From an optimization exercise on the open Yosys and OpenROAD flow, aimed at a short achievable clock period; shortcuts taken in it are not production practice. The RTL was checked by simulation tests, not by an equivalence proof against the original design. Not every run is shown, and edits may drop behaviour that the tests do not exercise.

File: run.sh
#!/bin/bash
# synth_recipe.tcl (not shown) runs the flow's synth.tcl, then flattens the netlist and writes it again
# the make line also repeats each setting of config.mk as NAME=value (left out here)
make -C /OpenROAD-flow-scripts/flow DESIGN_CONFIG=/design/flow/config.mk WORK_HOME=/design/flow/orfs CLKGATE_MAP_FILE= SYNTH_SCRIPT=/design/flow/synth_recipe.tcl finish
File: config.mk
export PLATFORM = sky130hd
export DESIGN_NAME = processador
export DESIGN_NICKNAME = processador
export VERILOG_FILES = /design/flow/design.v
export SDC_FILE = /design/flow/constraint.sdc
export NUM_CORES = 8
export LEC_CHECK = 0
export CAP_MARGIN = 40
export CORE_MARGIN = 2
export CORE_UTILIZATION = 30
export SLEW_MARGIN = 20
File: constraint.sdc
create_clock -name core_clock -period 230.0 [get_ports {clk}]
set_input_delay 46.0000 -clock core_clock [delete_from_list [all_inputs] [get_ports {clk}]]
set_output_delay 46.0000 -clock core_clock [all_outputs]
set_load 0.01 [all_outputs]
File: design.v
module ALU (Resultado, slt, zero, codigo_entrada, operador1, operador2, shift);
	output reg [63:0] Resultado;
	output reg slt, zero;
	reg[31:0] HIdiv;
	reg[31:0] LOdiv;
	input [3:0] codigo_entrada;
	input [31:0] operador1;
	input [31:0] operador2;
	input [4:0] shift;
	always @(*)
	begin
		Resultado = 64'b0;
		slt = 0;
		zero = 0;
		HIdiv = 32'b0;
		LOdiv = 32'b0;
		case(codigo_entrada)
			4'b0001: Resultado = operador1 + operador2;
			4'b0010:
				begin
				Resultado= operador1 - operador2;
				if ($signed(Resultado) < 0) slt = 1;
				zero = Resultado == 0 ? 1:0 ;
				end
			4'b0011: Resultado = operador1 * operador2;
			4'b0100: 
				begin
				if (operador2 == 32'b0) begin
					HIdiv = operador1;
					LOdiv = 32'hFFFFFFFF;
				end else begin
					HIdiv = operador1 % operador2;
					LOdiv = operador1 / operador2;
				end
				Resultado = {HIdiv, LOdiv};
				end
			4'b0101: Resultado = operador1 << shift;
			4'b0110: Resultado = operador1 >> shift;
			4'b0111: Resultado = operador1 & operador2;
			4'b1000: Resultado = operador1 | operador2;
			4'b1001: Resultado = operador1 ^ operador2;
			4'b1010: Resultado = ~(operador1 | operador2);
			4'b1011: Resultado = ~operador1;
			default: Resultado = 64'b0;
		endcase
	end
endmodule
module Add_B (entrada_AddPC, entrada_Imediato, saida_addB);
	input [31:0] entrada_AddPC, entrada_Imediato;
	output wire [31:0] saida_addB;
	assign saida_addB = entrada_AddPC + entrada_Imediato;
endmodule 
module Add_PC (entrada_PC, saida_addPC);
	input [31:0] entrada_PC;
	output wire [31:0] saida_addPC;
	assign saida_addPC = entrada_PC + 1;
endmodule 
module Program_counter (breakk, entrada_PC, saida_PC, clk, reset, in, out, switchIO);
	input breakk, clk, reset, in, out;
	input switchIO;
	input [31:0] entrada_PC;
	output reg [31:0] saida_PC;
	reg paradaIO;
	wire paradaIO_prox;
	assign paradaIO_prox = switchIO ? 1'b0 : ((in | out) ? 1'b1 : paradaIO);
	always @(posedge clk)
	begin
		if (reset)
			begin
			saida_PC <= 32'd1;
			paradaIO <= 1'b0;
			end
		else
			begin
			paradaIO <= paradaIO_prox;
			if (paradaIO_prox == 1'b0 && breakk == 1'b0) saida_PC <= entrada_PC;
			end
	end
endmodule 
module banco_Registradores (Reg_leitura1, Reg_leitura2, Reg_escrita, Dados_entrada, Dados_escrita, Dados_leitura1,
Dados_leitura2, RS, EscreveReg, WriteHILO, In, ResultadoHILO, clk, reset, Out);
parameter RA = 5'b11111;
parameter HI = 5'b11110;
parameter LO = 5'b11101;
parameter RE = 5'b11100;
parameter ZERO = 5'b11010;
input [4:0] Reg_leitura1;
input [4:0] Reg_leitura2;
input [31:0] Dados_escrita;
input [31:0] Dados_entrada;
input clk, reset;
input EscreveReg, WriteHILO, Out, In;
input [63:0] ResultadoHILO;
input [4:0] Reg_escrita;
output wire [31:0] Dados_leitura1;
output wire [31:0] Dados_leitura2;
output reg [31:0] RS;
reg [31:0] registradores_banco [31:0];
assign Dados_leitura1 = registradores_banco[Reg_leitura1];  
assign Dados_leitura2 = registradores_banco[Reg_leitura2];
genvar k;
generate
	for (k = 0; k < 32; k = k + 1) begin : g_reg
		always @ (posedge clk)
		begin
			if (reset)
				registradores_banco[k] <= 32'b0;
			else if (In && k == RE)
				registradores_banco[k] <= Dados_entrada;
			else if (EscreveReg && Reg_escrita == k)
				registradores_banco[k] <= Dados_escrita;
			else if (WriteHILO && k == HI)
				registradores_banco[k] <= ResultadoHILO[63:32];
			else if (WriteHILO && k == LO)
				registradores_banco[k] <= ResultadoHILO[31:0];
			else if (k == ZERO)
				registradores_banco[k] <= 32'b0;
		end
	end
endgenerate
always @ (posedge clk)
begin
	if (reset) RS <= 32'b0;
	else if (Out) RS <= Dados_escrita;
end
endmodule 
module binParaBCD(
	input [25:0] bin,
	output reg [3:0] dezmilhao,
	output reg [3:0] milhao,
	output reg [3:0] cemmil,
	output reg [3:0] dezmil,
	output reg [3:0] mil,
	output reg [3:0] cem,
	output reg [3:0] dez,
	output reg [3:0] um
);
	integer i;
	always @(bin)
	begin
			dezmilhao = 4'd0;
			milhao = 4'd0;
			cemmil = 4'd0;
			dezmil = 4'd0;
			mil = 4'd0;
			cem = 4'd0;
			dez = 4'd0;
			um = 4'd0;
			for (i = 25; i >= 0; i = i-1)
			begin
				if (dezmilhao >= 5) dezmilhao = dezmilhao + 3;
				if (milhao >= 5) milhao = milhao + 3;
				if (cemmil >= 5) cemmil = cemmil + 3;
				if (dezmil >= 5) dezmil = dezmil + 3;
				if (mil >= 5) mil = mil+3;
				if (cem >= 5) cem = cem+3;
				if (dez >= 5) dez = dez+3;
				if (um >= 5) um = um+3;
				dezmilhao = dezmilhao << 1;
				dezmilhao[0] = milhao[3];
				milhao = milhao << 1;
				milhao[0] = cemmil[3];
				cemmil = cemmil << 1;
				cemmil[0] = dezmil [3];
				dezmil = dezmil << 1;
				dezmil[0] = mil[3];
				mil = mil << 1;
				mil[0] = cem[3];
				cem = cem << 1;
				cem[0] = dez[3];
				dez = dez << 1;
				dez[0] = um[3];
				um = um << 1;
				um[0] = bin[i];
			end
	end
endmodule 
module branch_logic (Zero_ula, BifNot, Branch, saida_para_muxf);
input Zero_ula, BifNot, Branch;
output reg saida_para_muxf;
	always @(*)
	begin
	saida_para_muxf = (Zero_ula & Branch) | (~Zero_ula & BifNot);
	end
endmodule 
module concatenador (entrada_AddPC, entrada_jump, saida_endJump);
	input [31:0] entrada_AddPC;
	input [25:0] entrada_jump;
	output wire [31:0] saida_endJump;
	assign saida_endJump = { entrada_AddPC [31:26] , entrada_jump };
endmodule 
module decodificadorDisplay (A,B,C,D, a,b,c,d,e,f,g);
	input A, B, C, D;
	output a,b,c,d,e,f,g;
	reg[6:0]segmentos;
	always @(*)
    	if ({A,B,C,D} == 4'b0000)
        	begin
        	segmentos = 7'b0000001;
        	end
    	else if ({A,B,C,D} == 4'b0001)
        	begin
        	segmentos = 7'b1001111;
        	end
    	else if ({A,B,C,D} == 4'b0010)
        	begin
        	segmentos = 7'b0010010;
        	end
    	else if ({A,B,C,D} == 4'b0011)
        	begin
        	segmentos = 7'b0000110;
        	end
    	else if ({A,B,C,D} == 4'b0100)
        	begin
        	segmentos = 7'b1001100;
        	end
    	else if ({A,B,C,D} == 4'b0101)
        	begin
        	segmentos = 7'b0100100;
        	end	 
    	else if ({A,B,C,D} == 4'b0110)
        	begin
        	segmentos = 7'b1100000;
        	end	 
    	else if ({A,B,C,D} == 4'b0111)
        	begin
        	segmentos = 7'b0001111;
        	end	 
    	else if ({A,B,C,D} == 4'b1000)
        	begin
        	segmentos = 7'b0000000;
        	end
    	else if ({A,B,C,D} == 4'b1001)
        	begin
        	segmentos = 7'b0000100;
        	end	 
    	else
        	segmentos = 7'b1111111;
    	assign {a,b,c,d,e,f,g} = segmentos;
endmodule 
module entrada (switches_fpga, In, saida_RE);
input [9:0] switches_fpga;
input In;
output reg [31:0] saida_RE;
always @(*)
begin
saida_RE = 32'b0;
if(In) saida_RE = switches_fpga;
end
endmodule 
module extensor_sinal (sin_entrada, sin_saida);
input [15:0] sin_entrada;
output wire [31:0] sin_saida;
assign sin_saida = sin_entrada[15] == 0 ? {16'b0000000000000000, sin_entrada}: {16'b1111111111111111, sin_entrada};
endmodule 
module filtroSwitchIO (clk, reset, switch, saida);
	input clk, reset, switch;
	output reg saida;
	reg [1:0] controle;
	always @( posedge clk )
	begin
		if (reset)
		begin
			saida <= 1'd0;
			controle <= 2'd0;
		end
		else if(switch == 1'd1 && (controle == 2'd0 || controle == 2'd1)) 
		begin 
			saida <= 1'd1;	
			controle <= controle + 2'd1;
		end
		else if (switch == 1'd1 && controle == 2'd2) 
		begin 
			saida <= 1'd0;	
		end
		else
		begin
			saida <= 1'd0;
			controle<=1'd0;
		end
	end
endmodule
module muxa (Instrucao0_25, Dados_leitura1, JumpR, saida_muxa);
	input [25:0] Instrucao0_25;
	input [31:0] Dados_leitura1;
	input JumpR;
	output reg [25:0] saida_muxa;
	always @ (*)
	begin
		if (JumpR) saida_muxa = Dados_leitura1[25:0];
		else saida_muxa = Instrucao0_25;
	end
endmodule 
module muxb (Instrucao21_25, JumpR, saida_muxb);
	input [4:0] Instrucao21_25;
	parameter ra = 5'b11111;
	input JumpR;
	output reg [4:0] saida_muxb;
	always @ (*)
	begin
		if (JumpR) saida_muxb = ra;
		else saida_muxb = Instrucao21_25;
	end
endmodule 
module muxc (Instrucao16_20, Instrucao11_15, RegDst, saida_muxc);
	parameter ra = 5'b11111;  
	input [4:0] Instrucao16_20;
	input [4:0] Instrucao11_15;
	input [1:0] RegDst;
	output reg [4:0] saida_muxc;
	always @ (*)
	begin
		saida_muxc = 5'b0;
		if (RegDst == 2'b00) saida_muxc = Instrucao16_20;
		if (RegDst == 2'b01) saida_muxc = Instrucao11_15;
		if (RegDst == 2'b10) saida_muxc = ra;
	end
endmodule 
module muxd (PC, Dados_escrita, WriteRa, saida_muxd);
input [31:0] PC;
input [31:0] Dados_escrita;
input WriteRa;
output reg [31:0] saida_muxd;
always @(*)
begin
	if (WriteRa) saida_muxd = PC;
	else saida_muxd = Dados_escrita;
end
endmodule 
module muxe (OrigALU, Dados_leitura2, imediato, saida_muxe);
input OrigALU;
input [31:0] Dados_leitura2;
input [31:0] imediato;
output reg [31:0] saida_muxe;
always @(*)
begin
	if (OrigALU) saida_muxe = imediato;
	else saida_muxe = Dados_leitura2;
end
endmodule
module muxf (entradaOR, PCplus4, PCplusBranch, saida_muxf );
input [31:0] PCplus4;
input [31:0] PCplusBranch;
input entradaOR;
output reg [31:0] saida_muxf;
always @(*)
begin
	if (entradaOR) saida_muxf = PCplusBranch;
	else saida_muxf = PCplus4;
end
endmodule
module muxg (entrada_muxf, entrada_jump, Jump, saida_muxg);
	input [31:0]entrada_muxf;
	input [31:0]entrada_jump;
	input Jump;
	output reg [31:0]saida_muxg;
	always @(*)
	begin
		if (Jump) saida_muxg = entrada_jump;
		else saida_muxg = entrada_muxf;
	end
endmodule 
module muxk (Dados_leitura, Slt_resultado, Resultado_ula, Slt, MemparaReg, saida_muxk);
	input [31:0] Dados_leitura;
	input Slt_resultado, Slt, MemparaReg;
	input [31:0] Resultado_ula;
	output reg [31:0] saida_muxk;
	always @(*)
	begin
		if (Slt) saida_muxk = Slt_resultado;
		else if (MemparaReg) saida_muxk = Dados_leitura;
		else saida_muxk = Resultado_ula;
	end
endmodule 
module unidade_Controle(Opcode, WriteHILO, EscreveReg, OrigALU, LeMem, EscreveMem, MemparaReg,
WriteRa, BifNot, Slt, Jump, JumpR, Out, In, Break, Branch, RegDst, controleALU);
	input [5:0] Opcode;
	output reg WriteHILO, EscreveReg, OrigALU, LeMem, EscreveMem, MemparaReg,
	WriteRa, BifNot, Slt, Jump, JumpR, Out, In, Break, Branch;
	output reg [1:0] RegDst;
	output reg [3:0] controleALU;
	always @(*)
	begin
		WriteHILO = 0;
		EscreveReg = 0;
		OrigALU = 0;
		LeMem = 0;
		EscreveMem = 0;
		MemparaReg = 0;
		WriteRa = 0;
		BifNot = 0;
		Slt = 0;
		Jump = 0;
		JumpR = 0;
		Out = 0;
		In = 0;
		Break = 0;
		Branch = 0;
		RegDst = 2'b00;
		controleALU = 4'b0000;
		case(Opcode)
			6'b000001:
				begin
					WriteHILO = 0;
					EscreveReg = 1;
					OrigALU = 0;
					LeMem = 0;
					EscreveMem = 0;
					MemparaReg = 0;
					WriteRa = 0;
					BifNot = 0;
					Slt = 0;
					Jump = 0;
					JumpR = 0;
					Out = 0;
					In = 0;
					Break = 0;
					Branch = 0;
					RegDst = 2'b01;
					controleALU = 4'b0001;
				end
			6'b000010 :
				begin
					RegDst = 2'b00;
					WriteHILO = 0;
					EscreveReg = 1;
					OrigALU = 1;
					LeMem = 0;
					EscreveMem = 0;
					MemparaReg = 0;
					WriteRa = 0;
					BifNot = 0;
					Slt = 0;
					Jump = 0;
					JumpR = 0;
					Out = 0;
					In = 0;
					Break = 0;
					Branch = 0;
					controleALU = 4'b0001;
				end
				6'b000011 :
				begin
					RegDst = 2'b01;
					WriteHILO = 0;
					EscreveReg = 1;
					OrigALU = 0;
					LeMem = 0;
					EscreveMem = 0;
					MemparaReg = 0;
					WriteRa = 0;
					BifNot = 0;
					Slt = 0;
					Jump = 0;
					JumpR = 0;
					Out = 0;
					In = 0;
					Break = 0;
					Branch = 0;
					controleALU = 4'b0010;
				end
				6'b000100 :
				begin
					RegDst = 2'b00;
					WriteHILO = 0;
					EscreveReg = 1;
					OrigALU = 1;
					LeMem = 0;
					EscreveMem = 0;
					MemparaReg = 0;
					WriteRa = 0;
					BifNot = 0;
					Slt = 0;
					Jump = 0;
					JumpR = 0;
					Out = 0;
					In = 0;
					Break = 0;
					Branch = 0;
					controleALU = 4'b0010;
				end
				6'b000101 :
				begin
					RegDst = 2'b01;
					WriteHILO = 1;
					EscreveReg = 0;
					OrigALU = 0;
					LeMem = 0;
					EscreveMem = 0;
					MemparaReg = 0;
					WriteRa = 0;
					BifNot = 0;
					Slt = 0;
					Jump = 0;
					JumpR = 0;
					Out = 0;
					In = 0;
					Break = 0;
					Branch = 0;	
					controleALU = 4'b0011;
				end
				6'b000111 :
				begin
					RegDst = 2'b01;
					WriteHILO = 1;
					EscreveReg = 0;
					OrigALU = 0;
					LeMem = 0;
					EscreveMem = 0;
					MemparaReg = 0;
					WriteRa = 0;
					BifNot = 0;
					Slt = 0;
					Jump = 0;
					JumpR = 0;
					Out = 0;
					In = 0;
					Break = 0;
					Branch = 0;	
					controleALU = 4'b0100;
				end
				6'b001000 :
				begin
					RegDst = 2'b00;
					WriteHILO = 0;
					EscreveReg = 1;
					OrigALU = 1;
					LeMem = 1;
					EscreveMem = 0;
					MemparaReg = 1;
					WriteRa = 0;
					BifNot = 0;
					Slt = 0;
					Jump = 0;
					JumpR = 0;
					Out = 0;
					In = 0;
					Break = 0;
					Branch = 0;
					controleALU = 4'b0001;	
				end
				6'b001001 :
				begin
					RegDst = 2'b00;
					WriteHILO = 0;
					EscreveReg = 0;
					OrigALU = 1;
					LeMem = 0;
					EscreveMem = 1;
					MemparaReg = 0;
					WriteRa = 0;
					BifNot = 0;
					Slt = 0;
					Jump = 0;
					JumpR = 0;
					Out = 0;
					In = 0;
					Break = 0;
					Branch = 0;
					controleALU = 4'b0001;	
				end
				6'b001011 :
				begin
					RegDst = 2'b01;
					WriteHILO = 0;
					EscreveReg = 1;
					OrigALU = 0;
					LeMem = 0;
					EscreveMem = 0;
					MemparaReg = 0;
					WriteRa = 0;
					BifNot = 0;
					Slt = 0;
					Jump = 0;
					JumpR = 0;
					Out = 0;
					In = 0;
					Break = 0;
					Branch = 0;
					controleALU = 4'b0110;	
				end
				6'b001100 :
				begin
					RegDst = 2'b01;
					WriteHILO = 0;
					EscreveReg = 1;
					OrigALU = 0;
					LeMem = 0;
					EscreveMem = 0;
					MemparaReg = 0;
					WriteRa = 0;
					BifNot = 0;
					Slt = 0;
					Jump = 0;
					JumpR = 0;
					Out = 0;
					In = 0;
					Break = 0;
					Branch = 0;
					controleALU = 4'b0101;	
				end
				6'b001101 :
				begin
					RegDst = 2'b01;
					WriteHILO = 0;
					EscreveReg = 1;
					OrigALU = 0;
					LeMem = 0;
					EscreveMem = 0;
					MemparaReg = 0;
					WriteRa = 0;
					BifNot = 0;
					Slt = 0;
					Jump = 0;
					JumpR = 0;
					Out = 0;
					In = 0;
					Break = 0;
					Branch = 0;
					controleALU = 4'b0111;		
				end
				6'b001110 :
				begin
					RegDst = 2'b00;
					WriteHILO = 0;
					EscreveReg = 1;
					OrigALU = 1;
					LeMem = 0;
					EscreveMem = 0;
					MemparaReg = 0;
					WriteRa = 0;
					BifNot = 0;
					Slt = 0;
					Jump = 0;
					JumpR = 0;
					Out = 0;
					In = 0;
					Break = 0;
					Branch = 0;
					controleALU = 4'b0111;		
				end
				6'b001111 :
				begin
					RegDst = 2'b01;
					WriteHILO = 0;
					EscreveReg = 1;
					OrigALU = 0;
					LeMem = 0;
					EscreveMem = 0;
					MemparaReg = 0;
					WriteRa = 0;
					BifNot = 0;
					Slt = 0;
					Jump = 0;
					JumpR = 0;
					Out = 0;
					In = 0;
					Break = 0;
					Branch = 0;
					controleALU = 4'b1000;		
				end
				6'b010000 :
				begin
					RegDst = 2'b00;
					WriteHILO = 0;
					EscreveReg = 1;
					OrigALU = 1;
					LeMem = 0;
					EscreveMem = 0;
					MemparaReg = 0;
					WriteRa = 0;
					BifNot = 0;
					Slt = 0;
					Jump = 0;
					JumpR = 0;
					Out = 0;
					In = 0;
					Break = 0;
					Branch = 0;
					controleALU = 4'b1000;		
				end
				6'b010001 :
				begin
					RegDst = 2'b01;
					WriteHILO = 0;
					EscreveReg = 1;
					OrigALU = 0;
					LeMem = 0;
					EscreveMem = 0;
					MemparaReg = 0;
					WriteRa = 0;
					BifNot = 0;
					Slt = 0;
					Jump = 0;
					JumpR = 0;
					Out = 0;
					In = 0;
					Break = 0;
					Branch = 0;
					controleALU = 4'b1001;		
				end
				6'b010010 :
				begin
					RegDst = 2'b00;
					WriteHILO = 0;
					EscreveReg = 1;
					OrigALU = 1;
					LeMem = 0;
					EscreveMem = 0;
					MemparaReg = 0;
					WriteRa = 0;
					BifNot = 0;
					Slt = 0;
					Jump = 0;
					JumpR = 0;
					Out = 0;
					In = 0;
					Break = 0;
					Branch = 0;
					controleALU = 4'b1001;		
				end
				6'b010011 :
				begin
					RegDst = 2'b01;
					WriteHILO = 0;
					EscreveReg = 1;
					OrigALU = 0;
					LeMem = 0;
					EscreveMem = 0;
					MemparaReg = 0;
					WriteRa = 0;
					BifNot = 0;
					Slt = 0;
					Jump = 0;
					JumpR = 0;
					Out = 0;
					In = 0;
					Break = 0;
					Branch = 0;
					controleALU = 4'b1010;		
				end
				6'b010100 :
				begin
					RegDst = 2'b01;
					WriteHILO = 0;
					EscreveReg = 1;
					OrigALU = 0;
					LeMem = 0;
					EscreveMem = 0;
					MemparaReg = 0;
					WriteRa = 0;
					BifNot = 0;
					Slt = 1;
					Jump = 0;
					JumpR = 0;
					Out = 0;
					In = 0;
					Break = 0;
					Branch = 0;
					controleALU = 4'b0010;		
				end
				6'b010101 :
				begin
					RegDst = 2'b00;
					WriteHILO = 0;
					EscreveReg = 1;
					OrigALU = 1;
					LeMem = 0;
					EscreveMem = 0;
					MemparaReg = 0;
					WriteRa = 0;
					BifNot = 0;
					Slt = 1;
					Jump = 0;
					JumpR = 0;
					Out = 0;
					In = 0;
					Break = 0;
					Branch = 0;
					controleALU = 4'b0010;		
				end
				6'b010110 :
				begin
					RegDst = 2'b01;
					WriteHILO = 0;
					EscreveReg = 1;
					OrigALU = 0;
					LeMem = 0;
					EscreveMem = 0;
					MemparaReg = 0;
					WriteRa = 0;
					BifNot = 0;
					Slt = 0;
					Jump = 0;
					JumpR = 0;
					Out = 0;
					In = 0;
					Break = 0;
					Branch = 0;
					controleALU = 4'b1011;	
				end
				6'b010111:
				begin
					RegDst = 2'b00;
					WriteHILO = 0;
					EscreveReg = 0;
					OrigALU = 0;
					LeMem = 0;
					EscreveMem = 0;
					MemparaReg = 0;
					WriteRa = 0;
					BifNot = 0;
					Slt = 0;
					Jump = 1;
					JumpR = 0;
					Out = 0;
					In = 0;
					Break = 0;
					Branch = 0;
					controleALU = 4'b0000;	
				end
				6'b011000:
				begin
					RegDst = 2'b00;
					WriteHILO = 0;
					EscreveReg = 0;
					OrigALU = 0;
					LeMem = 0;
					EscreveMem = 0;
					MemparaReg = 0;
					WriteRa = 0;
					BifNot = 0;
					Slt = 0;
					Jump = 1;
					JumpR = 1;
					Out = 0;
					In = 0;
					Break = 0;
					Branch = 0;
					controleALU = 4'b0000;	
				end
				6'b011001:
				begin
					RegDst = 2'b00;
					WriteHILO = 0;
					EscreveReg = 0;
					OrigALU = 0;
					LeMem = 0;
					EscreveMem = 0;
					MemparaReg = 0;
					WriteRa = 0;
					BifNot = 0;
					Slt = 0;
					Jump = 0;
					JumpR = 0;
					Out = 0;
					In = 0;
					Break = 0;
					Branch = 1;
					controleALU = 4'b0010;
				end
				6'b011010:
				begin
					RegDst = 2'b00;
					WriteHILO = 0;
					EscreveReg = 0;
					OrigALU = 0;
					LeMem = 0;
					EscreveMem = 0;
					MemparaReg = 0;
					WriteRa = 0;
					BifNot = 1;
					Slt = 0;
					Jump = 0;
					JumpR = 0;
					Out = 0;
					In = 0;
					Break = 0;
					Branch = 0;
					controleALU = 4'b0010;	
				end
				6'b011011:
				begin
					RegDst = 2'b10;
					WriteHILO = 0;
					EscreveReg = 1;
					OrigALU = 0;
					LeMem = 0;
					EscreveMem = 0;
					MemparaReg = 0;
					WriteRa = 1;
					BifNot = 0;
					Slt = 0;
					Jump = 1;
					JumpR = 0;
					Out = 0;
					In = 0;
					Break = 0;
					Branch = 0;
					controleALU = 4'b0000;	
				end
				6'b011100:
				begin
					RegDst = 2'b00;
					WriteHILO = 0;
					EscreveReg = 0;
					OrigALU = 0;
					LeMem = 0;
					EscreveMem = 0;
					MemparaReg = 0;
					WriteRa = 0;
					BifNot = 0;
					Slt = 0;
					Jump = 0;
					JumpR = 0;
					Out = 0;
					In = 0;
					Break = 1;
					Branch = 0;
					controleALU = 4'b0000;	
				end
				6'b011101:
				begin
					RegDst = 2'b01;
					WriteHILO = 0;
					EscreveReg = 0;
					OrigALU = 0;
					LeMem = 0;
					EscreveMem = 0;
					MemparaReg = 0;
					WriteRa = 0;
					BifNot = 0;
					Slt = 0;
					Jump = 0;
					JumpR = 0;
					Out = 1;
					In = 0;
					Break = 0;
					Branch = 0;
					controleALU = 4'b0001;	
				end
				6'b011110:
				begin
					RegDst = 2'b00;
					WriteHILO = 0;
					EscreveReg = 0;
					OrigALU = 0;
					LeMem = 0;
					EscreveMem = 0;
					MemparaReg = 0;
					WriteRa = 0;
					BifNot = 0;
					Slt = 0;
					Jump = 0;
					JumpR = 0;
					Out = 0;
					In = 1;
					Break = 0;
					Branch = 0;
					controleALU = 4'b0000;	
				end	
				default:
				begin
					WriteHILO = 0;
					EscreveReg = 0;
					OrigALU = 0;
					LeMem = 0;
					EscreveMem = 0;
					MemparaReg = 0;
					WriteRa = 0;
					BifNot = 0;
					Slt = 0;
					Jump = 0;
					JumpR = 0;
					Out = 0;
					In = 0;
					Break = 0;
					Branch = 0;
					controleALU = 4'b0000;
					RegDst = 2'b10;			
				end
		endcase
	end
endmodule 
module processador (clk, Reset, Chaves, switch, display1, display2, display3, display4, display5, display6, display7, display8, saida_Display, 
saidaPC, Instrucao, EscreveMem, Dados_escrita_mem, Dados_leitura_mem, Resultado_ULA);
	input clk, Reset, switch;
	input [9:0] Chaves;
	output wire [31:0] saida_Display, saidaPC;
	input [31:0] Instrucao;
	output wire EscreveMem;
	output wire [31:0] Dados_escrita_mem;
	input [31:0] Dados_leitura_mem;
	output wire [6:0] display1, display2, display3, display4, display5, display6, display7, display8;
	wire WriteHILOwire, EscreveRegwire, OrigALUwire,
	LeMemwire, EscreveMemwire, MemparaRegwire, WriteRawire, BifNotwire, Sltwire,
	Jumpwire, JumpRwire, Outwire, Inwire, Breakwire, Branchwire;
	wire [1:0] RegDstwire;
	wire[3:0] controleALU;
	output wire [63:0] Resultado_ULA;
	wire [31:0] Saida_addPC, saida_moduloEntrada, saida_leitura2, saida_leitura1,
	saida_Concatenador, saida_AddB, saida_MemData, saida_Muxg, saida_Muxf,
	saida_Extensor, saida_Muxe, saida_Muxk, saida_Muxd;
	wire [4:0] saida_Muxc;
	wire [25:0] saida_Muxa;
	wire [4:0] saida_Muxb;
	wire [3:0] display1b, display2b, display3b, display4b, display5b, display6b, display7b, display8b;
	wire slt_ula, zero_ula, saida_branch_logic, switchIO;
	unidade_Controle UndControle(
			.Opcode(Instrucao[31:26]),
			.WriteHILO(WriteHILOwire),
			.EscreveReg(EscreveRegwire),
			.OrigALU(OrigALUwire),
			.LeMem(LeMemwire),
			.EscreveMem(EscreveMemwire),
			.MemparaReg(MemparaRegwire),
			.WriteRa(WriteRawire),
			.BifNot(BifNotwire),
			.Slt(Sltwire),
			.Jump(Jumpwire),
			.JumpR(JumpRwire),
			.Out(Outwire),
			.In(Inwire),
			.Break(Breakwire),
			.Branch(Branchwire),
			.RegDst(RegDstwire),
			.controleALU(controleALU)
	);
	Program_counter pc(
			.breakk(Breakwire),
			.entrada_PC(saida_Muxg),
			.saida_PC(saidaPC),
			.clk(clk),
			.reset(Reset),
			.in(Inwire),
			.out(Outwire),
			.switchIO(switchIO)
	);
	filtroSwitchIO filtro(
		.clk(clk),
		.reset(Reset),
		.switch(switch),
		.saida(switchIO)
	);
	Add_PC addPC (
		.entrada_PC(saidaPC),
		.saida_addPC(Saida_addPC)
	);
	muxa MuxA(
		.Instrucao0_25(Instrucao[25:0]),
		.Dados_leitura1(saida_leitura1),
		.JumpR(JumpRwire),
		.saida_muxa(saida_Muxa)
	);
	muxb MuxB(
		.Instrucao21_25(Instrucao[25:21]),
		.JumpR(JumpRwire),
		.saida_muxb(saida_Muxb)
	);
	muxc MuxC (
		.Instrucao16_20(Instrucao[20:16]),
		.Instrucao11_15(Instrucao[15:11]),
		.RegDst(RegDstwire),
		.saida_muxc(saida_Muxc)
	);
	muxd MuxD(
		.PC(saidaPC),
		.Dados_escrita(saida_Muxk),
		.WriteRa(WriteRawire),
		.saida_muxd(saida_Muxd)
	);
	banco_Registradores bancoR(
		.Reg_leitura1(saida_Muxb),
		.Reg_leitura2(Instrucao[20:16]),
		.Reg_escrita(saida_Muxc),
		.Dados_entrada(saida_moduloEntrada),
		.Dados_escrita(saida_Muxd),
		.Dados_leitura1(saida_leitura1),
		.Dados_leitura2(saida_leitura2),
		.RS(saida_Display),
		.EscreveReg(EscreveRegwire),  
		.WriteHILO(WriteHILOwire),
		.In(Inwire),
		.ResultadoHILO(Resultado_ULA),
		.clk(clk),
		.reset(Reset),
		.Out(Outwire)
	);
	binParaBCD decod(
		.bin(saida_Display[25:0]),
		.dezmilhao(display8b),
		.milhao(display7b),
		.cemmil(display6b),
		.dezmil(display5b),
		.mil(display4b),
		.cem(display3b),
		.dez(display2b),
		.um(display1b)
	);
	decodificadorDisplay decodSaida8(
		.A(display8b[3]),
		.B(display8b[2]),
		.C(display8b[1]),
		.D(display8b[0]),
		.a(display8[6]),
		.b(display8[5]),
		.c(display8[4]),
		.d(display8[3]),
		.e(display8[2]),
		.f(display8[1]),
		.g(display8[0])
	);
	decodificadorDisplay decodSaida7(
		.A(display7b[3]),
		.B(display7b[2]),
		.C(display7b[1]),
		.D(display7b[0]),
		.a(display7[6]),
		.b(display7[5]),
		.c(display7[4]),
		.d(display7[3]),
		.e(display7[2]),
		.f(display7[1]),
		.g(display7[0])
	);
	decodificadorDisplay decodSaida6(
		.A(display6b[3]),
		.B(display6b[2]),
		.C(display6b[1]),
		.D(display6b[0]),
		.a(display6[6]),
		.b(display6[5]),
		.c(display6[4]),
		.d(display6[3]),
		.e(display6[2]),
		.f(display6[1]),
		.g(display6[0])
	);
	decodificadorDisplay decodSaida5(
		.A(display5b[3]),
		.B(display5b[2]),
		.C(display5b[1]),
		.D(display5b[0]),
		.a(display5[6]),
		.b(display5[5]),
		.c(display5[4]),
		.d(display5[3]),
		.e(display5[2]),
		.f(display5[1]),
		.g(display5[0])
	);
	decodificadorDisplay decodSaida4(
		.A(display4b[3]),
		.B(display4b[2]),
		.C(display4b[1]),
		.D(display4b[0]),
		.a(display4[6]),
		.b(display4[5]),
		.c(display4[4]),
		.d(display4[3]),
		.e(display4[2]),
		.f(display4[1]),
		.g(display4[0])
	);
	decodificadorDisplay decodSaida3(
		.A(display3b[3]),
		.B(display3b[2]),
		.C(display3b[1]),
		.D(display3b[0]),
		.a(display3[6]),
		.b(display3[5]),
		.c(display3[4]),
		.d(display3[3]),
		.e(display3[2]),
		.f(display3[1]),
		.g(display3[0])
	);
	decodificadorDisplay decodSaida2(
		.A(display2b[3]),
		.B(display2b[2]),
		.C(display2b[1]),
		.D(display2b[0]),
		.a(display2[6]),
		.b(display2[5]),
		.c(display2[4]),
		.d(display2[3]),
		.e(display2[2]),
		.f(display2[1]),
		.g(display2[0])
	);
	decodificadorDisplay decodSaida1(
		.A(display1b[3]),
		.B(display1b[2]),
		.C(display1b[1]),
		.D(display1b[0]),
		.a(display1[6]),
		.b(display1[5]),
		.c(display1[4]),
		.d(display1[3]),
		.e(display1[2]),
		.f(display1[1]),
		.g(display1[0])
	);
	entrada Entrada (
		.switches_fpga(Chaves),
		.In(Inwire),
		.saida_RE(saida_moduloEntrada)
	);
	extensor_sinal Extensor(
		.sin_entrada(Instrucao[15:0]),
		.sin_saida(saida_Extensor)
	);
	concatenador Concat(
		.entrada_AddPC(Saida_addPC),
		.entrada_jump(saida_Muxa),
		.saida_endJump(saida_Concatenador)
	);
	muxe Muxe ( 
		.OrigALU(OrigALUwire),
		.Dados_leitura2(saida_leitura2),
		.imediato(saida_Extensor),
		.saida_muxe(saida_Muxe)
	);
	ALU Alu ( 
		.Resultado(Resultado_ULA),
		.slt(slt_ula),
		.zero(zero_ula),
		.codigo_entrada(controleALU),
		.operador1(saida_leitura1),
		.operador2(saida_Muxe),
		.shift(Instrucao[10:6])
	);
	Add_B Add_b(
		.entrada_AddPC(Saida_addPC),
		.entrada_Imediato(saida_Extensor),
		.saida_addB(saida_AddB)
	);
	assign EscreveMem = EscreveMemwire;
	assign Dados_escrita_mem = saida_leitura2;
	assign saida_MemData = Dados_leitura_mem;
	muxk Muxk(
		.Dados_leitura(saida_MemData),
		.Slt_resultado(slt_ula),
		.Resultado_ula(Resultado_ULA[31:0]),
		.Slt(Sltwire),
		.MemparaReg(MemparaRegwire),
		.saida_muxk(saida_Muxk)
	);
	branch_logic Branch(
		.Zero_ula(zero_ula),
		.BifNot(BifNotwire),
		.Branch(Branchwire),
		.saida_para_muxf(saida_branch_logic)
	);
	muxf Muxf(
		.entradaOR(saida_branch_logic),
		.PCplus4(Saida_addPC),
		.PCplusBranch(saida_AddB),
		.saida_muxf(saida_Muxf)
	);
	muxg Muxg(
		.entrada_muxf(saida_Muxf),
		.entrada_jump(saida_Concatenador),
		.Jump(Jumpwire),
		.saida_muxg(saida_Muxg)
	);
endmodule 
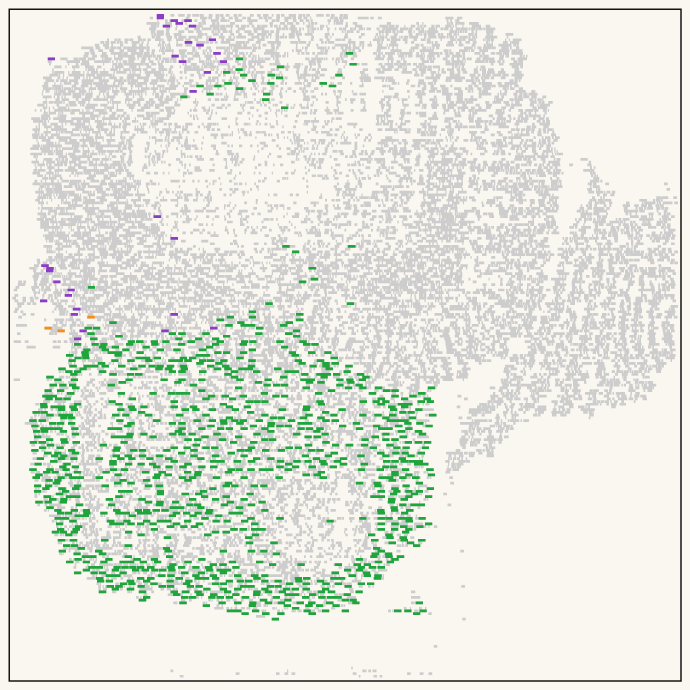
run_1/hierarchy.png
Drawn at 1 px/micron. Other cells in grey.
purple -> pc  # sequential cells 33
orange -> filtro  # sequential cells 3
green -> bancoR  # sequential cells 1056
final cell count without fillers: 23130
die area: 449300 sq um
final core utilization: 34.08%

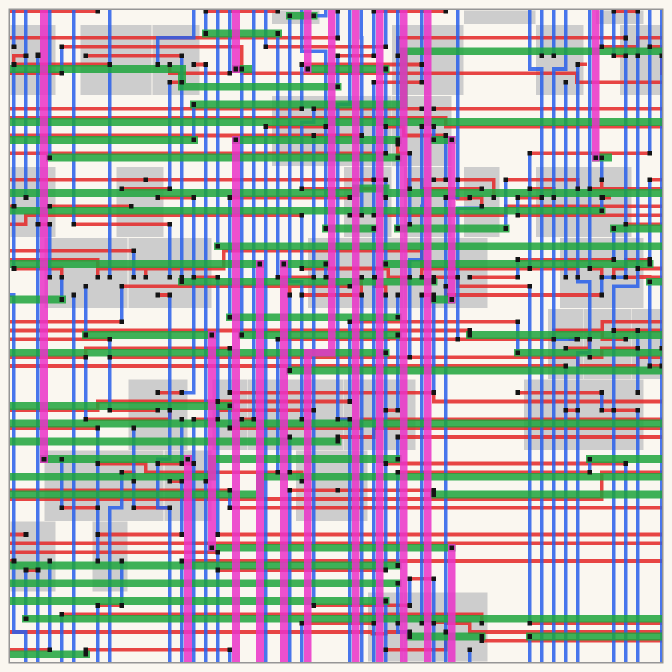
run_1/zoom.png
Window x 323 to 348, y 457 to 482 microns. Cells in grey, sequential cells in the stronger grey; small squares are vias.
blue -> met2
red -> met1
magenta -> met4
green -> met3
sequential cells in the window = 0
cells with their middle in the window = 34
most frequent = a221oi_1 (6), a21oi_1 (5)

==> flow_summary.yaml, run 1 <==
logic_synthesis:
  synthMuxAreaShare_pct: 5.017
  yosysWarnings: 18
  synth_area_leaders: "dfxtp_1 16%, fa_1 14%, ha_1 11%"
  synth-adder-area-share_pct: 24.24
  synth.most_common_cell: "nor2_1"
  syn_area_sq_um: 133200
critical_path:
  crit_buf_inv: 31
  slowest_delay_ps: 780
  cp_common_cell: "o21a_1"
  worstRegToRegCells: 635
  crit_type: "input pin to primary output"
  startpoint_type: "input pin"
  reg2reg_slack_ps: 101530
  cp_slowest_cell: "nor2_1"
placed_design:
  gp_congestion: 1.124
  dp.cells: 22760
  dp_slack_ps: 6074
clocking:
  cts_root_buf: "clkbuf_16"
  ctsHoldBuffers: 0
route:
  avgRoutedWirePerCell_microns: 33.21
  detail_route.drc_violations: 0
  drtIter0Drc: 21830
layout:
  drive_above_1_share_pct: 10.07
global_routing:
  antenna_found_initial: 97
sta:
  drv_slew: 0
  period_share_pct: 95.85
  final-setup-viol-count: 0
  max_slew_margin_pct: 26.87
  setup_ws_ps: 9541
status:
  status: "timing/DRC/antenna clean"
job:
  drv_cap: 0
floorplanning:
  ioPinCount: 294
  die_x_microns: 670.3
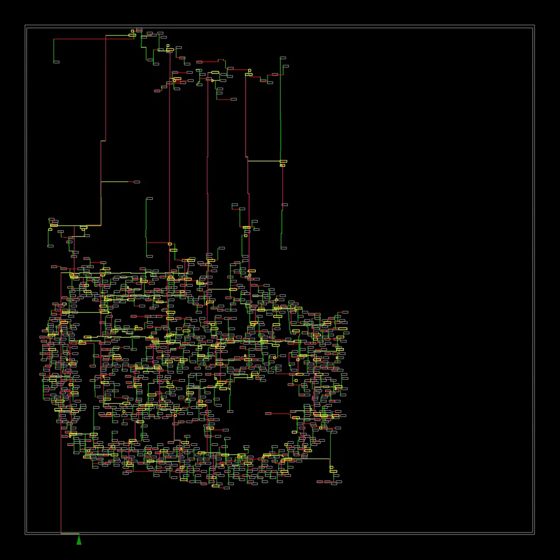
run_1/final_clocks.png
Worst Skew: 103.0 ps
clock latency (worst-skew pair): 850 ps
Sink Count: 1092
FF+latch count: 1092

run 1: cell type report:
cell class | count | area (sq um) | area share [%]
Multi-Input combinational cell | 13300 | 102700 | 68.25
Sequential cell | 1092 | 21860 | 14.52
Timing Repair Buffer | 950 | 8518 | 5.659
Tap cell | 5904 | 7387 | 4.907
Inverter | 1583 | 5948 | 3.951
Clock buffer | 147 | 3133 | 2.081
Clock inverter | 56 | 695.7 | 0.4621
Antenna cell | 100 | 250.2 | 0.1662
run 1: what timing repair did:
item,4_1_cts,5_1_grt
buffers inserted,0,32
gates resized for setup,0,84
setup endpoints to repair,0,34
run 1: sequential cells by signal (all words and copies together) (netlist names):
register,flops
pc.saida_PC,32
filtro.controle,2
filtro.saida,1
bancoR.registradores_banco,1024
bancoR.RS,32
pc.paradaIO,1
run 1: logic make-up after synthesis:
family                     count (synthesis)
AOI/OAI and AO/OA                       4794
xor gates and xnor gates                 279
adders and majority gates               2040
buffers and inverters                   2760
DFF                                     1092
muxes                                    609
and+or+nand+nor                         5572
run 1: routing by layer:
| metal | vias up | wire length, microns | track usage [%] | share of wire [%] |
|---|---|---|---|---|
| met3 | 3251 | 107000 | 13.79 | 14 |
| met1 | 69180 | 286700 | 39.79 | 37 |
| met4 | 54 | 78920 | 25.66 | 10 |
| li1 | 60850 | - | - | - |
| met2 | 10680 | 294800 | 45.63 | 38 |
| met5 | - | 713 | 0.8397 | 0.093 |
run 1: layout by cell type (no fill, tap or decap), types with 59 or more instances in the layout:
cell | synthesis | final
a22o_1 | 140 | 140
mux2_2 | 360 | 360
or3_1 | 97 | 93
o21bai_1 | 75 | 72
o22ai_1 | 69 | 69
nor2_4 | 0 | 91
fa_1 | 900 | 900
mux2i_1 | 226 | 218
xor2_1 | 68 | 68
nor2_1 | 2433 | 2333
a21oi_1 | 626 | 591
a22oi_1 | 595 | 595
a21o_1 | 125 | 124
and3_1 | 117 | 116
a221oi_1 | 193 | 188
diode_2 | 0 | 100
dfxtp_1 | 1092 | 1092
and2_1 | 90 | 87
a31oi_1 | 81 | 80
nand3_1 | 255 | 251
a211oi_1 | 1066 | 1058
nand4_1 | 226 | 226
inv_1 | 1541 | 1524
nor2b_1 | 96 | 96
nand2b_1 | 133 | 130
xnor2_1 | 200 | 200
o211ai_1 | 63 | 63
o21a_1 | 431 | 422
o21ai_1 | 49 | 65
o31ai_1 | 64 | 59
ha_1 | 1140 | 1140
clkbuf_16 | 0 | 111
a21boi_0 | 71 | 68
o21ai_0 | 567 | 540
nor3_1 | 529 | 521
nand2_1 | 1337 | 1331
buf_4 | 57 | 556
clkdlybuf4s50_1 | 0 | 283
run 1: per-stage QoR:
step	util, %	instance area [sq um]
5_1_grt	34.03	150300
6_report	34.08	150500
3_5_place_dp	32.94	145500
2_1_floorplan	-	133200
3_3_place_gp	32.72	144500
4_1_cts	33.81	149300
==> run 2: too many edits to list; what changed since run 1 <==
design.v: 1267 -> 8904 lines; modules unchanged: 3
  datapath: new, 4522 lines
  sel: new, 6 lines
  addw: new, 6 lines
  subw: new, 6 lines
  carryw: new, 7 lines
  recip: new, 3472 lines
  recip_seed: new, 18 lines
  booth16: new, 12 lines
  booth8: new, 12 lines
  processador: edited, 283 -> 133 lines
  removed: ALU, Add_B, Add_PC, Program_counter, banco_Registradores, branch_logic, concatenador, entrada, extensor_sinal, filtroSwitchIO, muxa, muxb, muxc, muxd, muxe, muxf, muxg, muxk
==> module sel as of run 2 <==
module sel (d, x, y);
  parameter N = 32;
  input [N-1:0] d, x;
  output y;
  assign y = |(d & x);
endmodule
==> module processador as of run 2 <==
module processador (clk, Reset, Chaves, switch, display1, display2, display3, display4, display5, display6, display7, display8, saida_Display,
saidaPC, Instrucao, EscreveMem, Dados_escrita_mem, Dados_leitura_mem, Resultado_ULA);
	input clk, Reset, switch;
	input [9:0] Chaves;
	output wire [31:0] saida_Display, saidaPC;
	input [31:0] Instrucao;
	output wire EscreveMem;
	output wire [31:0] Dados_escrita_mem;
	input [31:0] Dados_leitura_mem;
	output wire [6:0] display1, display2, display3, display4, display5, display6, display7, display8;
	output wire [63:0] Resultado_ULA;
	integer k;
	wire WriteHILO, EscreveReg, OrigALU, LeMem, EscreveMemC, MemparaReg, WriteRa, BifNot, Slt,
	     Jump, JumpR, Out, In, Break, Branch;
	wire [1:0] RegDst;
	wire [3:0] controleALU;
	unidade_Controle UndControle(
		.Opcode(Instrucao[31:26]), .WriteHILO(WriteHILO), .EscreveReg(EscreveReg),
		.OrigALU(OrigALU), .LeMem(LeMem), .EscreveMem(EscreveMemC), .MemparaReg(MemparaReg),
		.WriteRa(WriteRa), .BifNot(BifNot), .Slt(Slt), .Jump(Jump), .JumpR(JumpR),
		.Out(Out), .In(In), .Break(Break), .Branch(Branch), .RegDst(RegDst),
		.controleALU(controleALU));
	wire [4:0] rs = Instrucao[25:21];
	wire [4:0] rt = Instrucao[20:16];
	wire [4:0] rd = Instrucao[15:11];
	wire [4:0] sh = Instrucao[10:6];
	wire [31:0] imm = {{16{Instrucao[15]}}, Instrucao[15:0]};
	reg [32*32-1:0] R;             
	reg [32*68-1:0] MS1;           
	reg [32*70-1:0] MS3;           
	reg pvA, pvB;                  
	reg [4:0] paA;                 
	reg [31:0] pxA, pxB;           
	reg [31:0] PC;
	reg paradaIO;
	reg [31:0] RS;
	wire [67:0] rA1, rB1;
	wire [69:0] rA3, rB3;
	recip recA (.x(pxA), .M1(rA1), .M3(rA3));
	recip recB (.x(pxB), .M1(rB1), .M3(rB3));
	wire [31:0] b;
	wire zero, slt;
	datapath dp (.rs(rs), .rt(rt), .sh(sh), .imm(imm), .OrigALU(OrigALU), .ctl(controleALU),
		.R(R), .MS1(MS1), .MS3(MS3),
		.pvA(pvA), .paA(paA), .pvB(pvB),
		.rA1(rA1), .rA3(rA3), .rB1(rB1), .rB3(rB3),
		.res(Resultado_ULA), .b(b), .zero(zero), .slt(slt));
	wire [31:0] wd = WriteRa ? PC : Slt ? {31'b0, slt} : MemparaReg ? Dados_leitura_mem : Resultado_ULA[31:0];
	wire [4:0] regdst = (RegDst == 2'b00) ? rt : (RegDst == 2'b01) ? rd : (RegDst == 2'b10) ? 5'd31 : 5'd0;
	wire weA = In | EscreveReg | WriteHILO;
	wire [4:0] waA = In ? 5'd28 : EscreveReg ? regdst : 5'd29;
	wire [31:0] wdA = In ? {22'b0, Chaves} : EscreveReg ? wd : Resultado_ULA[31:0];
	wire weB = WriteHILO & ~In & ~EscreveReg;
	wire [31:0] wdB = Resultado_ULA[63:32];
	always @(posedge clk) begin
		for (k = 0; k < 32; k = k + 1) begin
			if (Reset) R[32*k +: 32] <= 32'b0;
			else if (weA && waA == k) R[32*k +: 32] <= wdA;
			else if (weB && k == 30) R[32*k +: 32] <= wdB;
			else if (k == 26) R[32*k +: 32] <= 32'b0;
			if (Reset) begin
				MS1[68*k +: 68] <= 68'b0; MS3[70*k +: 70] <= 70'b0;
			end else if (pvA && paA == k) begin
				MS1[68*k +: 68] <= rA1; MS3[70*k +: 70] <= rA3;
			end else if (pvB && k == 30) begin
				MS1[68*k +: 68] <= rB1; MS3[70*k +: 70] <= rB3;
			end
		end
		if (Reset) begin
			pvA <= 1'b0; pvB <= 1'b0; paA <= 5'b0; pxA <= 32'b0; pxB <= 32'b0;
		end else begin
			pvA <= weA; paA <= waA; pxA <= wdA;
			pvB <= weB; pxB <= wdB;
		end
	end
	always @(posedge clk) begin
		if (Reset) RS <= 32'b0;
		else if (Out) RS <= wd;
	end
	assign saida_Display = RS;
	reg switchIO;
	reg [1:0] controle;
	always @(posedge clk) begin
		if (Reset) begin
			switchIO <= 1'b0;
			controle <= 2'd0;
		end else if (switch && (controle == 2'd0 || controle == 2'd1)) begin
			switchIO <= 1'b1;
			controle <= controle + 2'd1;
		end else if (switch && controle == 2'd2) begin
			switchIO <= 1'b0;
		end else begin
			switchIO <= 1'b0;
			controle <= 2'd0;
		end
	end
	wire [31:0] pc1 = PC + 32'd1;
	wire taken = (Branch & zero) | (BifNot & ~zero);
	wire [25:0] jtgt = JumpR ? R[32*31 +: 26] : Instrucao[25:0];
	wire [31:0] pcn = Jump ? {pc1[31:26], jtgt} : taken ? pc1 + imm : pc1;
	wire paradaIO_prox = switchIO ? 1'b0 : ((In | Out) ? 1'b1 : paradaIO);
	always @(posedge clk) begin
		if (Reset) begin
			PC <= 32'd1;
			paradaIO <= 1'b0;
		end else begin
			paradaIO <= paradaIO_prox;
			if (!paradaIO_prox && !Break) PC <= pcn;
		end
	end
	assign saidaPC = PC;
	assign EscreveMem = EscreveMemC;
	assign Dados_escrita_mem = b;
	wire [3:0] display1b, display2b, display3b, display4b, display5b, display6b, display7b, display8b;
	binParaBCD decod (.bin(RS[25:0]), .dezmilhao(display8b), .milhao(display7b), .cemmil(display6b),
		.dezmil(display5b), .mil(display4b), .cem(display3b), .dez(display2b), .um(display1b));
	decodificadorDisplay d8 (.A(display8b[3]), .B(display8b[2]), .C(display8b[1]), .D(display8b[0]),
		.a(display8[6]), .b(display8[5]), .c(display8[4]), .d(display8[3]), .e(display8[2]), .f(display8[1]), .g(display8[0]));
	decodificadorDisplay d7 (.A(display7b[3]), .B(display7b[2]), .C(display7b[1]), .D(display7b[0]),
		.a(display7[6]), .b(display7[5]), .c(display7[4]), .d(display7[3]), .e(display7[2]), .f(display7[1]), .g(display7[0]));
	decodificadorDisplay d6 (.A(display6b[3]), .B(display6b[2]), .C(display6b[1]), .D(display6b[0]),
		.a(display6[6]), .b(display6[5]), .c(display6[4]), .d(display6[3]), .e(display6[2]), .f(display6[1]), .g(display6[0]));
	decodificadorDisplay d5 (.A(display5b[3]), .B(display5b[2]), .C(display5b[1]), .D(display5b[0]),
		.a(display5[6]), .b(display5[5]), .c(display5[4]), .d(display5[3]), .e(display5[2]), .f(display5[1]), .g(display5[0]));
	decodificadorDisplay d4 (.A(display4b[3]), .B(display4b[2]), .C(display4b[1]), .D(display4b[0]),
		.a(display4[6]), .b(display4[5]), .c(display4[4]), .d(display4[3]), .e(display4[2]), .f(display4[1]), .g(display4[0]));
	decodificadorDisplay d3 (.A(display3b[3]), .B(display3b[2]), .C(display3b[1]), .D(display3b[0]),
		.a(display3[6]), .b(display3[5]), .c(display3[4]), .d(display3[3]), .e(display3[2]), .f(display3[1]), .g(display3[0]));
	decodificadorDisplay d2 (.A(display2b[3]), .B(display2b[2]), .C(display2b[1]), .D(display2b[0]),
		.a(display2[6]), .b(display2[5]), .c(display2[4]), .d(display2[3]), .e(display2[2]), .f(display2[1]), .g(display2[0]));
	decodificadorDisplay d1 (.A(display1b[3]), .B(display1b[2]), .C(display1b[1]), .D(display1b[0]),
		.a(display1[6]), .b(display1[5]), .c(display1[4]), .d(display1[3]), .e(display1[2]), .f(display1[1]), .g(display1[0]));
endmodule
==> module subw as of run 2 <==
module subw (a, b, s);
  parameter W = 32;
  input [W-1:0] a, b;
  output [W-1:0] s;
  assign s = a - b;
endmodule
==> module booth16 as of run 2 <==
module booth16 (v, s, mg);
  input [4:0] v;
  output s;
  output [7:0] mg;
  wire [3:0] u = {1'b0, v[3:1]} + {3'b0, v[0]};       
  wire [3:0] mag = v[4] ? 4'd8 - u : u;
  assign s = v[4] & (u != 4'd8);
  genvar k;
  for (k = 1; k <= 8; k = k + 1) begin : g_m
    assign mg[k-1] = (mag == k);
  end
endmodule
==> module carryw as of run 2 <==
module carryw (a, b, c);
  parameter W = 32;
  input [W-1:0] a, b;
  output c;
  wire [W:0] t = {1'b0, a} + {1'b0, b};
  assign c = t[W];
endmodule
==> module booth8 as of run 2 <==
module booth8 (v, s, mg);
  input [3:0] v;
  output s;
  output [3:0] mg;
  wire [2:0] u = {1'b0, v[2:1]} + {2'b0, v[0]};       
  wire [2:0] mag = v[3] ? 3'd4 - u : u;
  assign s = v[3] & (u != 3'd4);
  genvar k;
  for (k = 1; k <= 4; k = k + 1) begin : g_m
    assign mg[k-1] = (mag == k);
  end
endmodule
==> module addw as of run 2 <==
module addw (a, b, s);
  parameter W = 32;
  input [W-1:0] a, b;
  output [W-1:0] s;
  assign s = a + b;
endmodule
==> module recip_seed as of run 2 <==
module recip_seed (idx, y0);
  input [9:0] idx;
  output [12:0] y0;
  wire [1023:0] oh = 1024'b1 << idx;
  assign y0[0] = |(oh & 1024'hfffffe0001ffc01fe03f03e0f83c3c3c3871c71c718c7319cce6666666cc993649b6db6d25a5a5294ad4ab552aaaaaaaaaa955ab56b5ad2da49649364c999998ce738e38f1f0f81fc003ffffc007f03e1e3c738ce6666cdb25b4b5a955aaaa954ad692d936666738e1e0fe00000fe0f1c7333364b4a55aa954a4b264671c3f00);
  assign y0[1] = |(oh & 1024'h555554aaaaaa95554aaa554aad56a956ad5a95a95ad6a5ad694b4b4b4b692da492db6db64936c9b26c9932664cccccccccce663398c631ce38e78e3870e1e1e0f07c0fc0fe00ffe00003ffffc0000ffe01fc0f83e1e1e3c71c738c67339999b3264db64b6d2d2d6a54aa555555554aa56a5a5a4926c9933198c73c78781fc000);
  assign y0[2] = |(oh & 1024'h3333326666664cccd999332664cd9b3264c9b364c9b26c9b24d926d926db649249b6db6d24925b6925b496d2da5a5a5a5a5ad296b5ad6b5a95ad5a952a54ab55aad55aaa5555aaaaaaa955556aaaaaab5556aad54ab54a95a95ad6b5a52d2d25b496db6db649b64c99336666666673398c639c71c70e1c3e1f07c07f801fffff);
  assign y0[3] = |(oh & 1024'hf0f0e1e1e1e3c3c3878f0e1e3c3870e1c3870e3c78e1c78e3c71e38e1c71c71c78e38e31c71c718e38c71ce39c639c639c6318e739ce7398c63398ce63398cc66333999cccc66666667333326666666cccd99b3266cd9b364c9b26c93649b6c924db6db6d2492da4b692d2d2d2d296b5ad6b52b52a54a954aad552aaab55555);
  assign y0[4] = |(oh & 1024'hff01fe01fe03fc07f80fe01fc07f01fc07f01fc07e03f81fc0fe07e03f03f03f81f81f03f03f07e07c0fc1f83e07c1f83e0f81f07c1f0783e0f87c1e0f87c3e1f0f8783c3c1e1e1e1f0f0f1e1e1e1e3c3c7870e1e3c78f1c3871e38f1c78e38e3c71c71ce38e39c718e31ce31ce718c6318ce7319cc673399ccce666733333);
  assign y0[5] = |(oh & 1024'hfffe0001fffc0007ffe0003fff0003fff0003ffe0007ffc001ffe000fff0007ff800fff000ffe003ffc007fe003ff801ff800ffc00ff801ff803fe007fc01ff007f803fc01fe01ff00ff01fe01fe03fc07f01fe03f80fc07f01f80fc07e07e03f03f03e07e07c0f81f03e0fc1f07c1f07c1f0f83c1f0f87c3c1e1e0f0f0f);
  assign y0[6] = |(oh & 1024'h1fffffffc0000001fffffff0000000ffffffe0000003fffffe000000ffffff800000fffffe000003ffffe000007ffff800003ffff800007fffe00003ffff00007fffc0001ffff0000fffe0001fffc000fffe0007ffc000fff8003ffe001fff000ffe001ffc007ff001ffc00ffc00ffc00ff803ff007fc03fe01ff00ff);
  assign y0[7] = |(oh & 1024'h3ffffffffffffff00000000000001ffffffffffffe0000000000007ffffffffffe00000000001ffffffffff80000000007ffffffffe000000000ffffffffc00000000fffffffe00000003ffffffe0000003ffffff8000001ffffff000001fffffc00000fffffc00003ffffc00007ffff00003fffe0000ffff);
  assign y0[8] = |(oh & 1024'hffffffffffffffffffffffffffe000000000000000000000001fffffffffffffffffffff80000000000000000001fffffffffffffffffc0000000000000001ffffffffffffffe00000000000007ffffffffffff000000000003ffffffffffc0000000003fffffffff000000001ffffffff);
  assign y0[9] = |(oh & 1024'h1fffffffffffffffffffffffffffffffffffffffffffff80000000000000000000000000000000000003ffffffffffffffffffffffffffffffe00000000000000000000000000ffffffffffffffffffffffc0000000000000000000fffffffffffffffff);
  assign y0[10] = |(oh & 1024'h7fffffffffffffffffffffffffffffffffffffffffffffffffffffffffffffffffffe0000000000000000000000000000000000000000000000003ffffffffffffffffffffffffffffffffffff);
  assign y0[11] = |(oh & 1024'h1fffffffffffffffffffffffffffffffffffffffffffffffffffffffffffffffffffffffffffffffffffff);
  assign y0[12] = |(oh & 1024'hffffffffffffffffffffffffffffffffffffffffffffffffffffffffffffffffffffffffffffffffffffffffffffffffffffffffffffffffffffffffffffffffffffffffffffffffffffffffffffffffffffffffffffffffffffffffffffffffffffffffffffffffffffffffffffffffffffffffffffffffffffffffffffffff);
endmodule
==> flow/run.sh (new file) <==
#!/bin/bash
set -euo pipefail
bash standard.sh synth > synth.log 2>&1
bash standard.sh SETUP_SLACK_MARGIN=130 finish > layout.log 2>&1
==> standard.sh (new file) <==
#!/bin/bash
# synth_recipe.tcl (not shown) runs the flow's synth.tcl, then flattens the netlist and writes it again
# the make line also repeats each setting of config.mk as NAME=value (left out here)
make -C /OpenROAD-flow-scripts/flow DESIGN_CONFIG=/design/flow/config.mk WORK_HOME=/design/flow/orfs CLKGATE_MAP_FILE= SYNTH_SCRIPT=/design/flow/synth_recipe.tcl "${@:-finish}"
--- a/config.mk
+++ b/config.mk
@@ -6,6 +6,10 @@
 export NUM_CORES = 8
 export LEC_CHECK = 0
+export ABC_CLOCK_PERIOD_IN_PS = 1000
 export CAP_MARGIN = 40
 export CORE_MARGIN = 2
 export CORE_UTILIZATION = 30
+export PLACE_DENSITY = 0.38
 export SLEW_MARGIN = 20
+export SYNTH_HIERARCHICAL = 1
+export SYNTH_MINIMUM_KEEP_SIZE = 0
removed: run.sh
==> run 2 against run 1 <==
The layout now fails its checks (max-slew violations). First-iteration DRC count grew to 4.2 times the previous value. Clock skew up 110 ps. Global-route usage rose by 7.1 points. Sequential cell count increased by 4487. Routed wire length grew to 5.5 times the previous value. Maximum frequency up 110%. Die area increased to 4.4 times the previous value.
==> flow_summary.yaml, run 2 <==
floorplanning:
  ioPinCount: 294
  die_area_sq_um: 1996000
  die_x_mm: 1.413
critical_path:
  startpoint_type: "input pin"
  crit_type: "input pin to primary output"
  cp_slowest_cell: "or4_4"
  cp_common_cell: "fa_1"
  slowest_delay_ps: 890
layout:
  stdcell_count: 105500
  regMostFlops: "MS3"
  mostFrequentLayoutCell: "nand2_1"
  biggestRegsByFlops: "MS3 x2240, MS1 x2176, R x1024"
  mostFrequentLayoutCells: "13490 x nand2_1, 8134 x a21oi_1, 6193 x a22oi_1"
  drive_above_1_share_pct: 14.39
  largest_reg_flops: 2240
  multi_input_area_sq_um: 454300
  area_delta_synth_final_pct: 16.12
  regArea_sq_um: 111700
job:
  drv_cap: 0
clocking:
  clkLatencyLatePin_ps: 1370
  cts_root_buf: "clkbuf_16"
  cts_sinks: 5579
  ctsHoldBuffers: 0
logic_synthesis:
  yosysWarnings: 12
sta:
  drv_slew: 48
  period_share_pct: 46.25
  final-setup-viol-count: 0
  max_slew_margin_pct: -10.15
  fin_worst_skew_ps: 216.2
  setup_ws_ps: 123640
route:
  detail_route.drc_violations: 0
  drtIter0Drc: 91870
placed_design:
  gp_congestion: 1.065
  dp.cells: 101800
  port-buffer-count: 293
global_routing:
  antenna_found_initial: 566
status:
  status: "complete, but fails checks"
  violations: "max-slew violations"
## run 2: cell type report
type / instances / area share, %
sequential: 5579 / 16.16
clock buffer: 1036 / 2.962
timing repair buffer: 4956 / 7.393
clock inverter: 211 / 0.4417
tap: 26470 / 4.790
antenna: 1284 / 0.4647
inverter: 3797 / 2.076
multi-input combinational: 62210 / 65.71
## run 2: path summary, 6_finish.rpt
kind	cells past startpoint	slack, ps	start	endpoint
worst max-delay path	47	123640	Instrucao[21]	Resultado_ULA[62]
worst min-delay path	2	450	MS3[2034]	MS3[2034]
worst max register to register	169	171600	pxA[24]	R[985]
worst min register to register	2	450	MS3[2034]	MS3[2034]
## run 2: what timing repair did
action / 4_1_cts / 5_1_grt
gates cloned: 121 / 22
setup buffers: 807 / 188
pin swaps: 583 / 368
setup endpoints to repair: 64 / 64
gates resized for setup: 2095 / 575
## run 2: worst max-delay path, delay by kind of cell
family          cells  cell delay (ps)
compound gates     10             2370
xor+xnor            3              650
fa+ha+maj          12             5570
buf+inv            15             2820
simple gates        7             2370
## run 2: layer usage
| layer | up-vias | GRT usage, % | part of all wire [%] |
|---|---|---|---|
| met1 | 330900 | 48.73 | 39 |
| met5 | - | 0.4522 | 0.071 |
| li1 | 279300 | - | - |
| met3 | 10330 | 12.37 | 10 |
| met2 | 39010 | 59.00 | 42 |
| met4 | 199 | 30.00 | 9.0 |
## run 2: metrics by stage
step	util [%]	area [sq um]
floorplan	-	598700
global placement	31.92	632000
detailed placement	32.25	638700
CTS	34.45	682200
global route	34.86	690200
finish	34.92	691400
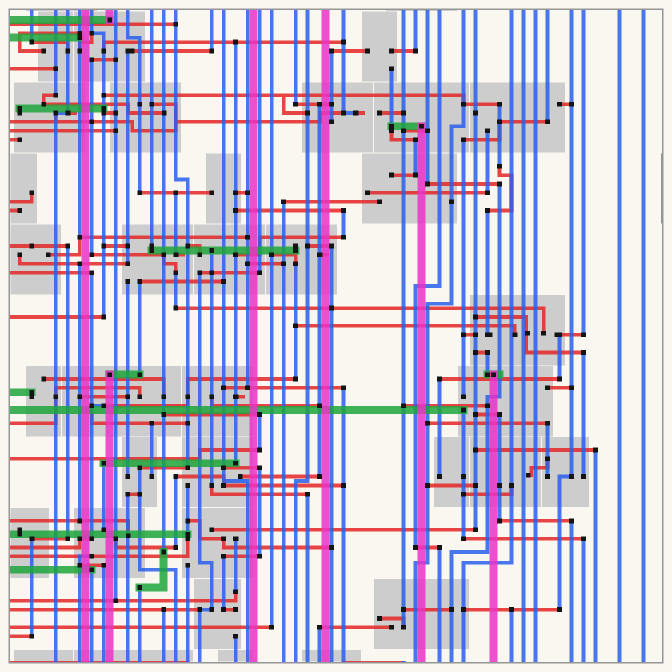
run_2/zoom.png
Window x 694 to 719, y 976 to 1001 microns. Cells in grey, sequential cells in the stronger grey; small squares are vias.
red -> met1
magenta -> met4
blue -> met2
green -> met3
sequential cells in the window = 0
cells with their middle in the window = 30
most frequent = a22oi_1 (13), nand2_1 (6), mux2i_1 (5)

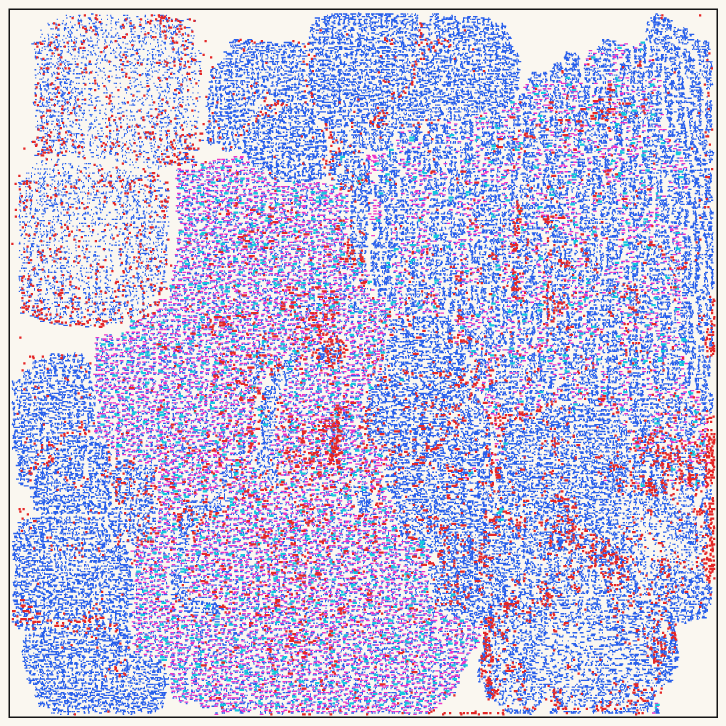
run_2/cell_classes.png
Drawn at 0.5 px/micron.
cyan -> clock drivers and dummy loads  # cells 1247
red -> other buffers and delay cells  # cells 4956
blue -> all other logic  # cells 66006
magenta -> flip-flops  # cells 5579
Seq area share: 16.16%
final core utilization: 34.92%
core area: 1980000 sq um
final instance area: 691400 sq um

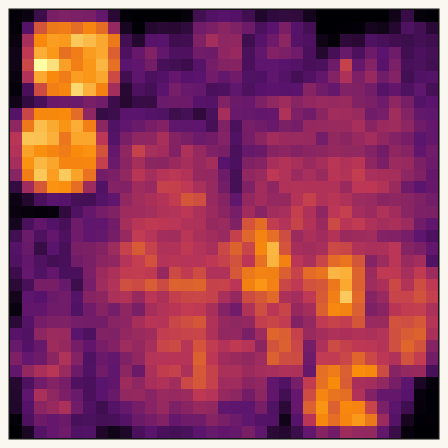
run_2/wire_density.png
35 x 35 tiles, from black (low) to pale yellow (high), scaled to the fullest tile. Values are wire area over tile area, all layers added.
nearly empty tiles = 2.9%
tiles over half the peak = 23%
fullest tile = 0.96
total track usage: 40.01%
vias after detailed routing: 659700
WL/cell: 39.82 microns
final wirelength: 4203 mm

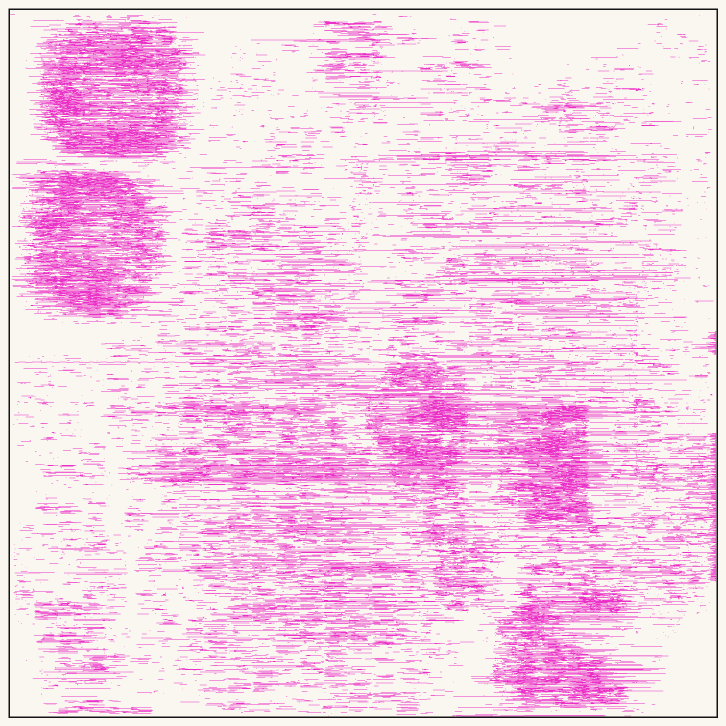
run_2/met3.png
Drawn at 0.5 px/micron.
wire length on this layer = 427 mm
share of all routed wire = 10%
met3 usage: 12.37%

## Run 3: what changed since run 2
--- a/config.mk
+++ b/config.mk
@@ -8,7 +8,8 @@
 export ABC_CLOCK_PERIOD_IN_PS = 1000
 export CAP_MARGIN = 40
+export CELL_PAD_IN_SITES_DETAIL_PLACEMENT = 1
 export CORE_MARGIN = 2
-export CORE_UTILIZATION = 30
-export PLACE_DENSITY = 0.38
+export CORE_UTILIZATION = 25
+export PLACE_DENSITY = 0.34
 export SLEW_MARGIN = 20
 export SYNTH_HIERARCHICAL = 1
==> run 3 against run 2 <==
The layout fails its checks (antenna violations, max-slew violations). Synthesized cell count unchanged. Non-clock buffer count down 52. Global-route usage fell by 4.8 points. Clock-buffer cell count grew 32. Maximum frequency decreased by 0.34%. Via count increased by 1.6%. Largest cell class unchanged. Sequential cell count unchanged. Final area rose by 0.55%.
==> flow_summary.yaml, run 3 <==
layout:
  mostFrequentLayoutCell: "nand2_1"
  stdcell_count: 110000
  area_delta_synth_final_pct: 16.76
  drive_above_1_share_pct: 14.31
  mostFrequentLayoutCells: "13510 x nand2_1, 8116 x a21oi_1, 6208 x a22oi_1"
  largest_reg_flops: 2240
  biggestRegsByFlops: "MS3 x2240, MS1 x2176, R x1024"
  regMostFlops: "MS3"
route:
  drtIter0Drc: 85040
  detail_route.drc_violations: 0
  final_antenna_net_count: 1
global_routing:
  antenna_found_initial: 667
  grt_start_max_net_pins: 211
critical_path:
  crit_buf_inv: 19
  timing.rr.start: "pxA[26]"
  cp-endpoint: "Resultado_ULA[57]"
  worst-path-stages: 60
  r2r_end: "pxA[20]"
  cpLargestDelayFamily: "adder cells"
  end_kind: "primary output"
  cp_slowest_cell: "fa_2"
  worstRegToRegCells: 191
  startpoint: "Instrucao[19]"
  reg2reg_slack_ps: 171260
  crit_type: "input pin to primary output"
  slowest_delay_ps: 700
  required_ps: 184000
  startpoint_type: "input pin"
placed_design:
  dp.cells: 107000
  port-buffer-count: 293
  gp_congestion: 1.091
sta:
  final-setup-viol-count: 0
  fin_worst_skew_ps: 204.6
  fin_crit_ps: 106720
  period_share_pct: 46.40
  max_slew_margin_pct: -26.46
  drv_slew: 48
floorplanning:
  die_x_mm: 1.547
  core-area_sq_um: 2379000
  ioPinCount: 294
  die_area_sq_um: 2394000
min_path:
  whs_path_depth: 2
clocking:
  cts_buffer_depth: 6
  clkLatencyLatePin_ps: 1430
  ctsHoldBuffers: 0
  tritoncts: "built"
  cts_root_buf: "clkbuf_16"
logic_synthesis:
  yosysWarnings: 12
  synthCells: 78650
  syn_area_sq_um: 595400
job:
  drv_cap: 0
status:
  status: "complete, but fails checks"
  violations: "antenna violations, max-slew violations"
-- run 3: changes by cell type in the layout (fill, tap and decap cells not counted), moves of 20 or more --
cell / before / now
clkbuf_16: 734 / 762
diode_2: 1284 / 636
o21ai_1: 216 / 192
buf_12: 394 / 421
buf_8: 164 / 122
inv_1: 3643 / 3665
a221oi_2: 201 / 223
nand2_2: 207 / 186
inv_2: 106 / 86
nor4_4: 65 / 45
-- run 3: worst min path at each step --
stage          slack (ps)        end      start
5_1_grt               460  MS3[1824]  MS3[1824]
3_5_place_dp          450  MS1[1514]  MS1[1514]
4_1_cts               450  MS1[1514]  MS1[1514]
3_3_place_gp          440  MS3[1541]  MS3[1541]
6_report              450  MS3[1798]  MS3[1798]
2_1_floorplan         420   paradaIO   switchIO
-- run 3: worst register-to-register path, delay by kind of cell, from the launching register on --
family,cells,cell delay [ps]
adder cells (fa/ha/maj),32,15160
multiplexers,8,2760
AO/OA/AOI/OAI,44,13730
AND/OR/NAND/NOR,38,10630
flip-flops,1,450
XOR/XNOR,9,2130
buffers and inverters,60,13750
-- run 3: layout make-up --
class                       count  area, sq um
clock inverter                203         2392
timing repair buffer         4904        50300
inverter                     3797        14340
antenna                       636         1592
fill                       282200      1684000
sequential                   5579       111700
multi-input combinational   62200       454000
clock buffer                 1068        21370
tap                         31580        39510
-- run 3: per-stage QoR --
stage	area, sq um	utilization (%)	setup WS (ps)
final	695200	29.22	123280
after global routing	694300	29.18	123270
after CTS	688400	28.93	123560
after detailed placement	646000	27.15	119130
after global placement	639300	26.87	118440
after floorplan	598700	-	117350
-- run 3: what timing repair did --
| item | CTS | global route |
|---|---|---|
| endpoints found under the setup margin | 64 | 64 |
| resized for setup | 2138 | 513 |
| gates cloned | 108 | 16 |
| setup buffers | 712 | 146 |
| pin swaps | 584 | 332 |
-- run 3: metal layers --
layer  track usage [%]  wire length, microns  up-vias
li1                  -                     -   278300
met1             45.45               1844000   346700
met2             51.77               1845000    35610
met3             10.47                431300     9504
met4             20.55                314700      258
met5            0.7606                  4495        -
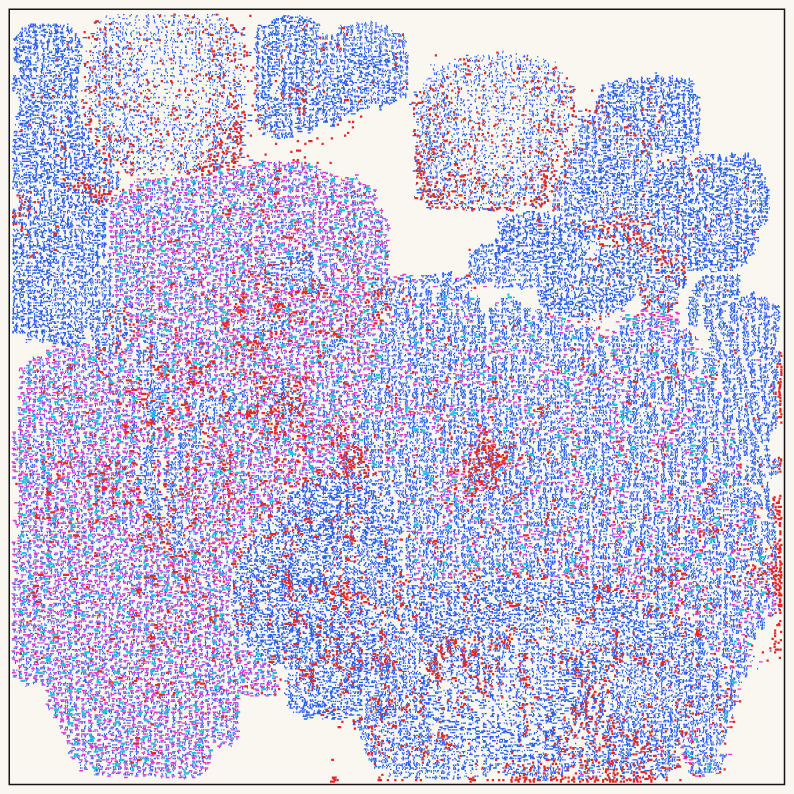
run_3/cell_classes.png
Drawn at 0.5 px/micron.
blue -> all other logic  # cells 65997
red -> other buffers and delay cells  # cells 4904
magenta -> flip-flops  # cells 5579
cyan -> clock drivers and dummy loads  # cells 1271
final core utilization: 29.22%
Seq area share: 16.07%

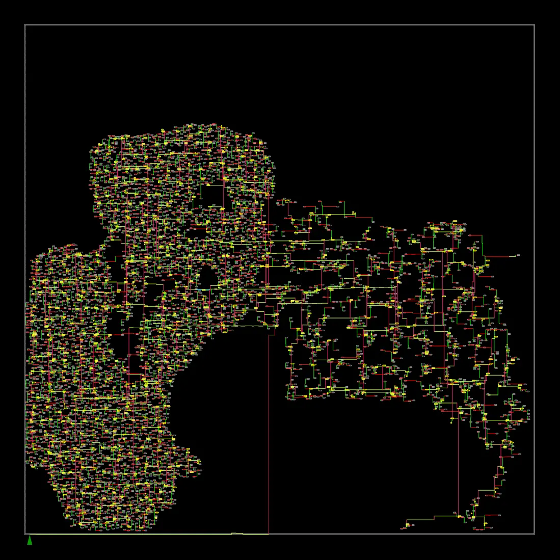
run_3/final_clocks.png
cts bufs inserted: 739
Sink Count: 5579

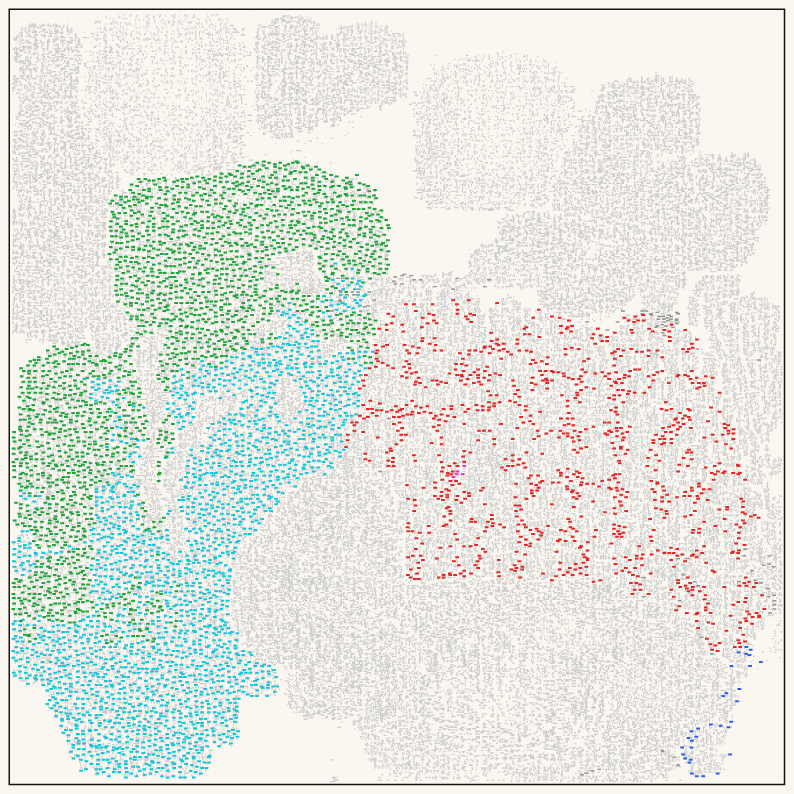
run_3/registers.png
Drawn at 0.5 px/micron. Other sequential cells in the stronger grey, the rest of the logic in the fainter grey.
magenta -> paA  # sequential cells 5, where centre
red -> R  # sequential cells 1024
blue -> PC  # sequential cells 32, where south-east
green -> MS1  # sequential cells 2176
cyan -> MS3  # sequential cells 2240
not coloured = 102
Seq. cell area: 111700 sq um

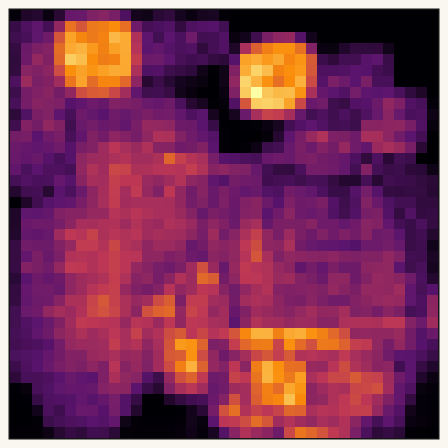
run_3/wire_density.png
39 x 39 tiles, from black (low) to pale yellow (high), scaled to the fullest tile. Values are wire area over tile area, all layers added.
densest ninth of the die = south
mean over tiles = 0.32
emptiest ninth of the die = north-east
vias after detailed routing: 670400
final wirelength: 4439 mm
WL/cell: 40.37 microns
total track usage: 35.21%

## Run 4: what changed since run 3
==> flow/run.sh (replaced) <==
#!/bin/bash
set -euo pipefail
bash standard.sh synth > synth.log 2>&1
bash standard.sh SETUP_SLACK_MARGIN=130 POST_GLOBAL_ROUTE_TCL="$PWD/flow/post_grt.tcl" finish > layout.log 2>&1
==> flow/post_grt.tcl (new file) <==
# After global routing's timing repair (which may upsize loads behind a weak
# driver), repair max slew and capacitance again, re-route the nets that
# changed, and rewrite the route guides for detailed routing.
puts "post_grt: repair_design after timing repair"
estimate_parasitics -global_routing
report_check_types -max_slew -max_capacitance -violators
repair_design -verbose -cap_margin $::env(CAP_MARGIN) -slew_margin $::env(SLEW_MARGIN)
global_route -start_incremental
detailed_placement
global_route -end_incremental
estimate_parasitics -global_routing
report_check_types -max_slew -max_capacitance -violators
report_worst_slack -max
write_guides $::env(RESULTS_DIR)/route.guide
--- a/config.mk
+++ b/config.mk
@@ -8,8 +8,7 @@
 export ABC_CLOCK_PERIOD_IN_PS = 1000
 export CAP_MARGIN = 40
-export CELL_PAD_IN_SITES_DETAIL_PLACEMENT = 1
 export CORE_MARGIN = 2
-export CORE_UTILIZATION = 25
-export PLACE_DENSITY = 0.34
+export CORE_UTILIZATION = 30
+export PLACE_DENSITY = 0.38
 export SLEW_MARGIN = 20
 export SYNTH_HIERARCHICAL = 1
==> run 4 against run 3 <==
Fails layout checks on max-slew violations. Setup slack better by 360 ps. Hold slack worse by 1.5 ps. Global-route usage increased by 4.8 points. Clock-buffer cell count decreased by 32. Cell count decreased by 4.0%. Routed wire length fell by 5.3%. First-iteration DRC count is 7.9% higher. Clock skew shrank 2.8 ps. Non-clock buffer count increased by 54. Critical endpoint is now Resultado_ULA[62].
==> flow_summary.yaml, run 4 <==
status:
  status: "complete, but fails checks"
  violations: "max-slew violations"
placed_design:
  port-buffer-count: 293
  placed_area_sq_um: 638700
clocking:
  cts_buffer_depth: 5
  post_cts_resize_count: 2095
  cts_root_buf: "clkbuf_16"
  numCtsBuffers: 706
  cts_setup_buffers: 807
critical_path:
  required_ps: 184000
  crit_type: "input pin to primary output"
  slowest_delay_ps: 850
  cp_slowest_cell: "or4_4"
  reg2reg_slack_ps: 171840
global_routing:
  antenna_found_initial: 566
  track_usage_pct: 40.01
route:
  top_layer: "met5"
  wl_met1_mm: 1633
  detail_route.drc_violations: 0
  final_antenna_net_count: 0
layout:
  drive_above_1_share_pct: 14.40
  mostFrequentLayoutCells: "13490 x nand2_1, 8134 x a21oi_1, 6193 x a22oi_1"
sta:
  drv_slew: 48
floorplanning:
  core-area_sq_um: 1980000
  die_area_sq_um: 1996000
==> run 4: worst paths after layout <==
path,depth (start not counted),start,end
setup / recovery,48,Instrucao[21],Resultado_ULA[62]
hold / removal,2,MS3[1725],MS3[1725]
setup reg to reg,169,pxA[24],R[985]
hold reg to reg,2,MS3[1725],MS3[1725]
==> run 4: final cells by class <==
class	instances	area (sq um)	area share (%)
multi-input combinational	62210	454300	65.71
sequential	5579	111700	16.16
timing repair buffer	4958	51130	7.395
tap	26470	33120	4.790
clock buffer	1036	20480	2.961
inverter	3797	14360	2.076
antenna	1303	3261	0.4716
clock inverter	211	3054	0.4417
==> run 4: stage by stage <==
stage | instances | setup slack (ps)
floorplan | 78780 | 117350
global placement | 101300 | 118770
detailed placement | 101800 | 119930
CTS | 103900 | 123760
finish | 105600 | 123640
==> run 4: critical path, delay by kind of cell <==
family | cells | cell delay, ps
AOI/OAI and AO/OA | 10 | 2490
adders and majority gates | 12 | 5570
xor gates and xnor gates | 3 | 660
and+or+nand+nor | 7 | 2190
buffers and inverters | 16 | 2950
==> run 4: routing by layer <==
layer | track usage [%] | vias to the layer above
li1 | - | 279300
met1 | 48.73 | 331200
met2 | 59.00 | 38790
met3 | 12.37 | 10310
met4 | 30.00 | 210
met5 | 0.4522 | -
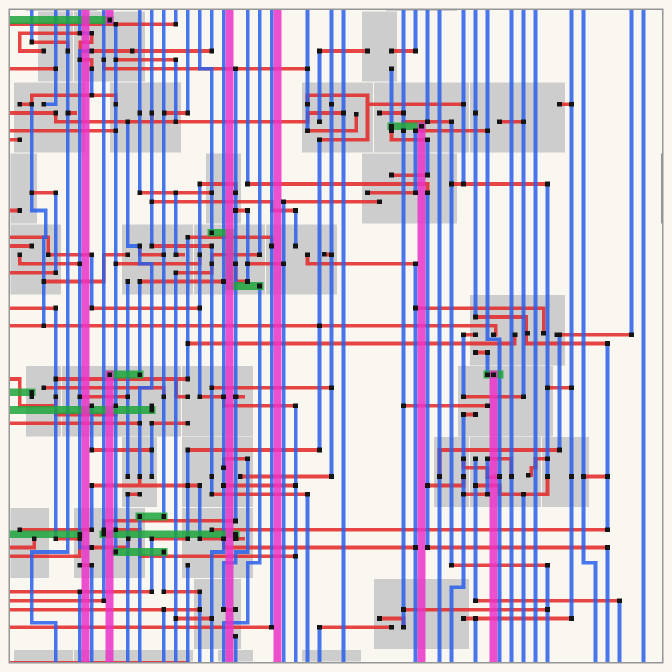
run_4/zoom.png
Window x 694 to 719, y 976 to 1001 microns. Cells in grey, sequential cells in the stronger grey; small squares are vias.
blue -> met2
magenta -> met4
red -> met1
green -> met3
most frequent = a22oi_1 (13), nand2_1 (6), mux2i_1 (5)
sequential cells in the window = 0
cells with their middle in the window = 30

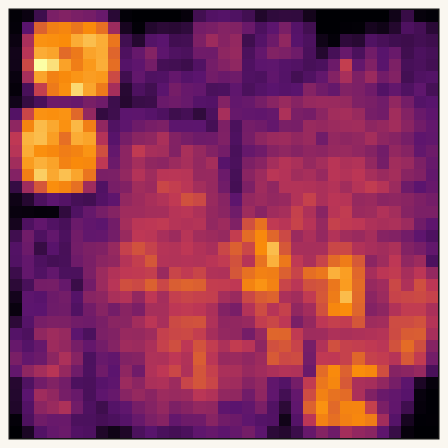
run_4/wire_density.png
35 x 35 tiles, from black (low) to pale yellow (high), scaled to the fullest tile. Values are wire area over tile area, all layers added.
fullest tile = 0.96
nearly empty tiles = 2.9%
mean over tiles = 0.37
tiles over half the peak = 22%
vias after detailed routing: 659800
final wirelength: 4203 mm
WL/cell: 39.82 microns

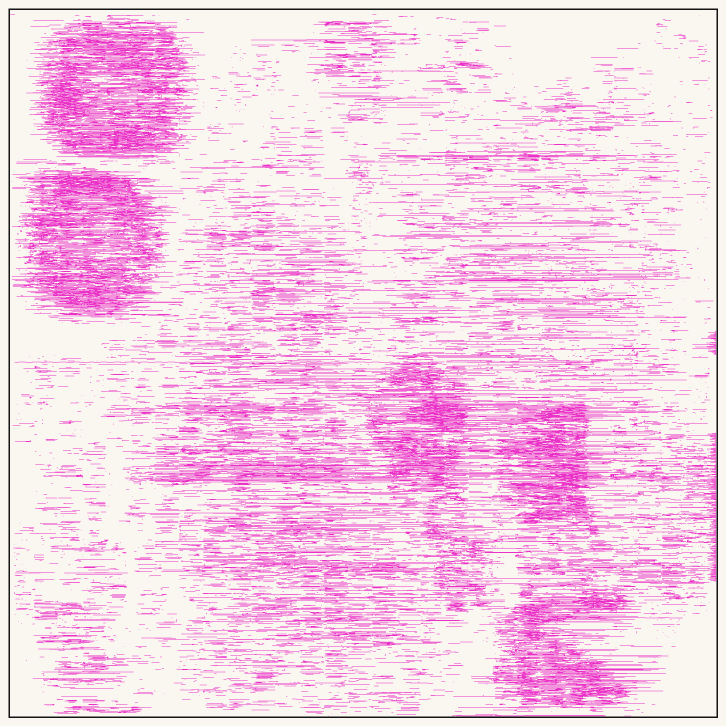
run_4/met3.png
Drawn at 0.5 px/micron.
wire length on this layer = 428 mm
main direction = horizontal

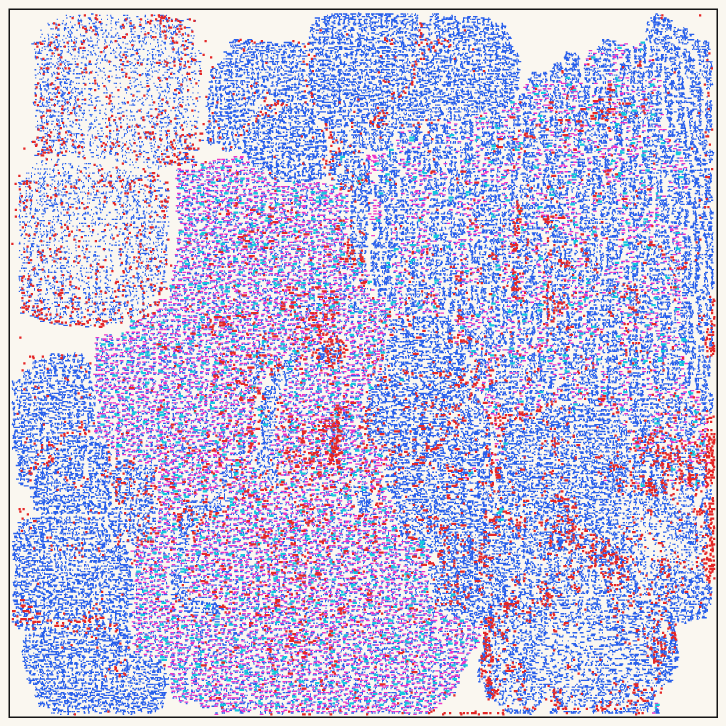
run_4/cell_classes.png
Drawn at 0.5 px/micron.
magenta -> flip-flops  # cells 5579
red -> other buffers and delay cells  # cells 4958
blue -> all other logic  # cells 66006
cyan -> clock drivers and dummy loads  # cells 1247
Seq area share: 16.16%
final core utilization: 34.92%
final instance area: 691500 sq um
FP Rows: 517

## Run 5: what changed since run 4
--- a/config.mk
+++ b/config.mk
@@ -9,6 +9,6 @@
 export CAP_MARGIN = 40
 export CORE_MARGIN = 2
-export CORE_UTILIZATION = 30
-export PLACE_DENSITY = 0.38
+export CORE_UTILIZATION = 35
+export PLACE_DENSITY = 0.45
 export SLEW_MARGIN = 20
 export SYNTH_HIERARCHICAL = 1
==> run 5 against run 4 <==
The layout still fails its checks (max-slew violations). Synthesized cell count unchanged. Final area fell by 1.7%. Clock-buffer cell count decreased by 83. Critical path type unchanged. Sequential share of layout area increased by 0.28 points. Largest cell class unchanged. Sequential cell count unchanged. Clock skew decreased by 53 ps. Critical endpoint is now Resultado_ULA[59]. Core utilization up 5.1 points.
==> flow_summary.yaml, run 5 <==
layout:
  area_delta_synth_final_pct: 14.16
  mostFrequentLayoutCells: "13520 x nand2_1, 8104 x a21oi_1, 6209 x a22oi_1"
  drive_above_1_share_pct: 14.04
  stdcell_count: 100600
  fin_area_sq_um: 679700
  nFillCells: 175800
status:
  status: "complete, but fails checks"
  violations: "max-slew violations"
route:
  met3_length_mm: 463.9
  drtIter0Drc: 99350
  wl_met1_mm: 1448
  detail_route.drc_violations: 0
  wl_met2_mm: 1590
  final_antenna_net_count: 0
  top_layer: "met5"
critical_path:
  crit_buf_inv: 24
  startpoint_type: "input pin"
  crit_type: "input pin to primary output"
  slowest_delay_ps: 570
  required_ps: 184000
placed_design:
  dp.cells: 97680
  placed_area_sq_um: 631900
sta:
  fin_crit_ps: 106230
  drv_slew: 48
  final-setup-viol-count: 0
  period_share_pct: 46.19
clocking:
  tritoncts: "built"
  cts_sinks: 5579
  cts_setup_buffers: 567
  ctsHoldBuffers: 0
floorplanning:
  num_rows: 479
  ioPinCount: 294
  die_area_sq_um: 1712000
logic_synthesis:
  yosysWarnings: 12
  syn_area_sq_um: 595400
job:
  drv_cap: 0
[run 5: changes by cell type in the layout (fill, tap and decap cells not counted), moves of 25 or more]
cell,previous run,this run
diode_2,1303,616
buf_4,3360,3170
buf_12,394,308
o21ai_1,216,170
clkbuf_1,181,141
buf_16,189,155
buf_6,344,377
a21oi_2,439,470
a21oi_1,8134,8104
nand2_2,207,180
bufbuf_16,78,52
nand2_1,13490,13515
[run 5: final timing paths]
kind	end	cells after the start	slack (ps)	start
hold / removal	MS3[1964]	2	450	MS3[1964]
setup / recovery	Resultado_ULA[59]	61	123770	Instrucao[18]
hold reg to reg	MS3[1964]	2	450	MS3[1964]
setup reg to reg	R[979]	172	172350	pxB[8]
[run 5: cell type report]
type | count | share of cell area (%)
multi-input combinational | 62200 | 66.86
sequential | 5579 | 16.43
timing repair buffer | 4642 | 6.840
tap | 22610 | 4.161
clock buffer | 953 | 2.850
inverter | 3797 | 2.112
clock inverter | 248 | 0.5211
antenna | 616 | 0.2268
[run 5: per-stage QoR]
stage	utilization, %	hold WS, ps	setup slack (ps)
floorplan	-	421.9	117350
global placement	36.79	441.2	118500
detailed placement	37.20	446.3	119240
CTS	39.35	453.7	124110
finish	40.02	452.7	123770
[run 5: layer usage]
| layer | vias to the layer above | GRT usage [%] |
|---|---|---|
| met2 | 44830 | 61.91 |
| met4 | 204 | 32.77 |
| met5 | - | 1.022 |
| li1 | 277700 | - |
| met3 | 13010 | 15.81 |
| met1 | 326100 | 51.16 |
[run 5: worst register-to-register path, delay by kind of cell, from the launching register on]
kind                     cells  cell delay, ps
AO/OA/AOI/OAI               43           13380
XOR/XNOR                    11            2850
adder cells (fa/ha/maj)     39           18260
buffers and inverters       37            9240
flip-flops                   1             400
multiplexers                 6            1630
AND/OR/NAND/NOR             36           11650
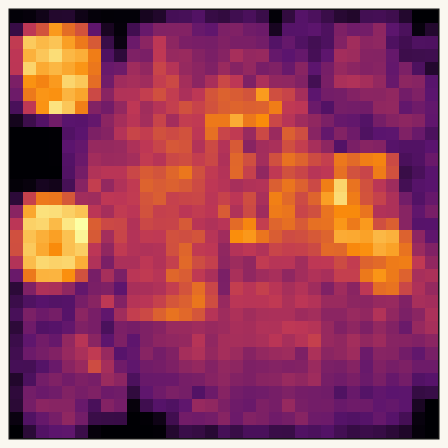
run_5/wire_density.png
33 x 33 tiles, from black (low) to pale yellow (high), scaled to the fullest tile. Values are wire area over tile area, all layers added.
tiles over half the peak = 29%
fullest tile = 0.99
mean over tiles = 0.41
nearly empty tiles = 3.7%
total track usage: 42.76%
vias after detailed routing: 661800
WL/cell: 38.49 microns

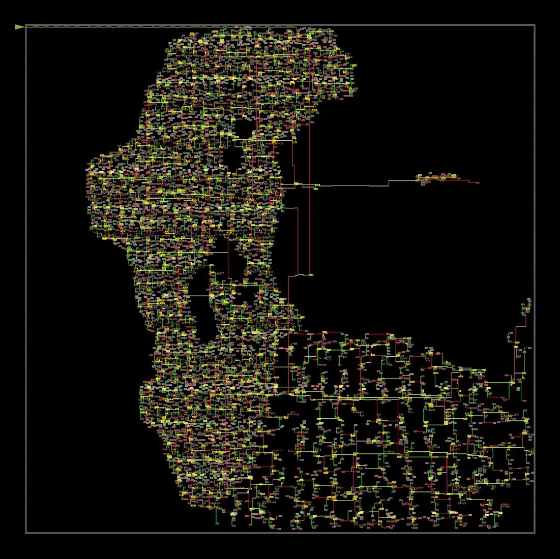
run_5/final_clocks.png
clkbuf count: 953
Worst Skew: 149.2 ps
clock latency (worst-skew pair): 1300 ps

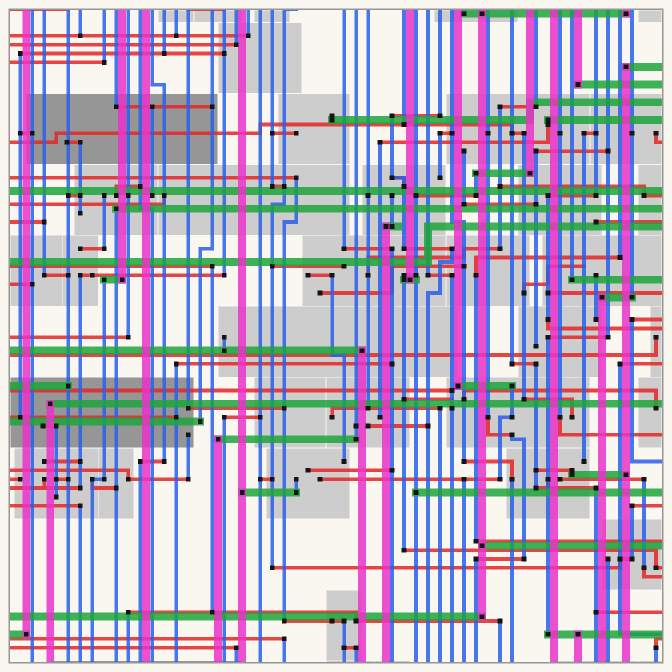
run_5/zoom.png
Window x 642 to 667, y 903 to 928 microns. Cells in grey, sequential cells in the stronger grey; small squares are vias.
magenta -> met4
red -> met1
blue -> met2
green -> met3
cells with their middle in the window = 27
netlist names of flops here include = MS3 (2)
most frequent = nand2_1 (5), a22o_1 (4), a221oi_2 (3)
sequential cells in the window = 2

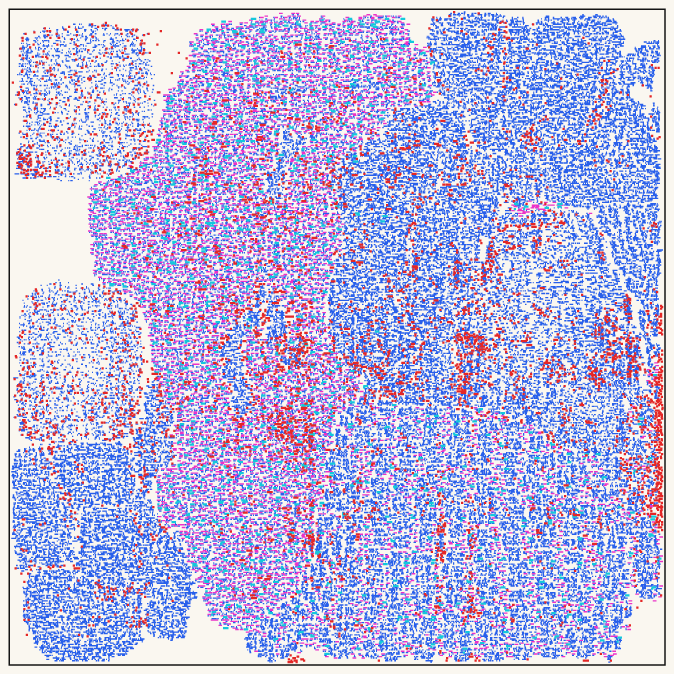
run_5/cell_classes.png
Drawn at 0.5 px/micron.
red -> other buffers and delay cells  # cells 4642
magenta -> flip-flops  # cells 5579
blue -> all other logic  # cells 65994
cyan -> clock drivers and dummy loads  # cells 1201
core area: 1698000 sq um
Seq area share: 16.43%

## Run 6: what changed since run 5
==> flow/run.sh (replaced) <==
#!/bin/bash
set -euo pipefail
bash standard.sh synth > synth.log 2>&1
bash standard.sh SETUP_SLACK_MARGIN=130 POST_GLOBAL_ROUTE_TCL="$PWD/flow/post_grt.tcl" "BUFFER_PORTS_ARGS=-buffer_cell sky130_fd_sc_hd__buf_4" finish > layout.log 2>&1
--- a/flow/post_grt.tcl
+++ b/flow/post_grt.tcl
@@ -1,6 +1,26 @@
 # After global routing's timing repair (which may upsize loads behind a weak
-# driver), repair max slew and capacitance again, re-route the nets that
-# changed, and rewrite the route guides for detailed routing.
-puts "post_grt: repair_design after timing repair"
+# driver): give adder cells that drive many loads their strongest size (the
+# parasitic estimate has missed the wire of some such nets), repair max slew
+# and capacitance again, re-route the nets that changed, and rewrite the
+# route guides for detailed routing.
+puts "post_grt: repair after timing repair"
+set block [ord::get_db_block]
+set n 0
+foreach inst [$block getInsts] {
+  set mname [[$inst getMaster] getName]
+  if {![regexp {^sky130_fd_sc_hd__(ha|fa)_(1|2)$} $mname -> kind drv]} { continue }
+  set big 0
+  foreach it [$inst getITerms] {
+    if {[$it isOutputSignal]} {
+      set net [$it getNet]
+      if {$net ne "NULL" && [llength [$net getITerms]] > 13} { set big 1 }
+    }
+  }
+  if {$big} {
+    replace_cell [$inst getName] sky130_fd_sc_hd__${kind}_4
+    incr n
+  }
+}
+puts "post_grt: upsized $n adder cells driving more than 12 loads"
 estimate_parasitics -global_routing
 report_check_types -max_slew -max_capacitance -violators
--- a/config.mk
+++ b/config.mk
@@ -9,6 +9,6 @@
 export CAP_MARGIN = 40
 export CORE_MARGIN = 2
-export CORE_UTILIZATION = 35
-export PLACE_DENSITY = 0.45
+export CORE_UTILIZATION = 30
+export PLACE_DENSITY = 0.38
 export SLEW_MARGIN = 20
 export SYNTH_HIERARCHICAL = 1
==> run 6 against run 5 <==
The flow now stops in global routing (5_1_grt). Area after synthesis did not move. Synthesized cell count unchanged.
==> flow_summary.yaml, run 6 <==
status:
  status: "stopped before the end"
  lastStage: "global routing (5_1_grt)"
  error_line: "[ERROR EST-0104] inconsistent parasitics state"
sta:
  grt-worst-endpoint: "Resultado_ULA[63]"
  worst_path_end_type: "primary output"
floorplanning:
  num_rows: 517
  die_y_mm: 1.413
  die_x_mm: 1.413
  ioPinCount: 294
  start_util_pct: 30.07
clocking:
  ctsHoldBuffers: 0
  cts_buffer_depth: 5
  cts_root_buf: "clkbuf_16"
  h-tree-depth: 6
  numCtsBuffers: 675
logic_synthesis:
  synthCells: 78650
  syn_area_sq_um: 595400
  avgSynthCellArea_sq_um: 7.570
  yosysWarnings: 12
global_routing:
  grt_start_max_net_pins: 204
placed_design:
  port-buffer-count: 293
  hpwl_mm: 2880
  gp_congestion: 1.059
==> run 6: worst max path at each step <==
stage,from,endpoint,slack (ps)
after global placement,Instrucao[17],Resultado_ULA[61],119590
after detailed placement,Instrucao[17],Resultado_ULA[59],119790
after floorplan,Instrucao[18],Resultado_ULA[63],117350
after CTS,Instrucao[17],Resultado_ULA[63],123890
==> run 6: through the flow <==
step	hold slack, ps	setup slack, ps	instances	util [%]	area [sq um]
CTS	454.0	123890	103400	33.89	671100
detailed placement	445.5	119790	101700	32.19	637400
global placement	440.0	119590	101200	31.88	631300
floorplan	421.9	117350	78780	-	598700
==> run 6: timing repair <==
action,CTS
hold endpoints to repair,0
setup endpoints to repair,64
buffers inserted,434
gates resized for setup,1111
pin swaps,332
gates cloned,58
## Run 7: what changed since run 6
--- a/config.mk
+++ b/config.mk
@@ -9,6 +9,6 @@
 export CAP_MARGIN = 40
 export CORE_MARGIN = 2
-export CORE_UTILIZATION = 30
-export PLACE_DENSITY = 0.38
+export CORE_UTILIZATION = 35
+export PLACE_DENSITY = 0.45
 export SLEW_MARGIN = 20
 export SYNTH_HIERARCHICAL = 1
==> run 7 against run 6 <==
The run again fails in global routing (5_1_grt). Synthesized cell count did not move. Area after synthesis did not move.
==> flow_summary.yaml, run 7 <==
floorplanning:
  die_y_mm: 1.308
  start_util_pct: 35.06
  ioPinCount: 294
  die_x_mm: 1.308
  num_rows: 479
logic_synthesis:
  yosysWarnings: 12
  synthCells: 78650
  syn_area_sq_um: 595400
  avgSynthCellArea_sq_um: 7.570
global_routing:
  grt_start_max_net_pins: 219
status:
  status: "stopped before the end"
  lastStage: "global routing (5_1_grt)"
  error_line: "[ERROR EST-0104] inconsistent parasitics state"
clocking:
  cts_buffer_depth: 5
  h-tree-depth: 6
  cts_root_buf: "clkbuf_16"
  numCtsBuffers: 700
placed_design:
  port-buffer-count: 293
  gp_congestion: 1.087
  dp.cells: 97770
  placed_area_sq_um: 631500
  dp_slack_ps: 120580
  hpwl_mm: 2667
sta:
  worst_path_end_type: "primary output"
  grt-worst-endpoint: "Resultado_ULA[61]"
==> run 7: what timing repair did <==
| item | 4_1_cts |
|---|---|
| setup endpoints to repair | 64 |
| setup buffers | 468 |
| endpoints found under the hold margin | 0 |
| pin swaps | 372 |
| hold buffers | 0 |
| gates cloned | 95 |
| resized for setup | 1313 |
==> run 7: worst max-delay path by stage <==
stage,startpoint,end,slack (ps),cells after the start
floorplan,Instrucao[18],Resultado_ULA[63],117350,47
global placement,Instrucao[20],Resultado_ULA[57],120200,50
detailed placement,Instrucao[20],Resultado_ULA[63],120580,51
CTS,Instrucao[17],Resultado_ULA[61],124320,54
==> run 7: through the flow <==
step,hold WS [ps]
after CTS,453.9
after detailed placement,446.3
after global placement,441.2
after floorplan,421.9
## Run 8: what changed since run 7
==> flow/run.sh (replaced) <==
#!/bin/bash
set -euo pipefail
bash standard.sh synth > synth.log 2>&1
bash standard.sh SETUP_SLACK_MARGIN=130 \
  POST_RESIZE_TCL="$PWD/flow/upsize.tcl" \
  POST_GLOBAL_ROUTE_TCL="$PWD/flow/post_grt.tcl" \
  "BUFFER_PORTS_ARGS=-buffer_cell sky130_fd_sc_hd__buf_4" \
  finish > layout.log 2>&1
==> flow/post_grt.tcl (replaced) <==
# After global routing's timing repair (which may upsize loads behind a weak
# driver), repair max slew and capacitance again, re-route the nets that
# changed, and rewrite the route guides for detailed routing.
puts "post_grt: repair_design after timing repair"
estimate_parasitics -global_routing
report_check_types -max_slew -max_capacitance -violators
repair_design -verbose -cap_margin $::env(CAP_MARGIN) -slew_margin $::env(SLEW_MARGIN)
global_route -start_incremental
detailed_placement
global_route -end_incremental
estimate_parasitics -global_routing
report_check_types -max_slew -max_capacitance -violators
report_worst_slack -max
write_guides $::env(RESULTS_DIR)/route.guide
==> flow/upsize.tcl (new file) <==
# After placement's repair_design: give full and half adder cells that drive
# many loads their strongest size.  The resizer leaves the nets these cells
# drive alone, and after routing a few of them exceed the max slew.
set block [ord::get_db_block]
set n 0
foreach inst [$block getInsts] {
  set mname [[$inst getMaster] getName]
  if {![regexp {^sky130_fd_sc_hd__(ha|fa)_(1|2)$} $mname -> kind drv]} { continue }
  set big 0
  foreach it [$inst getITerms] {
    if {[$it isOutputSignal]} {
      set net [$it getNet]
      if {$net ne "NULL" && [llength [$net getITerms]] > 16} { set big 1 }
    }
  }
  if {$big} {
    replace_cell [$inst getName] sky130_fd_sc_hd__${kind}_4
    incr n
  }
}
puts "upsize: $n adder cells driving more than 15 loads set to size 4"
==> run 8 against run 7 <==
Now clean on timing, DRC and antenna. Synthesized cell count unchanged. Area after synthesis stayed put.
==> flow_summary.yaml, run 8 <==
status:
  status: "timing/DRC/antenna clean"
layout:
  mostFrequentLayoutCell: "nand2_1"
  regMostFlops: "MS3"
  largest_reg_flops: 2240
  area_delta_synth_final_pct: 13.74
  mostFrequentLayoutCells: "13510 x nand2_1, 8128 x a21oi_1, 6221 x a22oi_1"
  stdcell_count: 100300
clocking:
  h-tree-depth: 6
  ctsHoldBuffers: 0
  cts_setup_buffers: 471
  cts_buffer_depth: 5
  cts_root_buf: "clkbuf_16"
  tritoncts: "built"
  post_cts_resize_count: 1402
sta:
  final-setup-viol-count: 0
  max_slew_margin_pct: 4.248
logic_synthesis:
  yosysWarnings: 12
  synthCells: 78650
  syn_area_sq_um: 595400
  avgSynthCellArea_sq_um: 7.570
job:
  drv_cap: 0
route:
  wl_met2_mm: 1570
  met3_length_mm: 452.0
  final_antenna_net_count: 0
  top_layer: "met5"
  drtIter0Drc: 96570
  detail_route.drc_violations: 0
placed_design:
  gp_congestion: 1.087
  placed_area_sq_um: 631800
  hpwl_mm: 2667
  dp.cells: 97770
critical_path:
  cp_slowest_cell: "nor4_4"
  required_ps: 184000
  end_kind: "primary output"
  slowest_delay_ps: 990
  startpoint_type: "input pin"
global_routing:
  track_usage_pct: 43.02
  grt_start_max_net_pins: 219
floorplanning:
  ioPinCount: 294
  die_y_mm: 1.308
  die_area_sq_um: 1712000
  core-area_sq_um: 1698000
  start_util_pct: 35.06
  die_x_mm: 1.308
## run 8: layout make-up
| class | count | area (sq um) | area share, % |
|---|---|---|---|
| diodes | 342 | 855.8 | 0.1264 |
| repair buffers | 4512 | 44460 | 6.564 |
| flip-flops and latches | 5579 | 111700 | 16.49 |
| clock buffers | 1031 | 20690 | 3.055 |
| inverters | 3797 | 14330 | 2.116 |
| multi-input cells | 62190 | 453600 | 66.97 |
| clock inverters | 248 | 3348 | 0.4944 |
| well taps | 22610 | 28290 | 4.177 |
## run 8: critical path, delay by kind of cell
family | cells | cell delay, ps
XOR/XNOR | 2 | 510
AND/OR/NAND/NOR | 10 | 2490
AO/OA/AOI/OAI | 12 | 2640
buffers and inverters | 20 | 2900
adder cells (fa/ha/maj) | 11 | 5180
multiplexers | 1 | 190
## run 8: final timing paths
kind / cells past startpoint / slack (ps) / startpoint / to
setup / recovery: 56 / 123870 / Instrucao[20] / Resultado_ULA[63]
hold / removal: 2 / 450 / MS3[888] / MS3[888]
setup reg to reg: 174 / 171390 / pxB[18] / R[988]
hold reg to reg: 2 / 450 / MS3[888] / MS3[888]
## run 8: stage by stage
step | worst slack, ps | utilization, % | hold slack (ps)
2_1_floorplan | 117350 | - | 421.9
3_3_place_gp | 120200 | 36.81 | 441.2
3_5_place_dp | 120590 | 37.20 | 446.3
4_1_cts | 124340 | 39.44 | 453.8
6_report | 123870 | 39.87 | 452.3
## run 8: routing by layer
layer  vias up  global-route usage [%]
met1    326600                   53.85
met2     42940                   61.32
met3     11710                   14.85
met5         -                  0.9012
met4       242                   30.50
li1     277200                       -
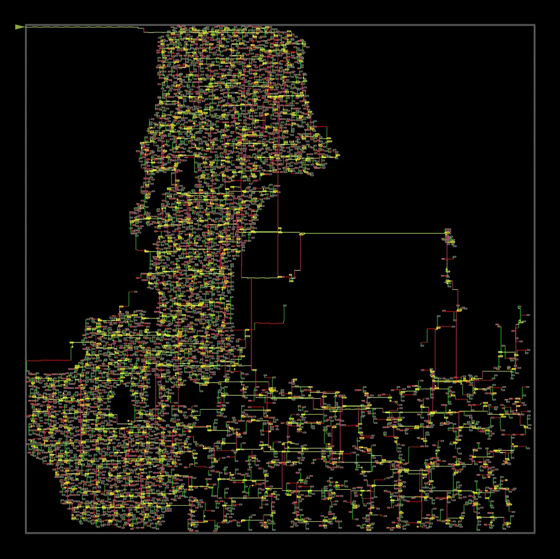
run_8/final_clocks.png
cts bufs inserted: 710
Worst Skew: 233.0 ps
clock latency (worst-skew pair): 1340 ps
FF+latch count: 5579
clkbuf count: 1031

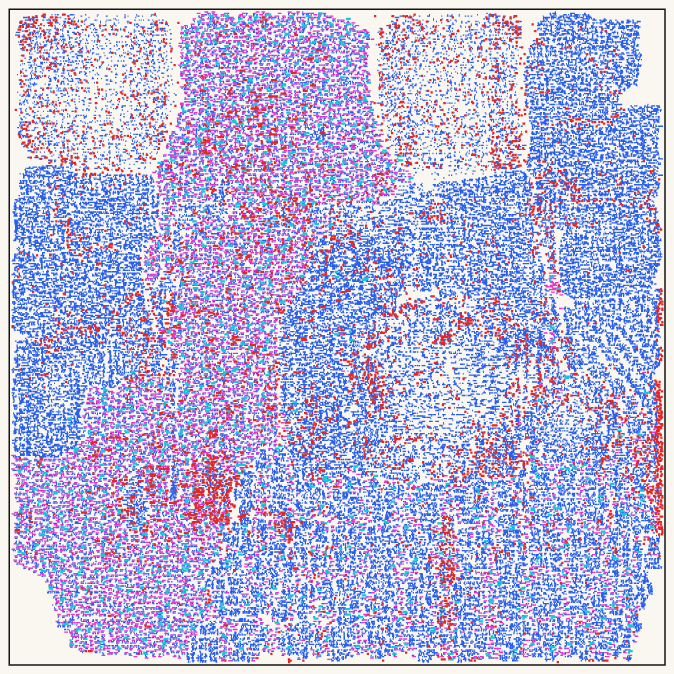
run_8/cell_classes.png
Drawn at 0.5 px/micron.
red -> other buffers and delay cells  # cells 4512
magenta -> flip-flops  # cells 5579
blue -> all other logic  # cells 65988
cyan -> clock drivers and dummy loads  # cells 1279
Seq area share: 16.49%
final core utilization: 39.87%
final instance area: 677200 sq um
FP Rows: 479

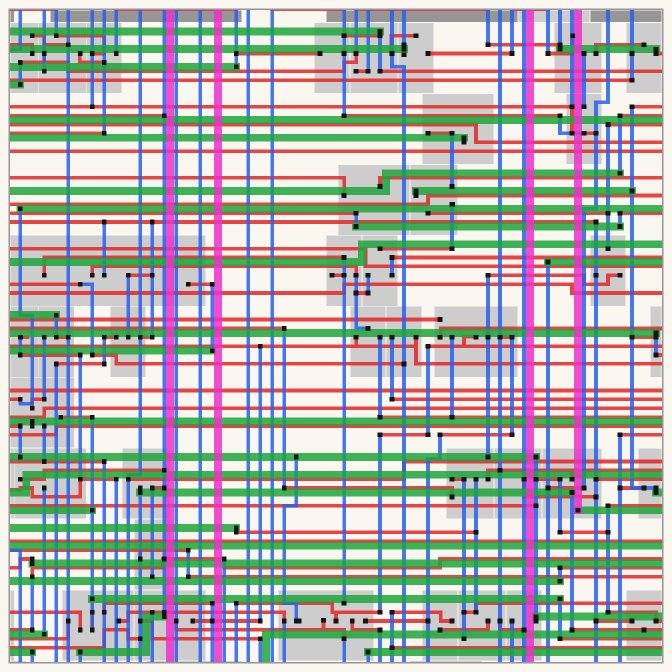
run_8/zoom.png
Window x 642 to 667, y 903 to 928 microns. Cells in grey, sequential cells in the stronger grey; small squares are vias.
green -> met3
blue -> met2
magenta -> met4
red -> met1
cells with their middle in the window = 35
sequential cells in the window = 0
most frequent = nand2_1 (16), a21oi_1 (5)

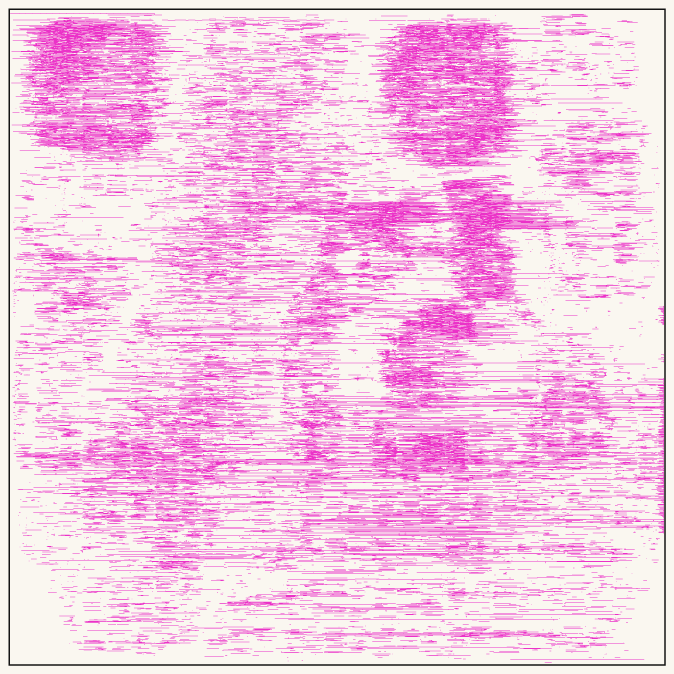
run_8/met3.png
Drawn at 0.5 px/micron.
main direction = horizontal
wire length on this layer = 452 mm
nets with wire on the layer = 8885
share of all routed wire = 12%
longest straight run = 546 microns
final wirelength: 3882 mm
vias after detailed routing: 658700
met3 usage: 14.85%

==> run 9: too many edits to list; what changed since run 8 <==
design.v: 8904 -> 9096 lines; modules unchanged: 12
  recip: edited, 3472 -> 3664 lines
==> run.sh (new file) <==
#!/bin/bash
# synth_recipe.tcl (not shown) runs the flow's synth.tcl, then flattens the netlist and writes it again
# the make line also repeats each setting of config.mk as NAME=value (left out here)
make -C /OpenROAD-flow-scripts/flow DESIGN_CONFIG=/design/flow/config.mk WORK_HOME=/design/flow/orfs CLKGATE_MAP_FILE= SYNTH_SCRIPT=/design/flow/synth_recipe.tcl finish
--- a/config.mk
+++ b/config.mk
@@ -9,6 +9,6 @@
 export CAP_MARGIN = 40
 export CORE_MARGIN = 2
-export CORE_UTILIZATION = 35
-export PLACE_DENSITY = 0.45
+export CORE_UTILIZATION = 30
+export PLACE_DENSITY = 0.38
 export SLEW_MARGIN = 20
 export SYNTH_HIERARCHICAL = 1
removed: flow/run.sh
removed: flow/post_grt.tcl
removed: flow/upsize.tcl
removed: standard.sh
==> run 9 against run 8 <==
Still clean. Via count shrank 1.7%. Sequential cell count is the same. Core utilization shrank 6.3 points. Cell count up 3.8%. First-iteration DRC count shrank 4.7%.
==> flow_summary.yaml, run 9 <==
layout:
  mostFrequentLayoutCell: "nand2_1"
  mostFrequentLayoutCells: "13920 x nand2_1, 8190 x a21oi_1, 6151 x a22oi_1"
placed_design:
  placed_area_sq_um: 639800
  gp_congestion: 1.070
  port-buffer-count: 293
clocking:
  ctsHoldBuffers: 0
  cts_root_buf: "clkbuf_16"
  numCtsBuffers: 741
critical_path:
  cp_slowest_cell: "fa_1"
  crit_type: "input pin to primary output"
  r2r_end: "pxB[27]"
  reg2reg_slack_ps: 170180
  startpoint_type: "input pin"
status:
  status: "timing/DRC/antenna clean"
sta:
  max_slew_margin_pct: 11.85
  final-setup-viol-count: 0
  period_share_pct: 48.56
job:
  drv_cap: 0
route:
  top_layer: "met5"
  met3_length_mm: 407.6
  wl_met1_mm: 1696
global_routing:
  antenna_found_initial: 490
-- run 9: cell type report --
type	count	area, sq um
antenna	520	1301
clock buffer	1064	21660
clock inverter	213	2451
fill	212400	1322000
inverter	3766	14150
multi-input combinational	62570	448100
sequential	5579	111700
tap	26520	33180
timing repair buffer	3872	34170
-- run 9: per-stage QoR --
step / worst slack, ps / instances / hold slack [ps] / util, %
after floorplan: 103520 / 79160 / 421.9 / -
after global placement: 118340 / 101700 / 441.0 / 31.85
after detailed placement: 118890 / 102200 / 446.3 / 32.18
after CTS: 118870 / 103500 / 453.9 / 33.39
after global routing: 117970 / 103900 / 466.1 / 33.50
final: 118320 / 104100 / 452.1 / 33.53
-- run 9: metal layers --
layer  up-vias  GRT usage, %
met5         -        0.2804
met4       219         19.90
met3      7761         10.65
met2     36360         54.23
met1    326400         50.84
li1     276900             -
-- run 9: worst min path at each step --
stage,startpoint,to,slack (ps),depth (start not counted)
finish,MS1[1143],MS1[1143],450,2
global route,MS1[1366],MS1[1366],470,2
CTS,MS1[86],MS1[86],450,2
detailed placement,MS1[1382],MS1[1382],450,2
global placement,MS1[1236],MS1[1236],440,2
floorplan,switchIO,paradaIO,420,1
-- run 9: worst min-delay path: stages, from the launching register on --
cell     delay [ps]
dfxtp_1         300
nand2_1          50
a21oi_1          50
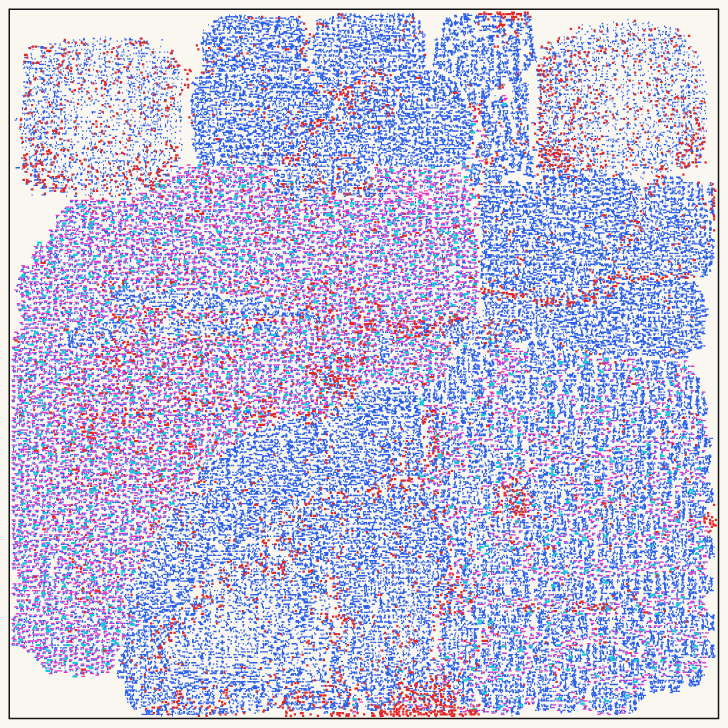
run_9/cell_classes.png
Drawn at 0.5 px/micron.
magenta -> flip-flops  # cells 5579
red -> other buffers and delay cells  # cells 3872
cyan -> clock drivers and dummy loads  # cells 1277
blue -> all other logic  # cells 66335
core area: 1988000 sq um
final instance area: 666800 sq um
final core utilization: 33.53%

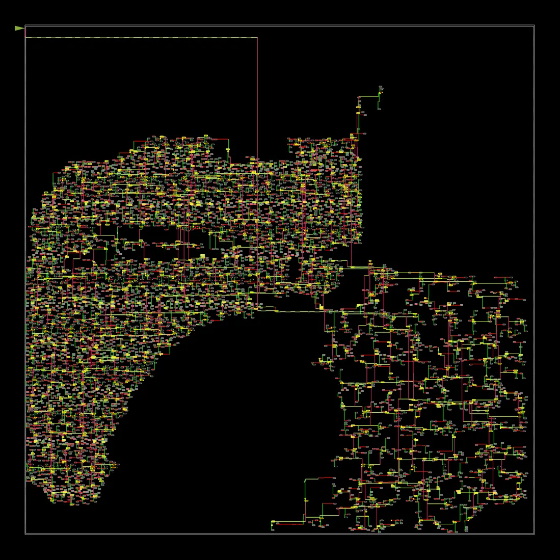
run_9/final_clocks.png
Worst Skew: 233.8 ps
clkbuf count: 1064
clock latency (worst-skew pair): 1460 ps

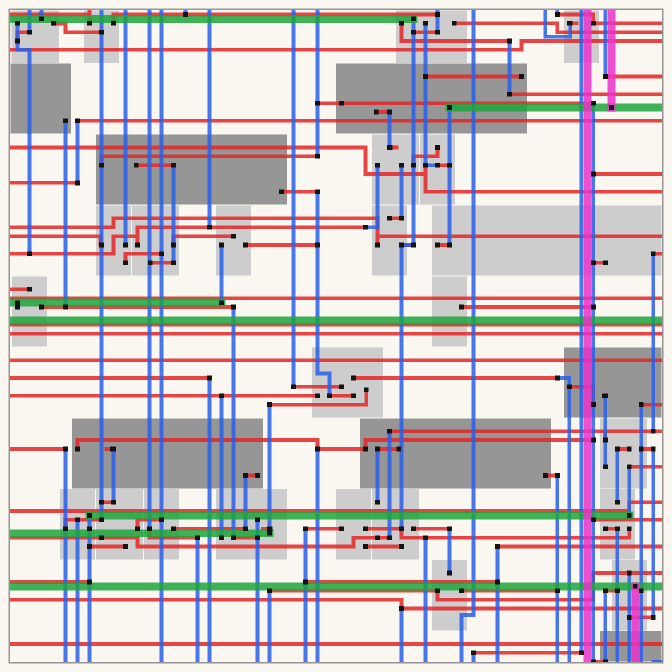
run_9/zoom.png
Window x 695 to 720, y 978 to 1003 microns. Cells in grey, sequential cells in the stronger grey; small squares are vias.
magenta -> met4
green -> met3
red -> met1
blue -> met2
cells with their middle in the window = 29
most frequent = nand2_1 (13), a21oi_1 (6), dfxtp_1 (5)
netlist names of flops here include = MS1 (5)
sequential cells in the window = 5

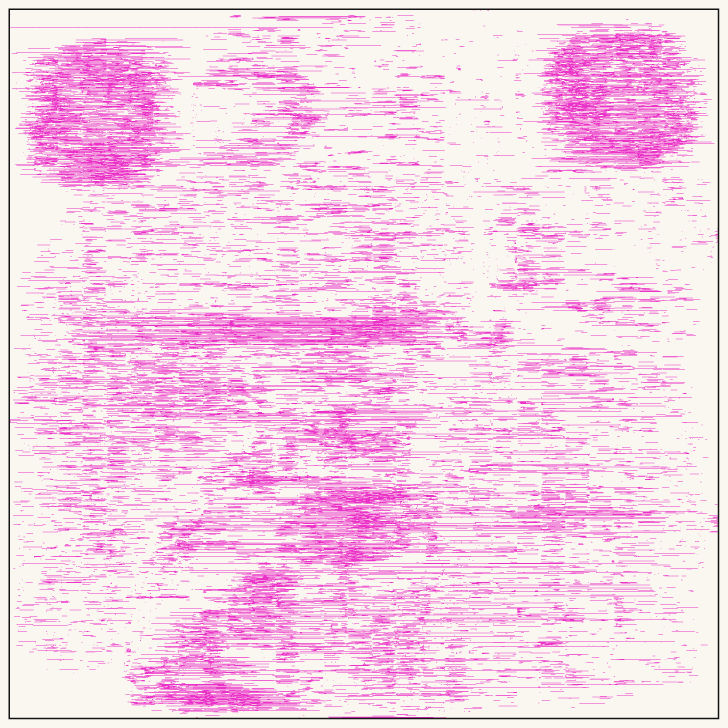
run_9/met3.png
Drawn at 0.5 px/micron.
wire length on this layer = 408 mm
share of all routed wire = 10%
main direction = horizontal
nets with wire on the layer = 8041
longest straight run = 753 microns
met3 usage: 10.65%
vias after detailed routing: 647700
final wirelength: 3980 mm

[static timing again, ports no longer ideal]
In the flow no input, the clock included, has a driving cell. The finished layouts below were timed again as built, in two steps.
Step 1 sets driving cells, clkbuf_16 on the clock port and buf_2 on the other inputs (assumed; they add their load-dependent delay and slew).
Step 2 moves the port delays by t, midway between the first and last clock arrival at a register: inputs arrive t later, outputs are due t later. That takes back most of the time a late clock gives input paths.
Three values: no drivers, after step 1, after step 2; two values: the first two.
| run | shift t [ns] | setup slack, ns | pins driven straight from the clock port |
|---|---|---|---|
| run 1 | 0.914 | 9.541 / 9.516 / 9.516 | 1 |
| run 2 | 1.489 | 123.636 / 123.074 / 123.074 | 1 |
| run 3 | 1.529 | 123.277 / 122.796 / 122.796 | 1 |
| run 4 | 1.486 | 123.639 / 123.073 / 123.073 | 1 |
| run 5 | 1.425 | 123.767 / 123.727 / 123.727 | 1 |
| run 8 | 1.440 | 123.869 / 123.700 / 123.700 | 1 |
| run 9 | 1.573 | 118.320 / 118.008 / 118.008 | 1 |
For run 4, which loses most, drivers alone change the setup slack by -0.566 ns; drivers and shift together by -0.566 ns.
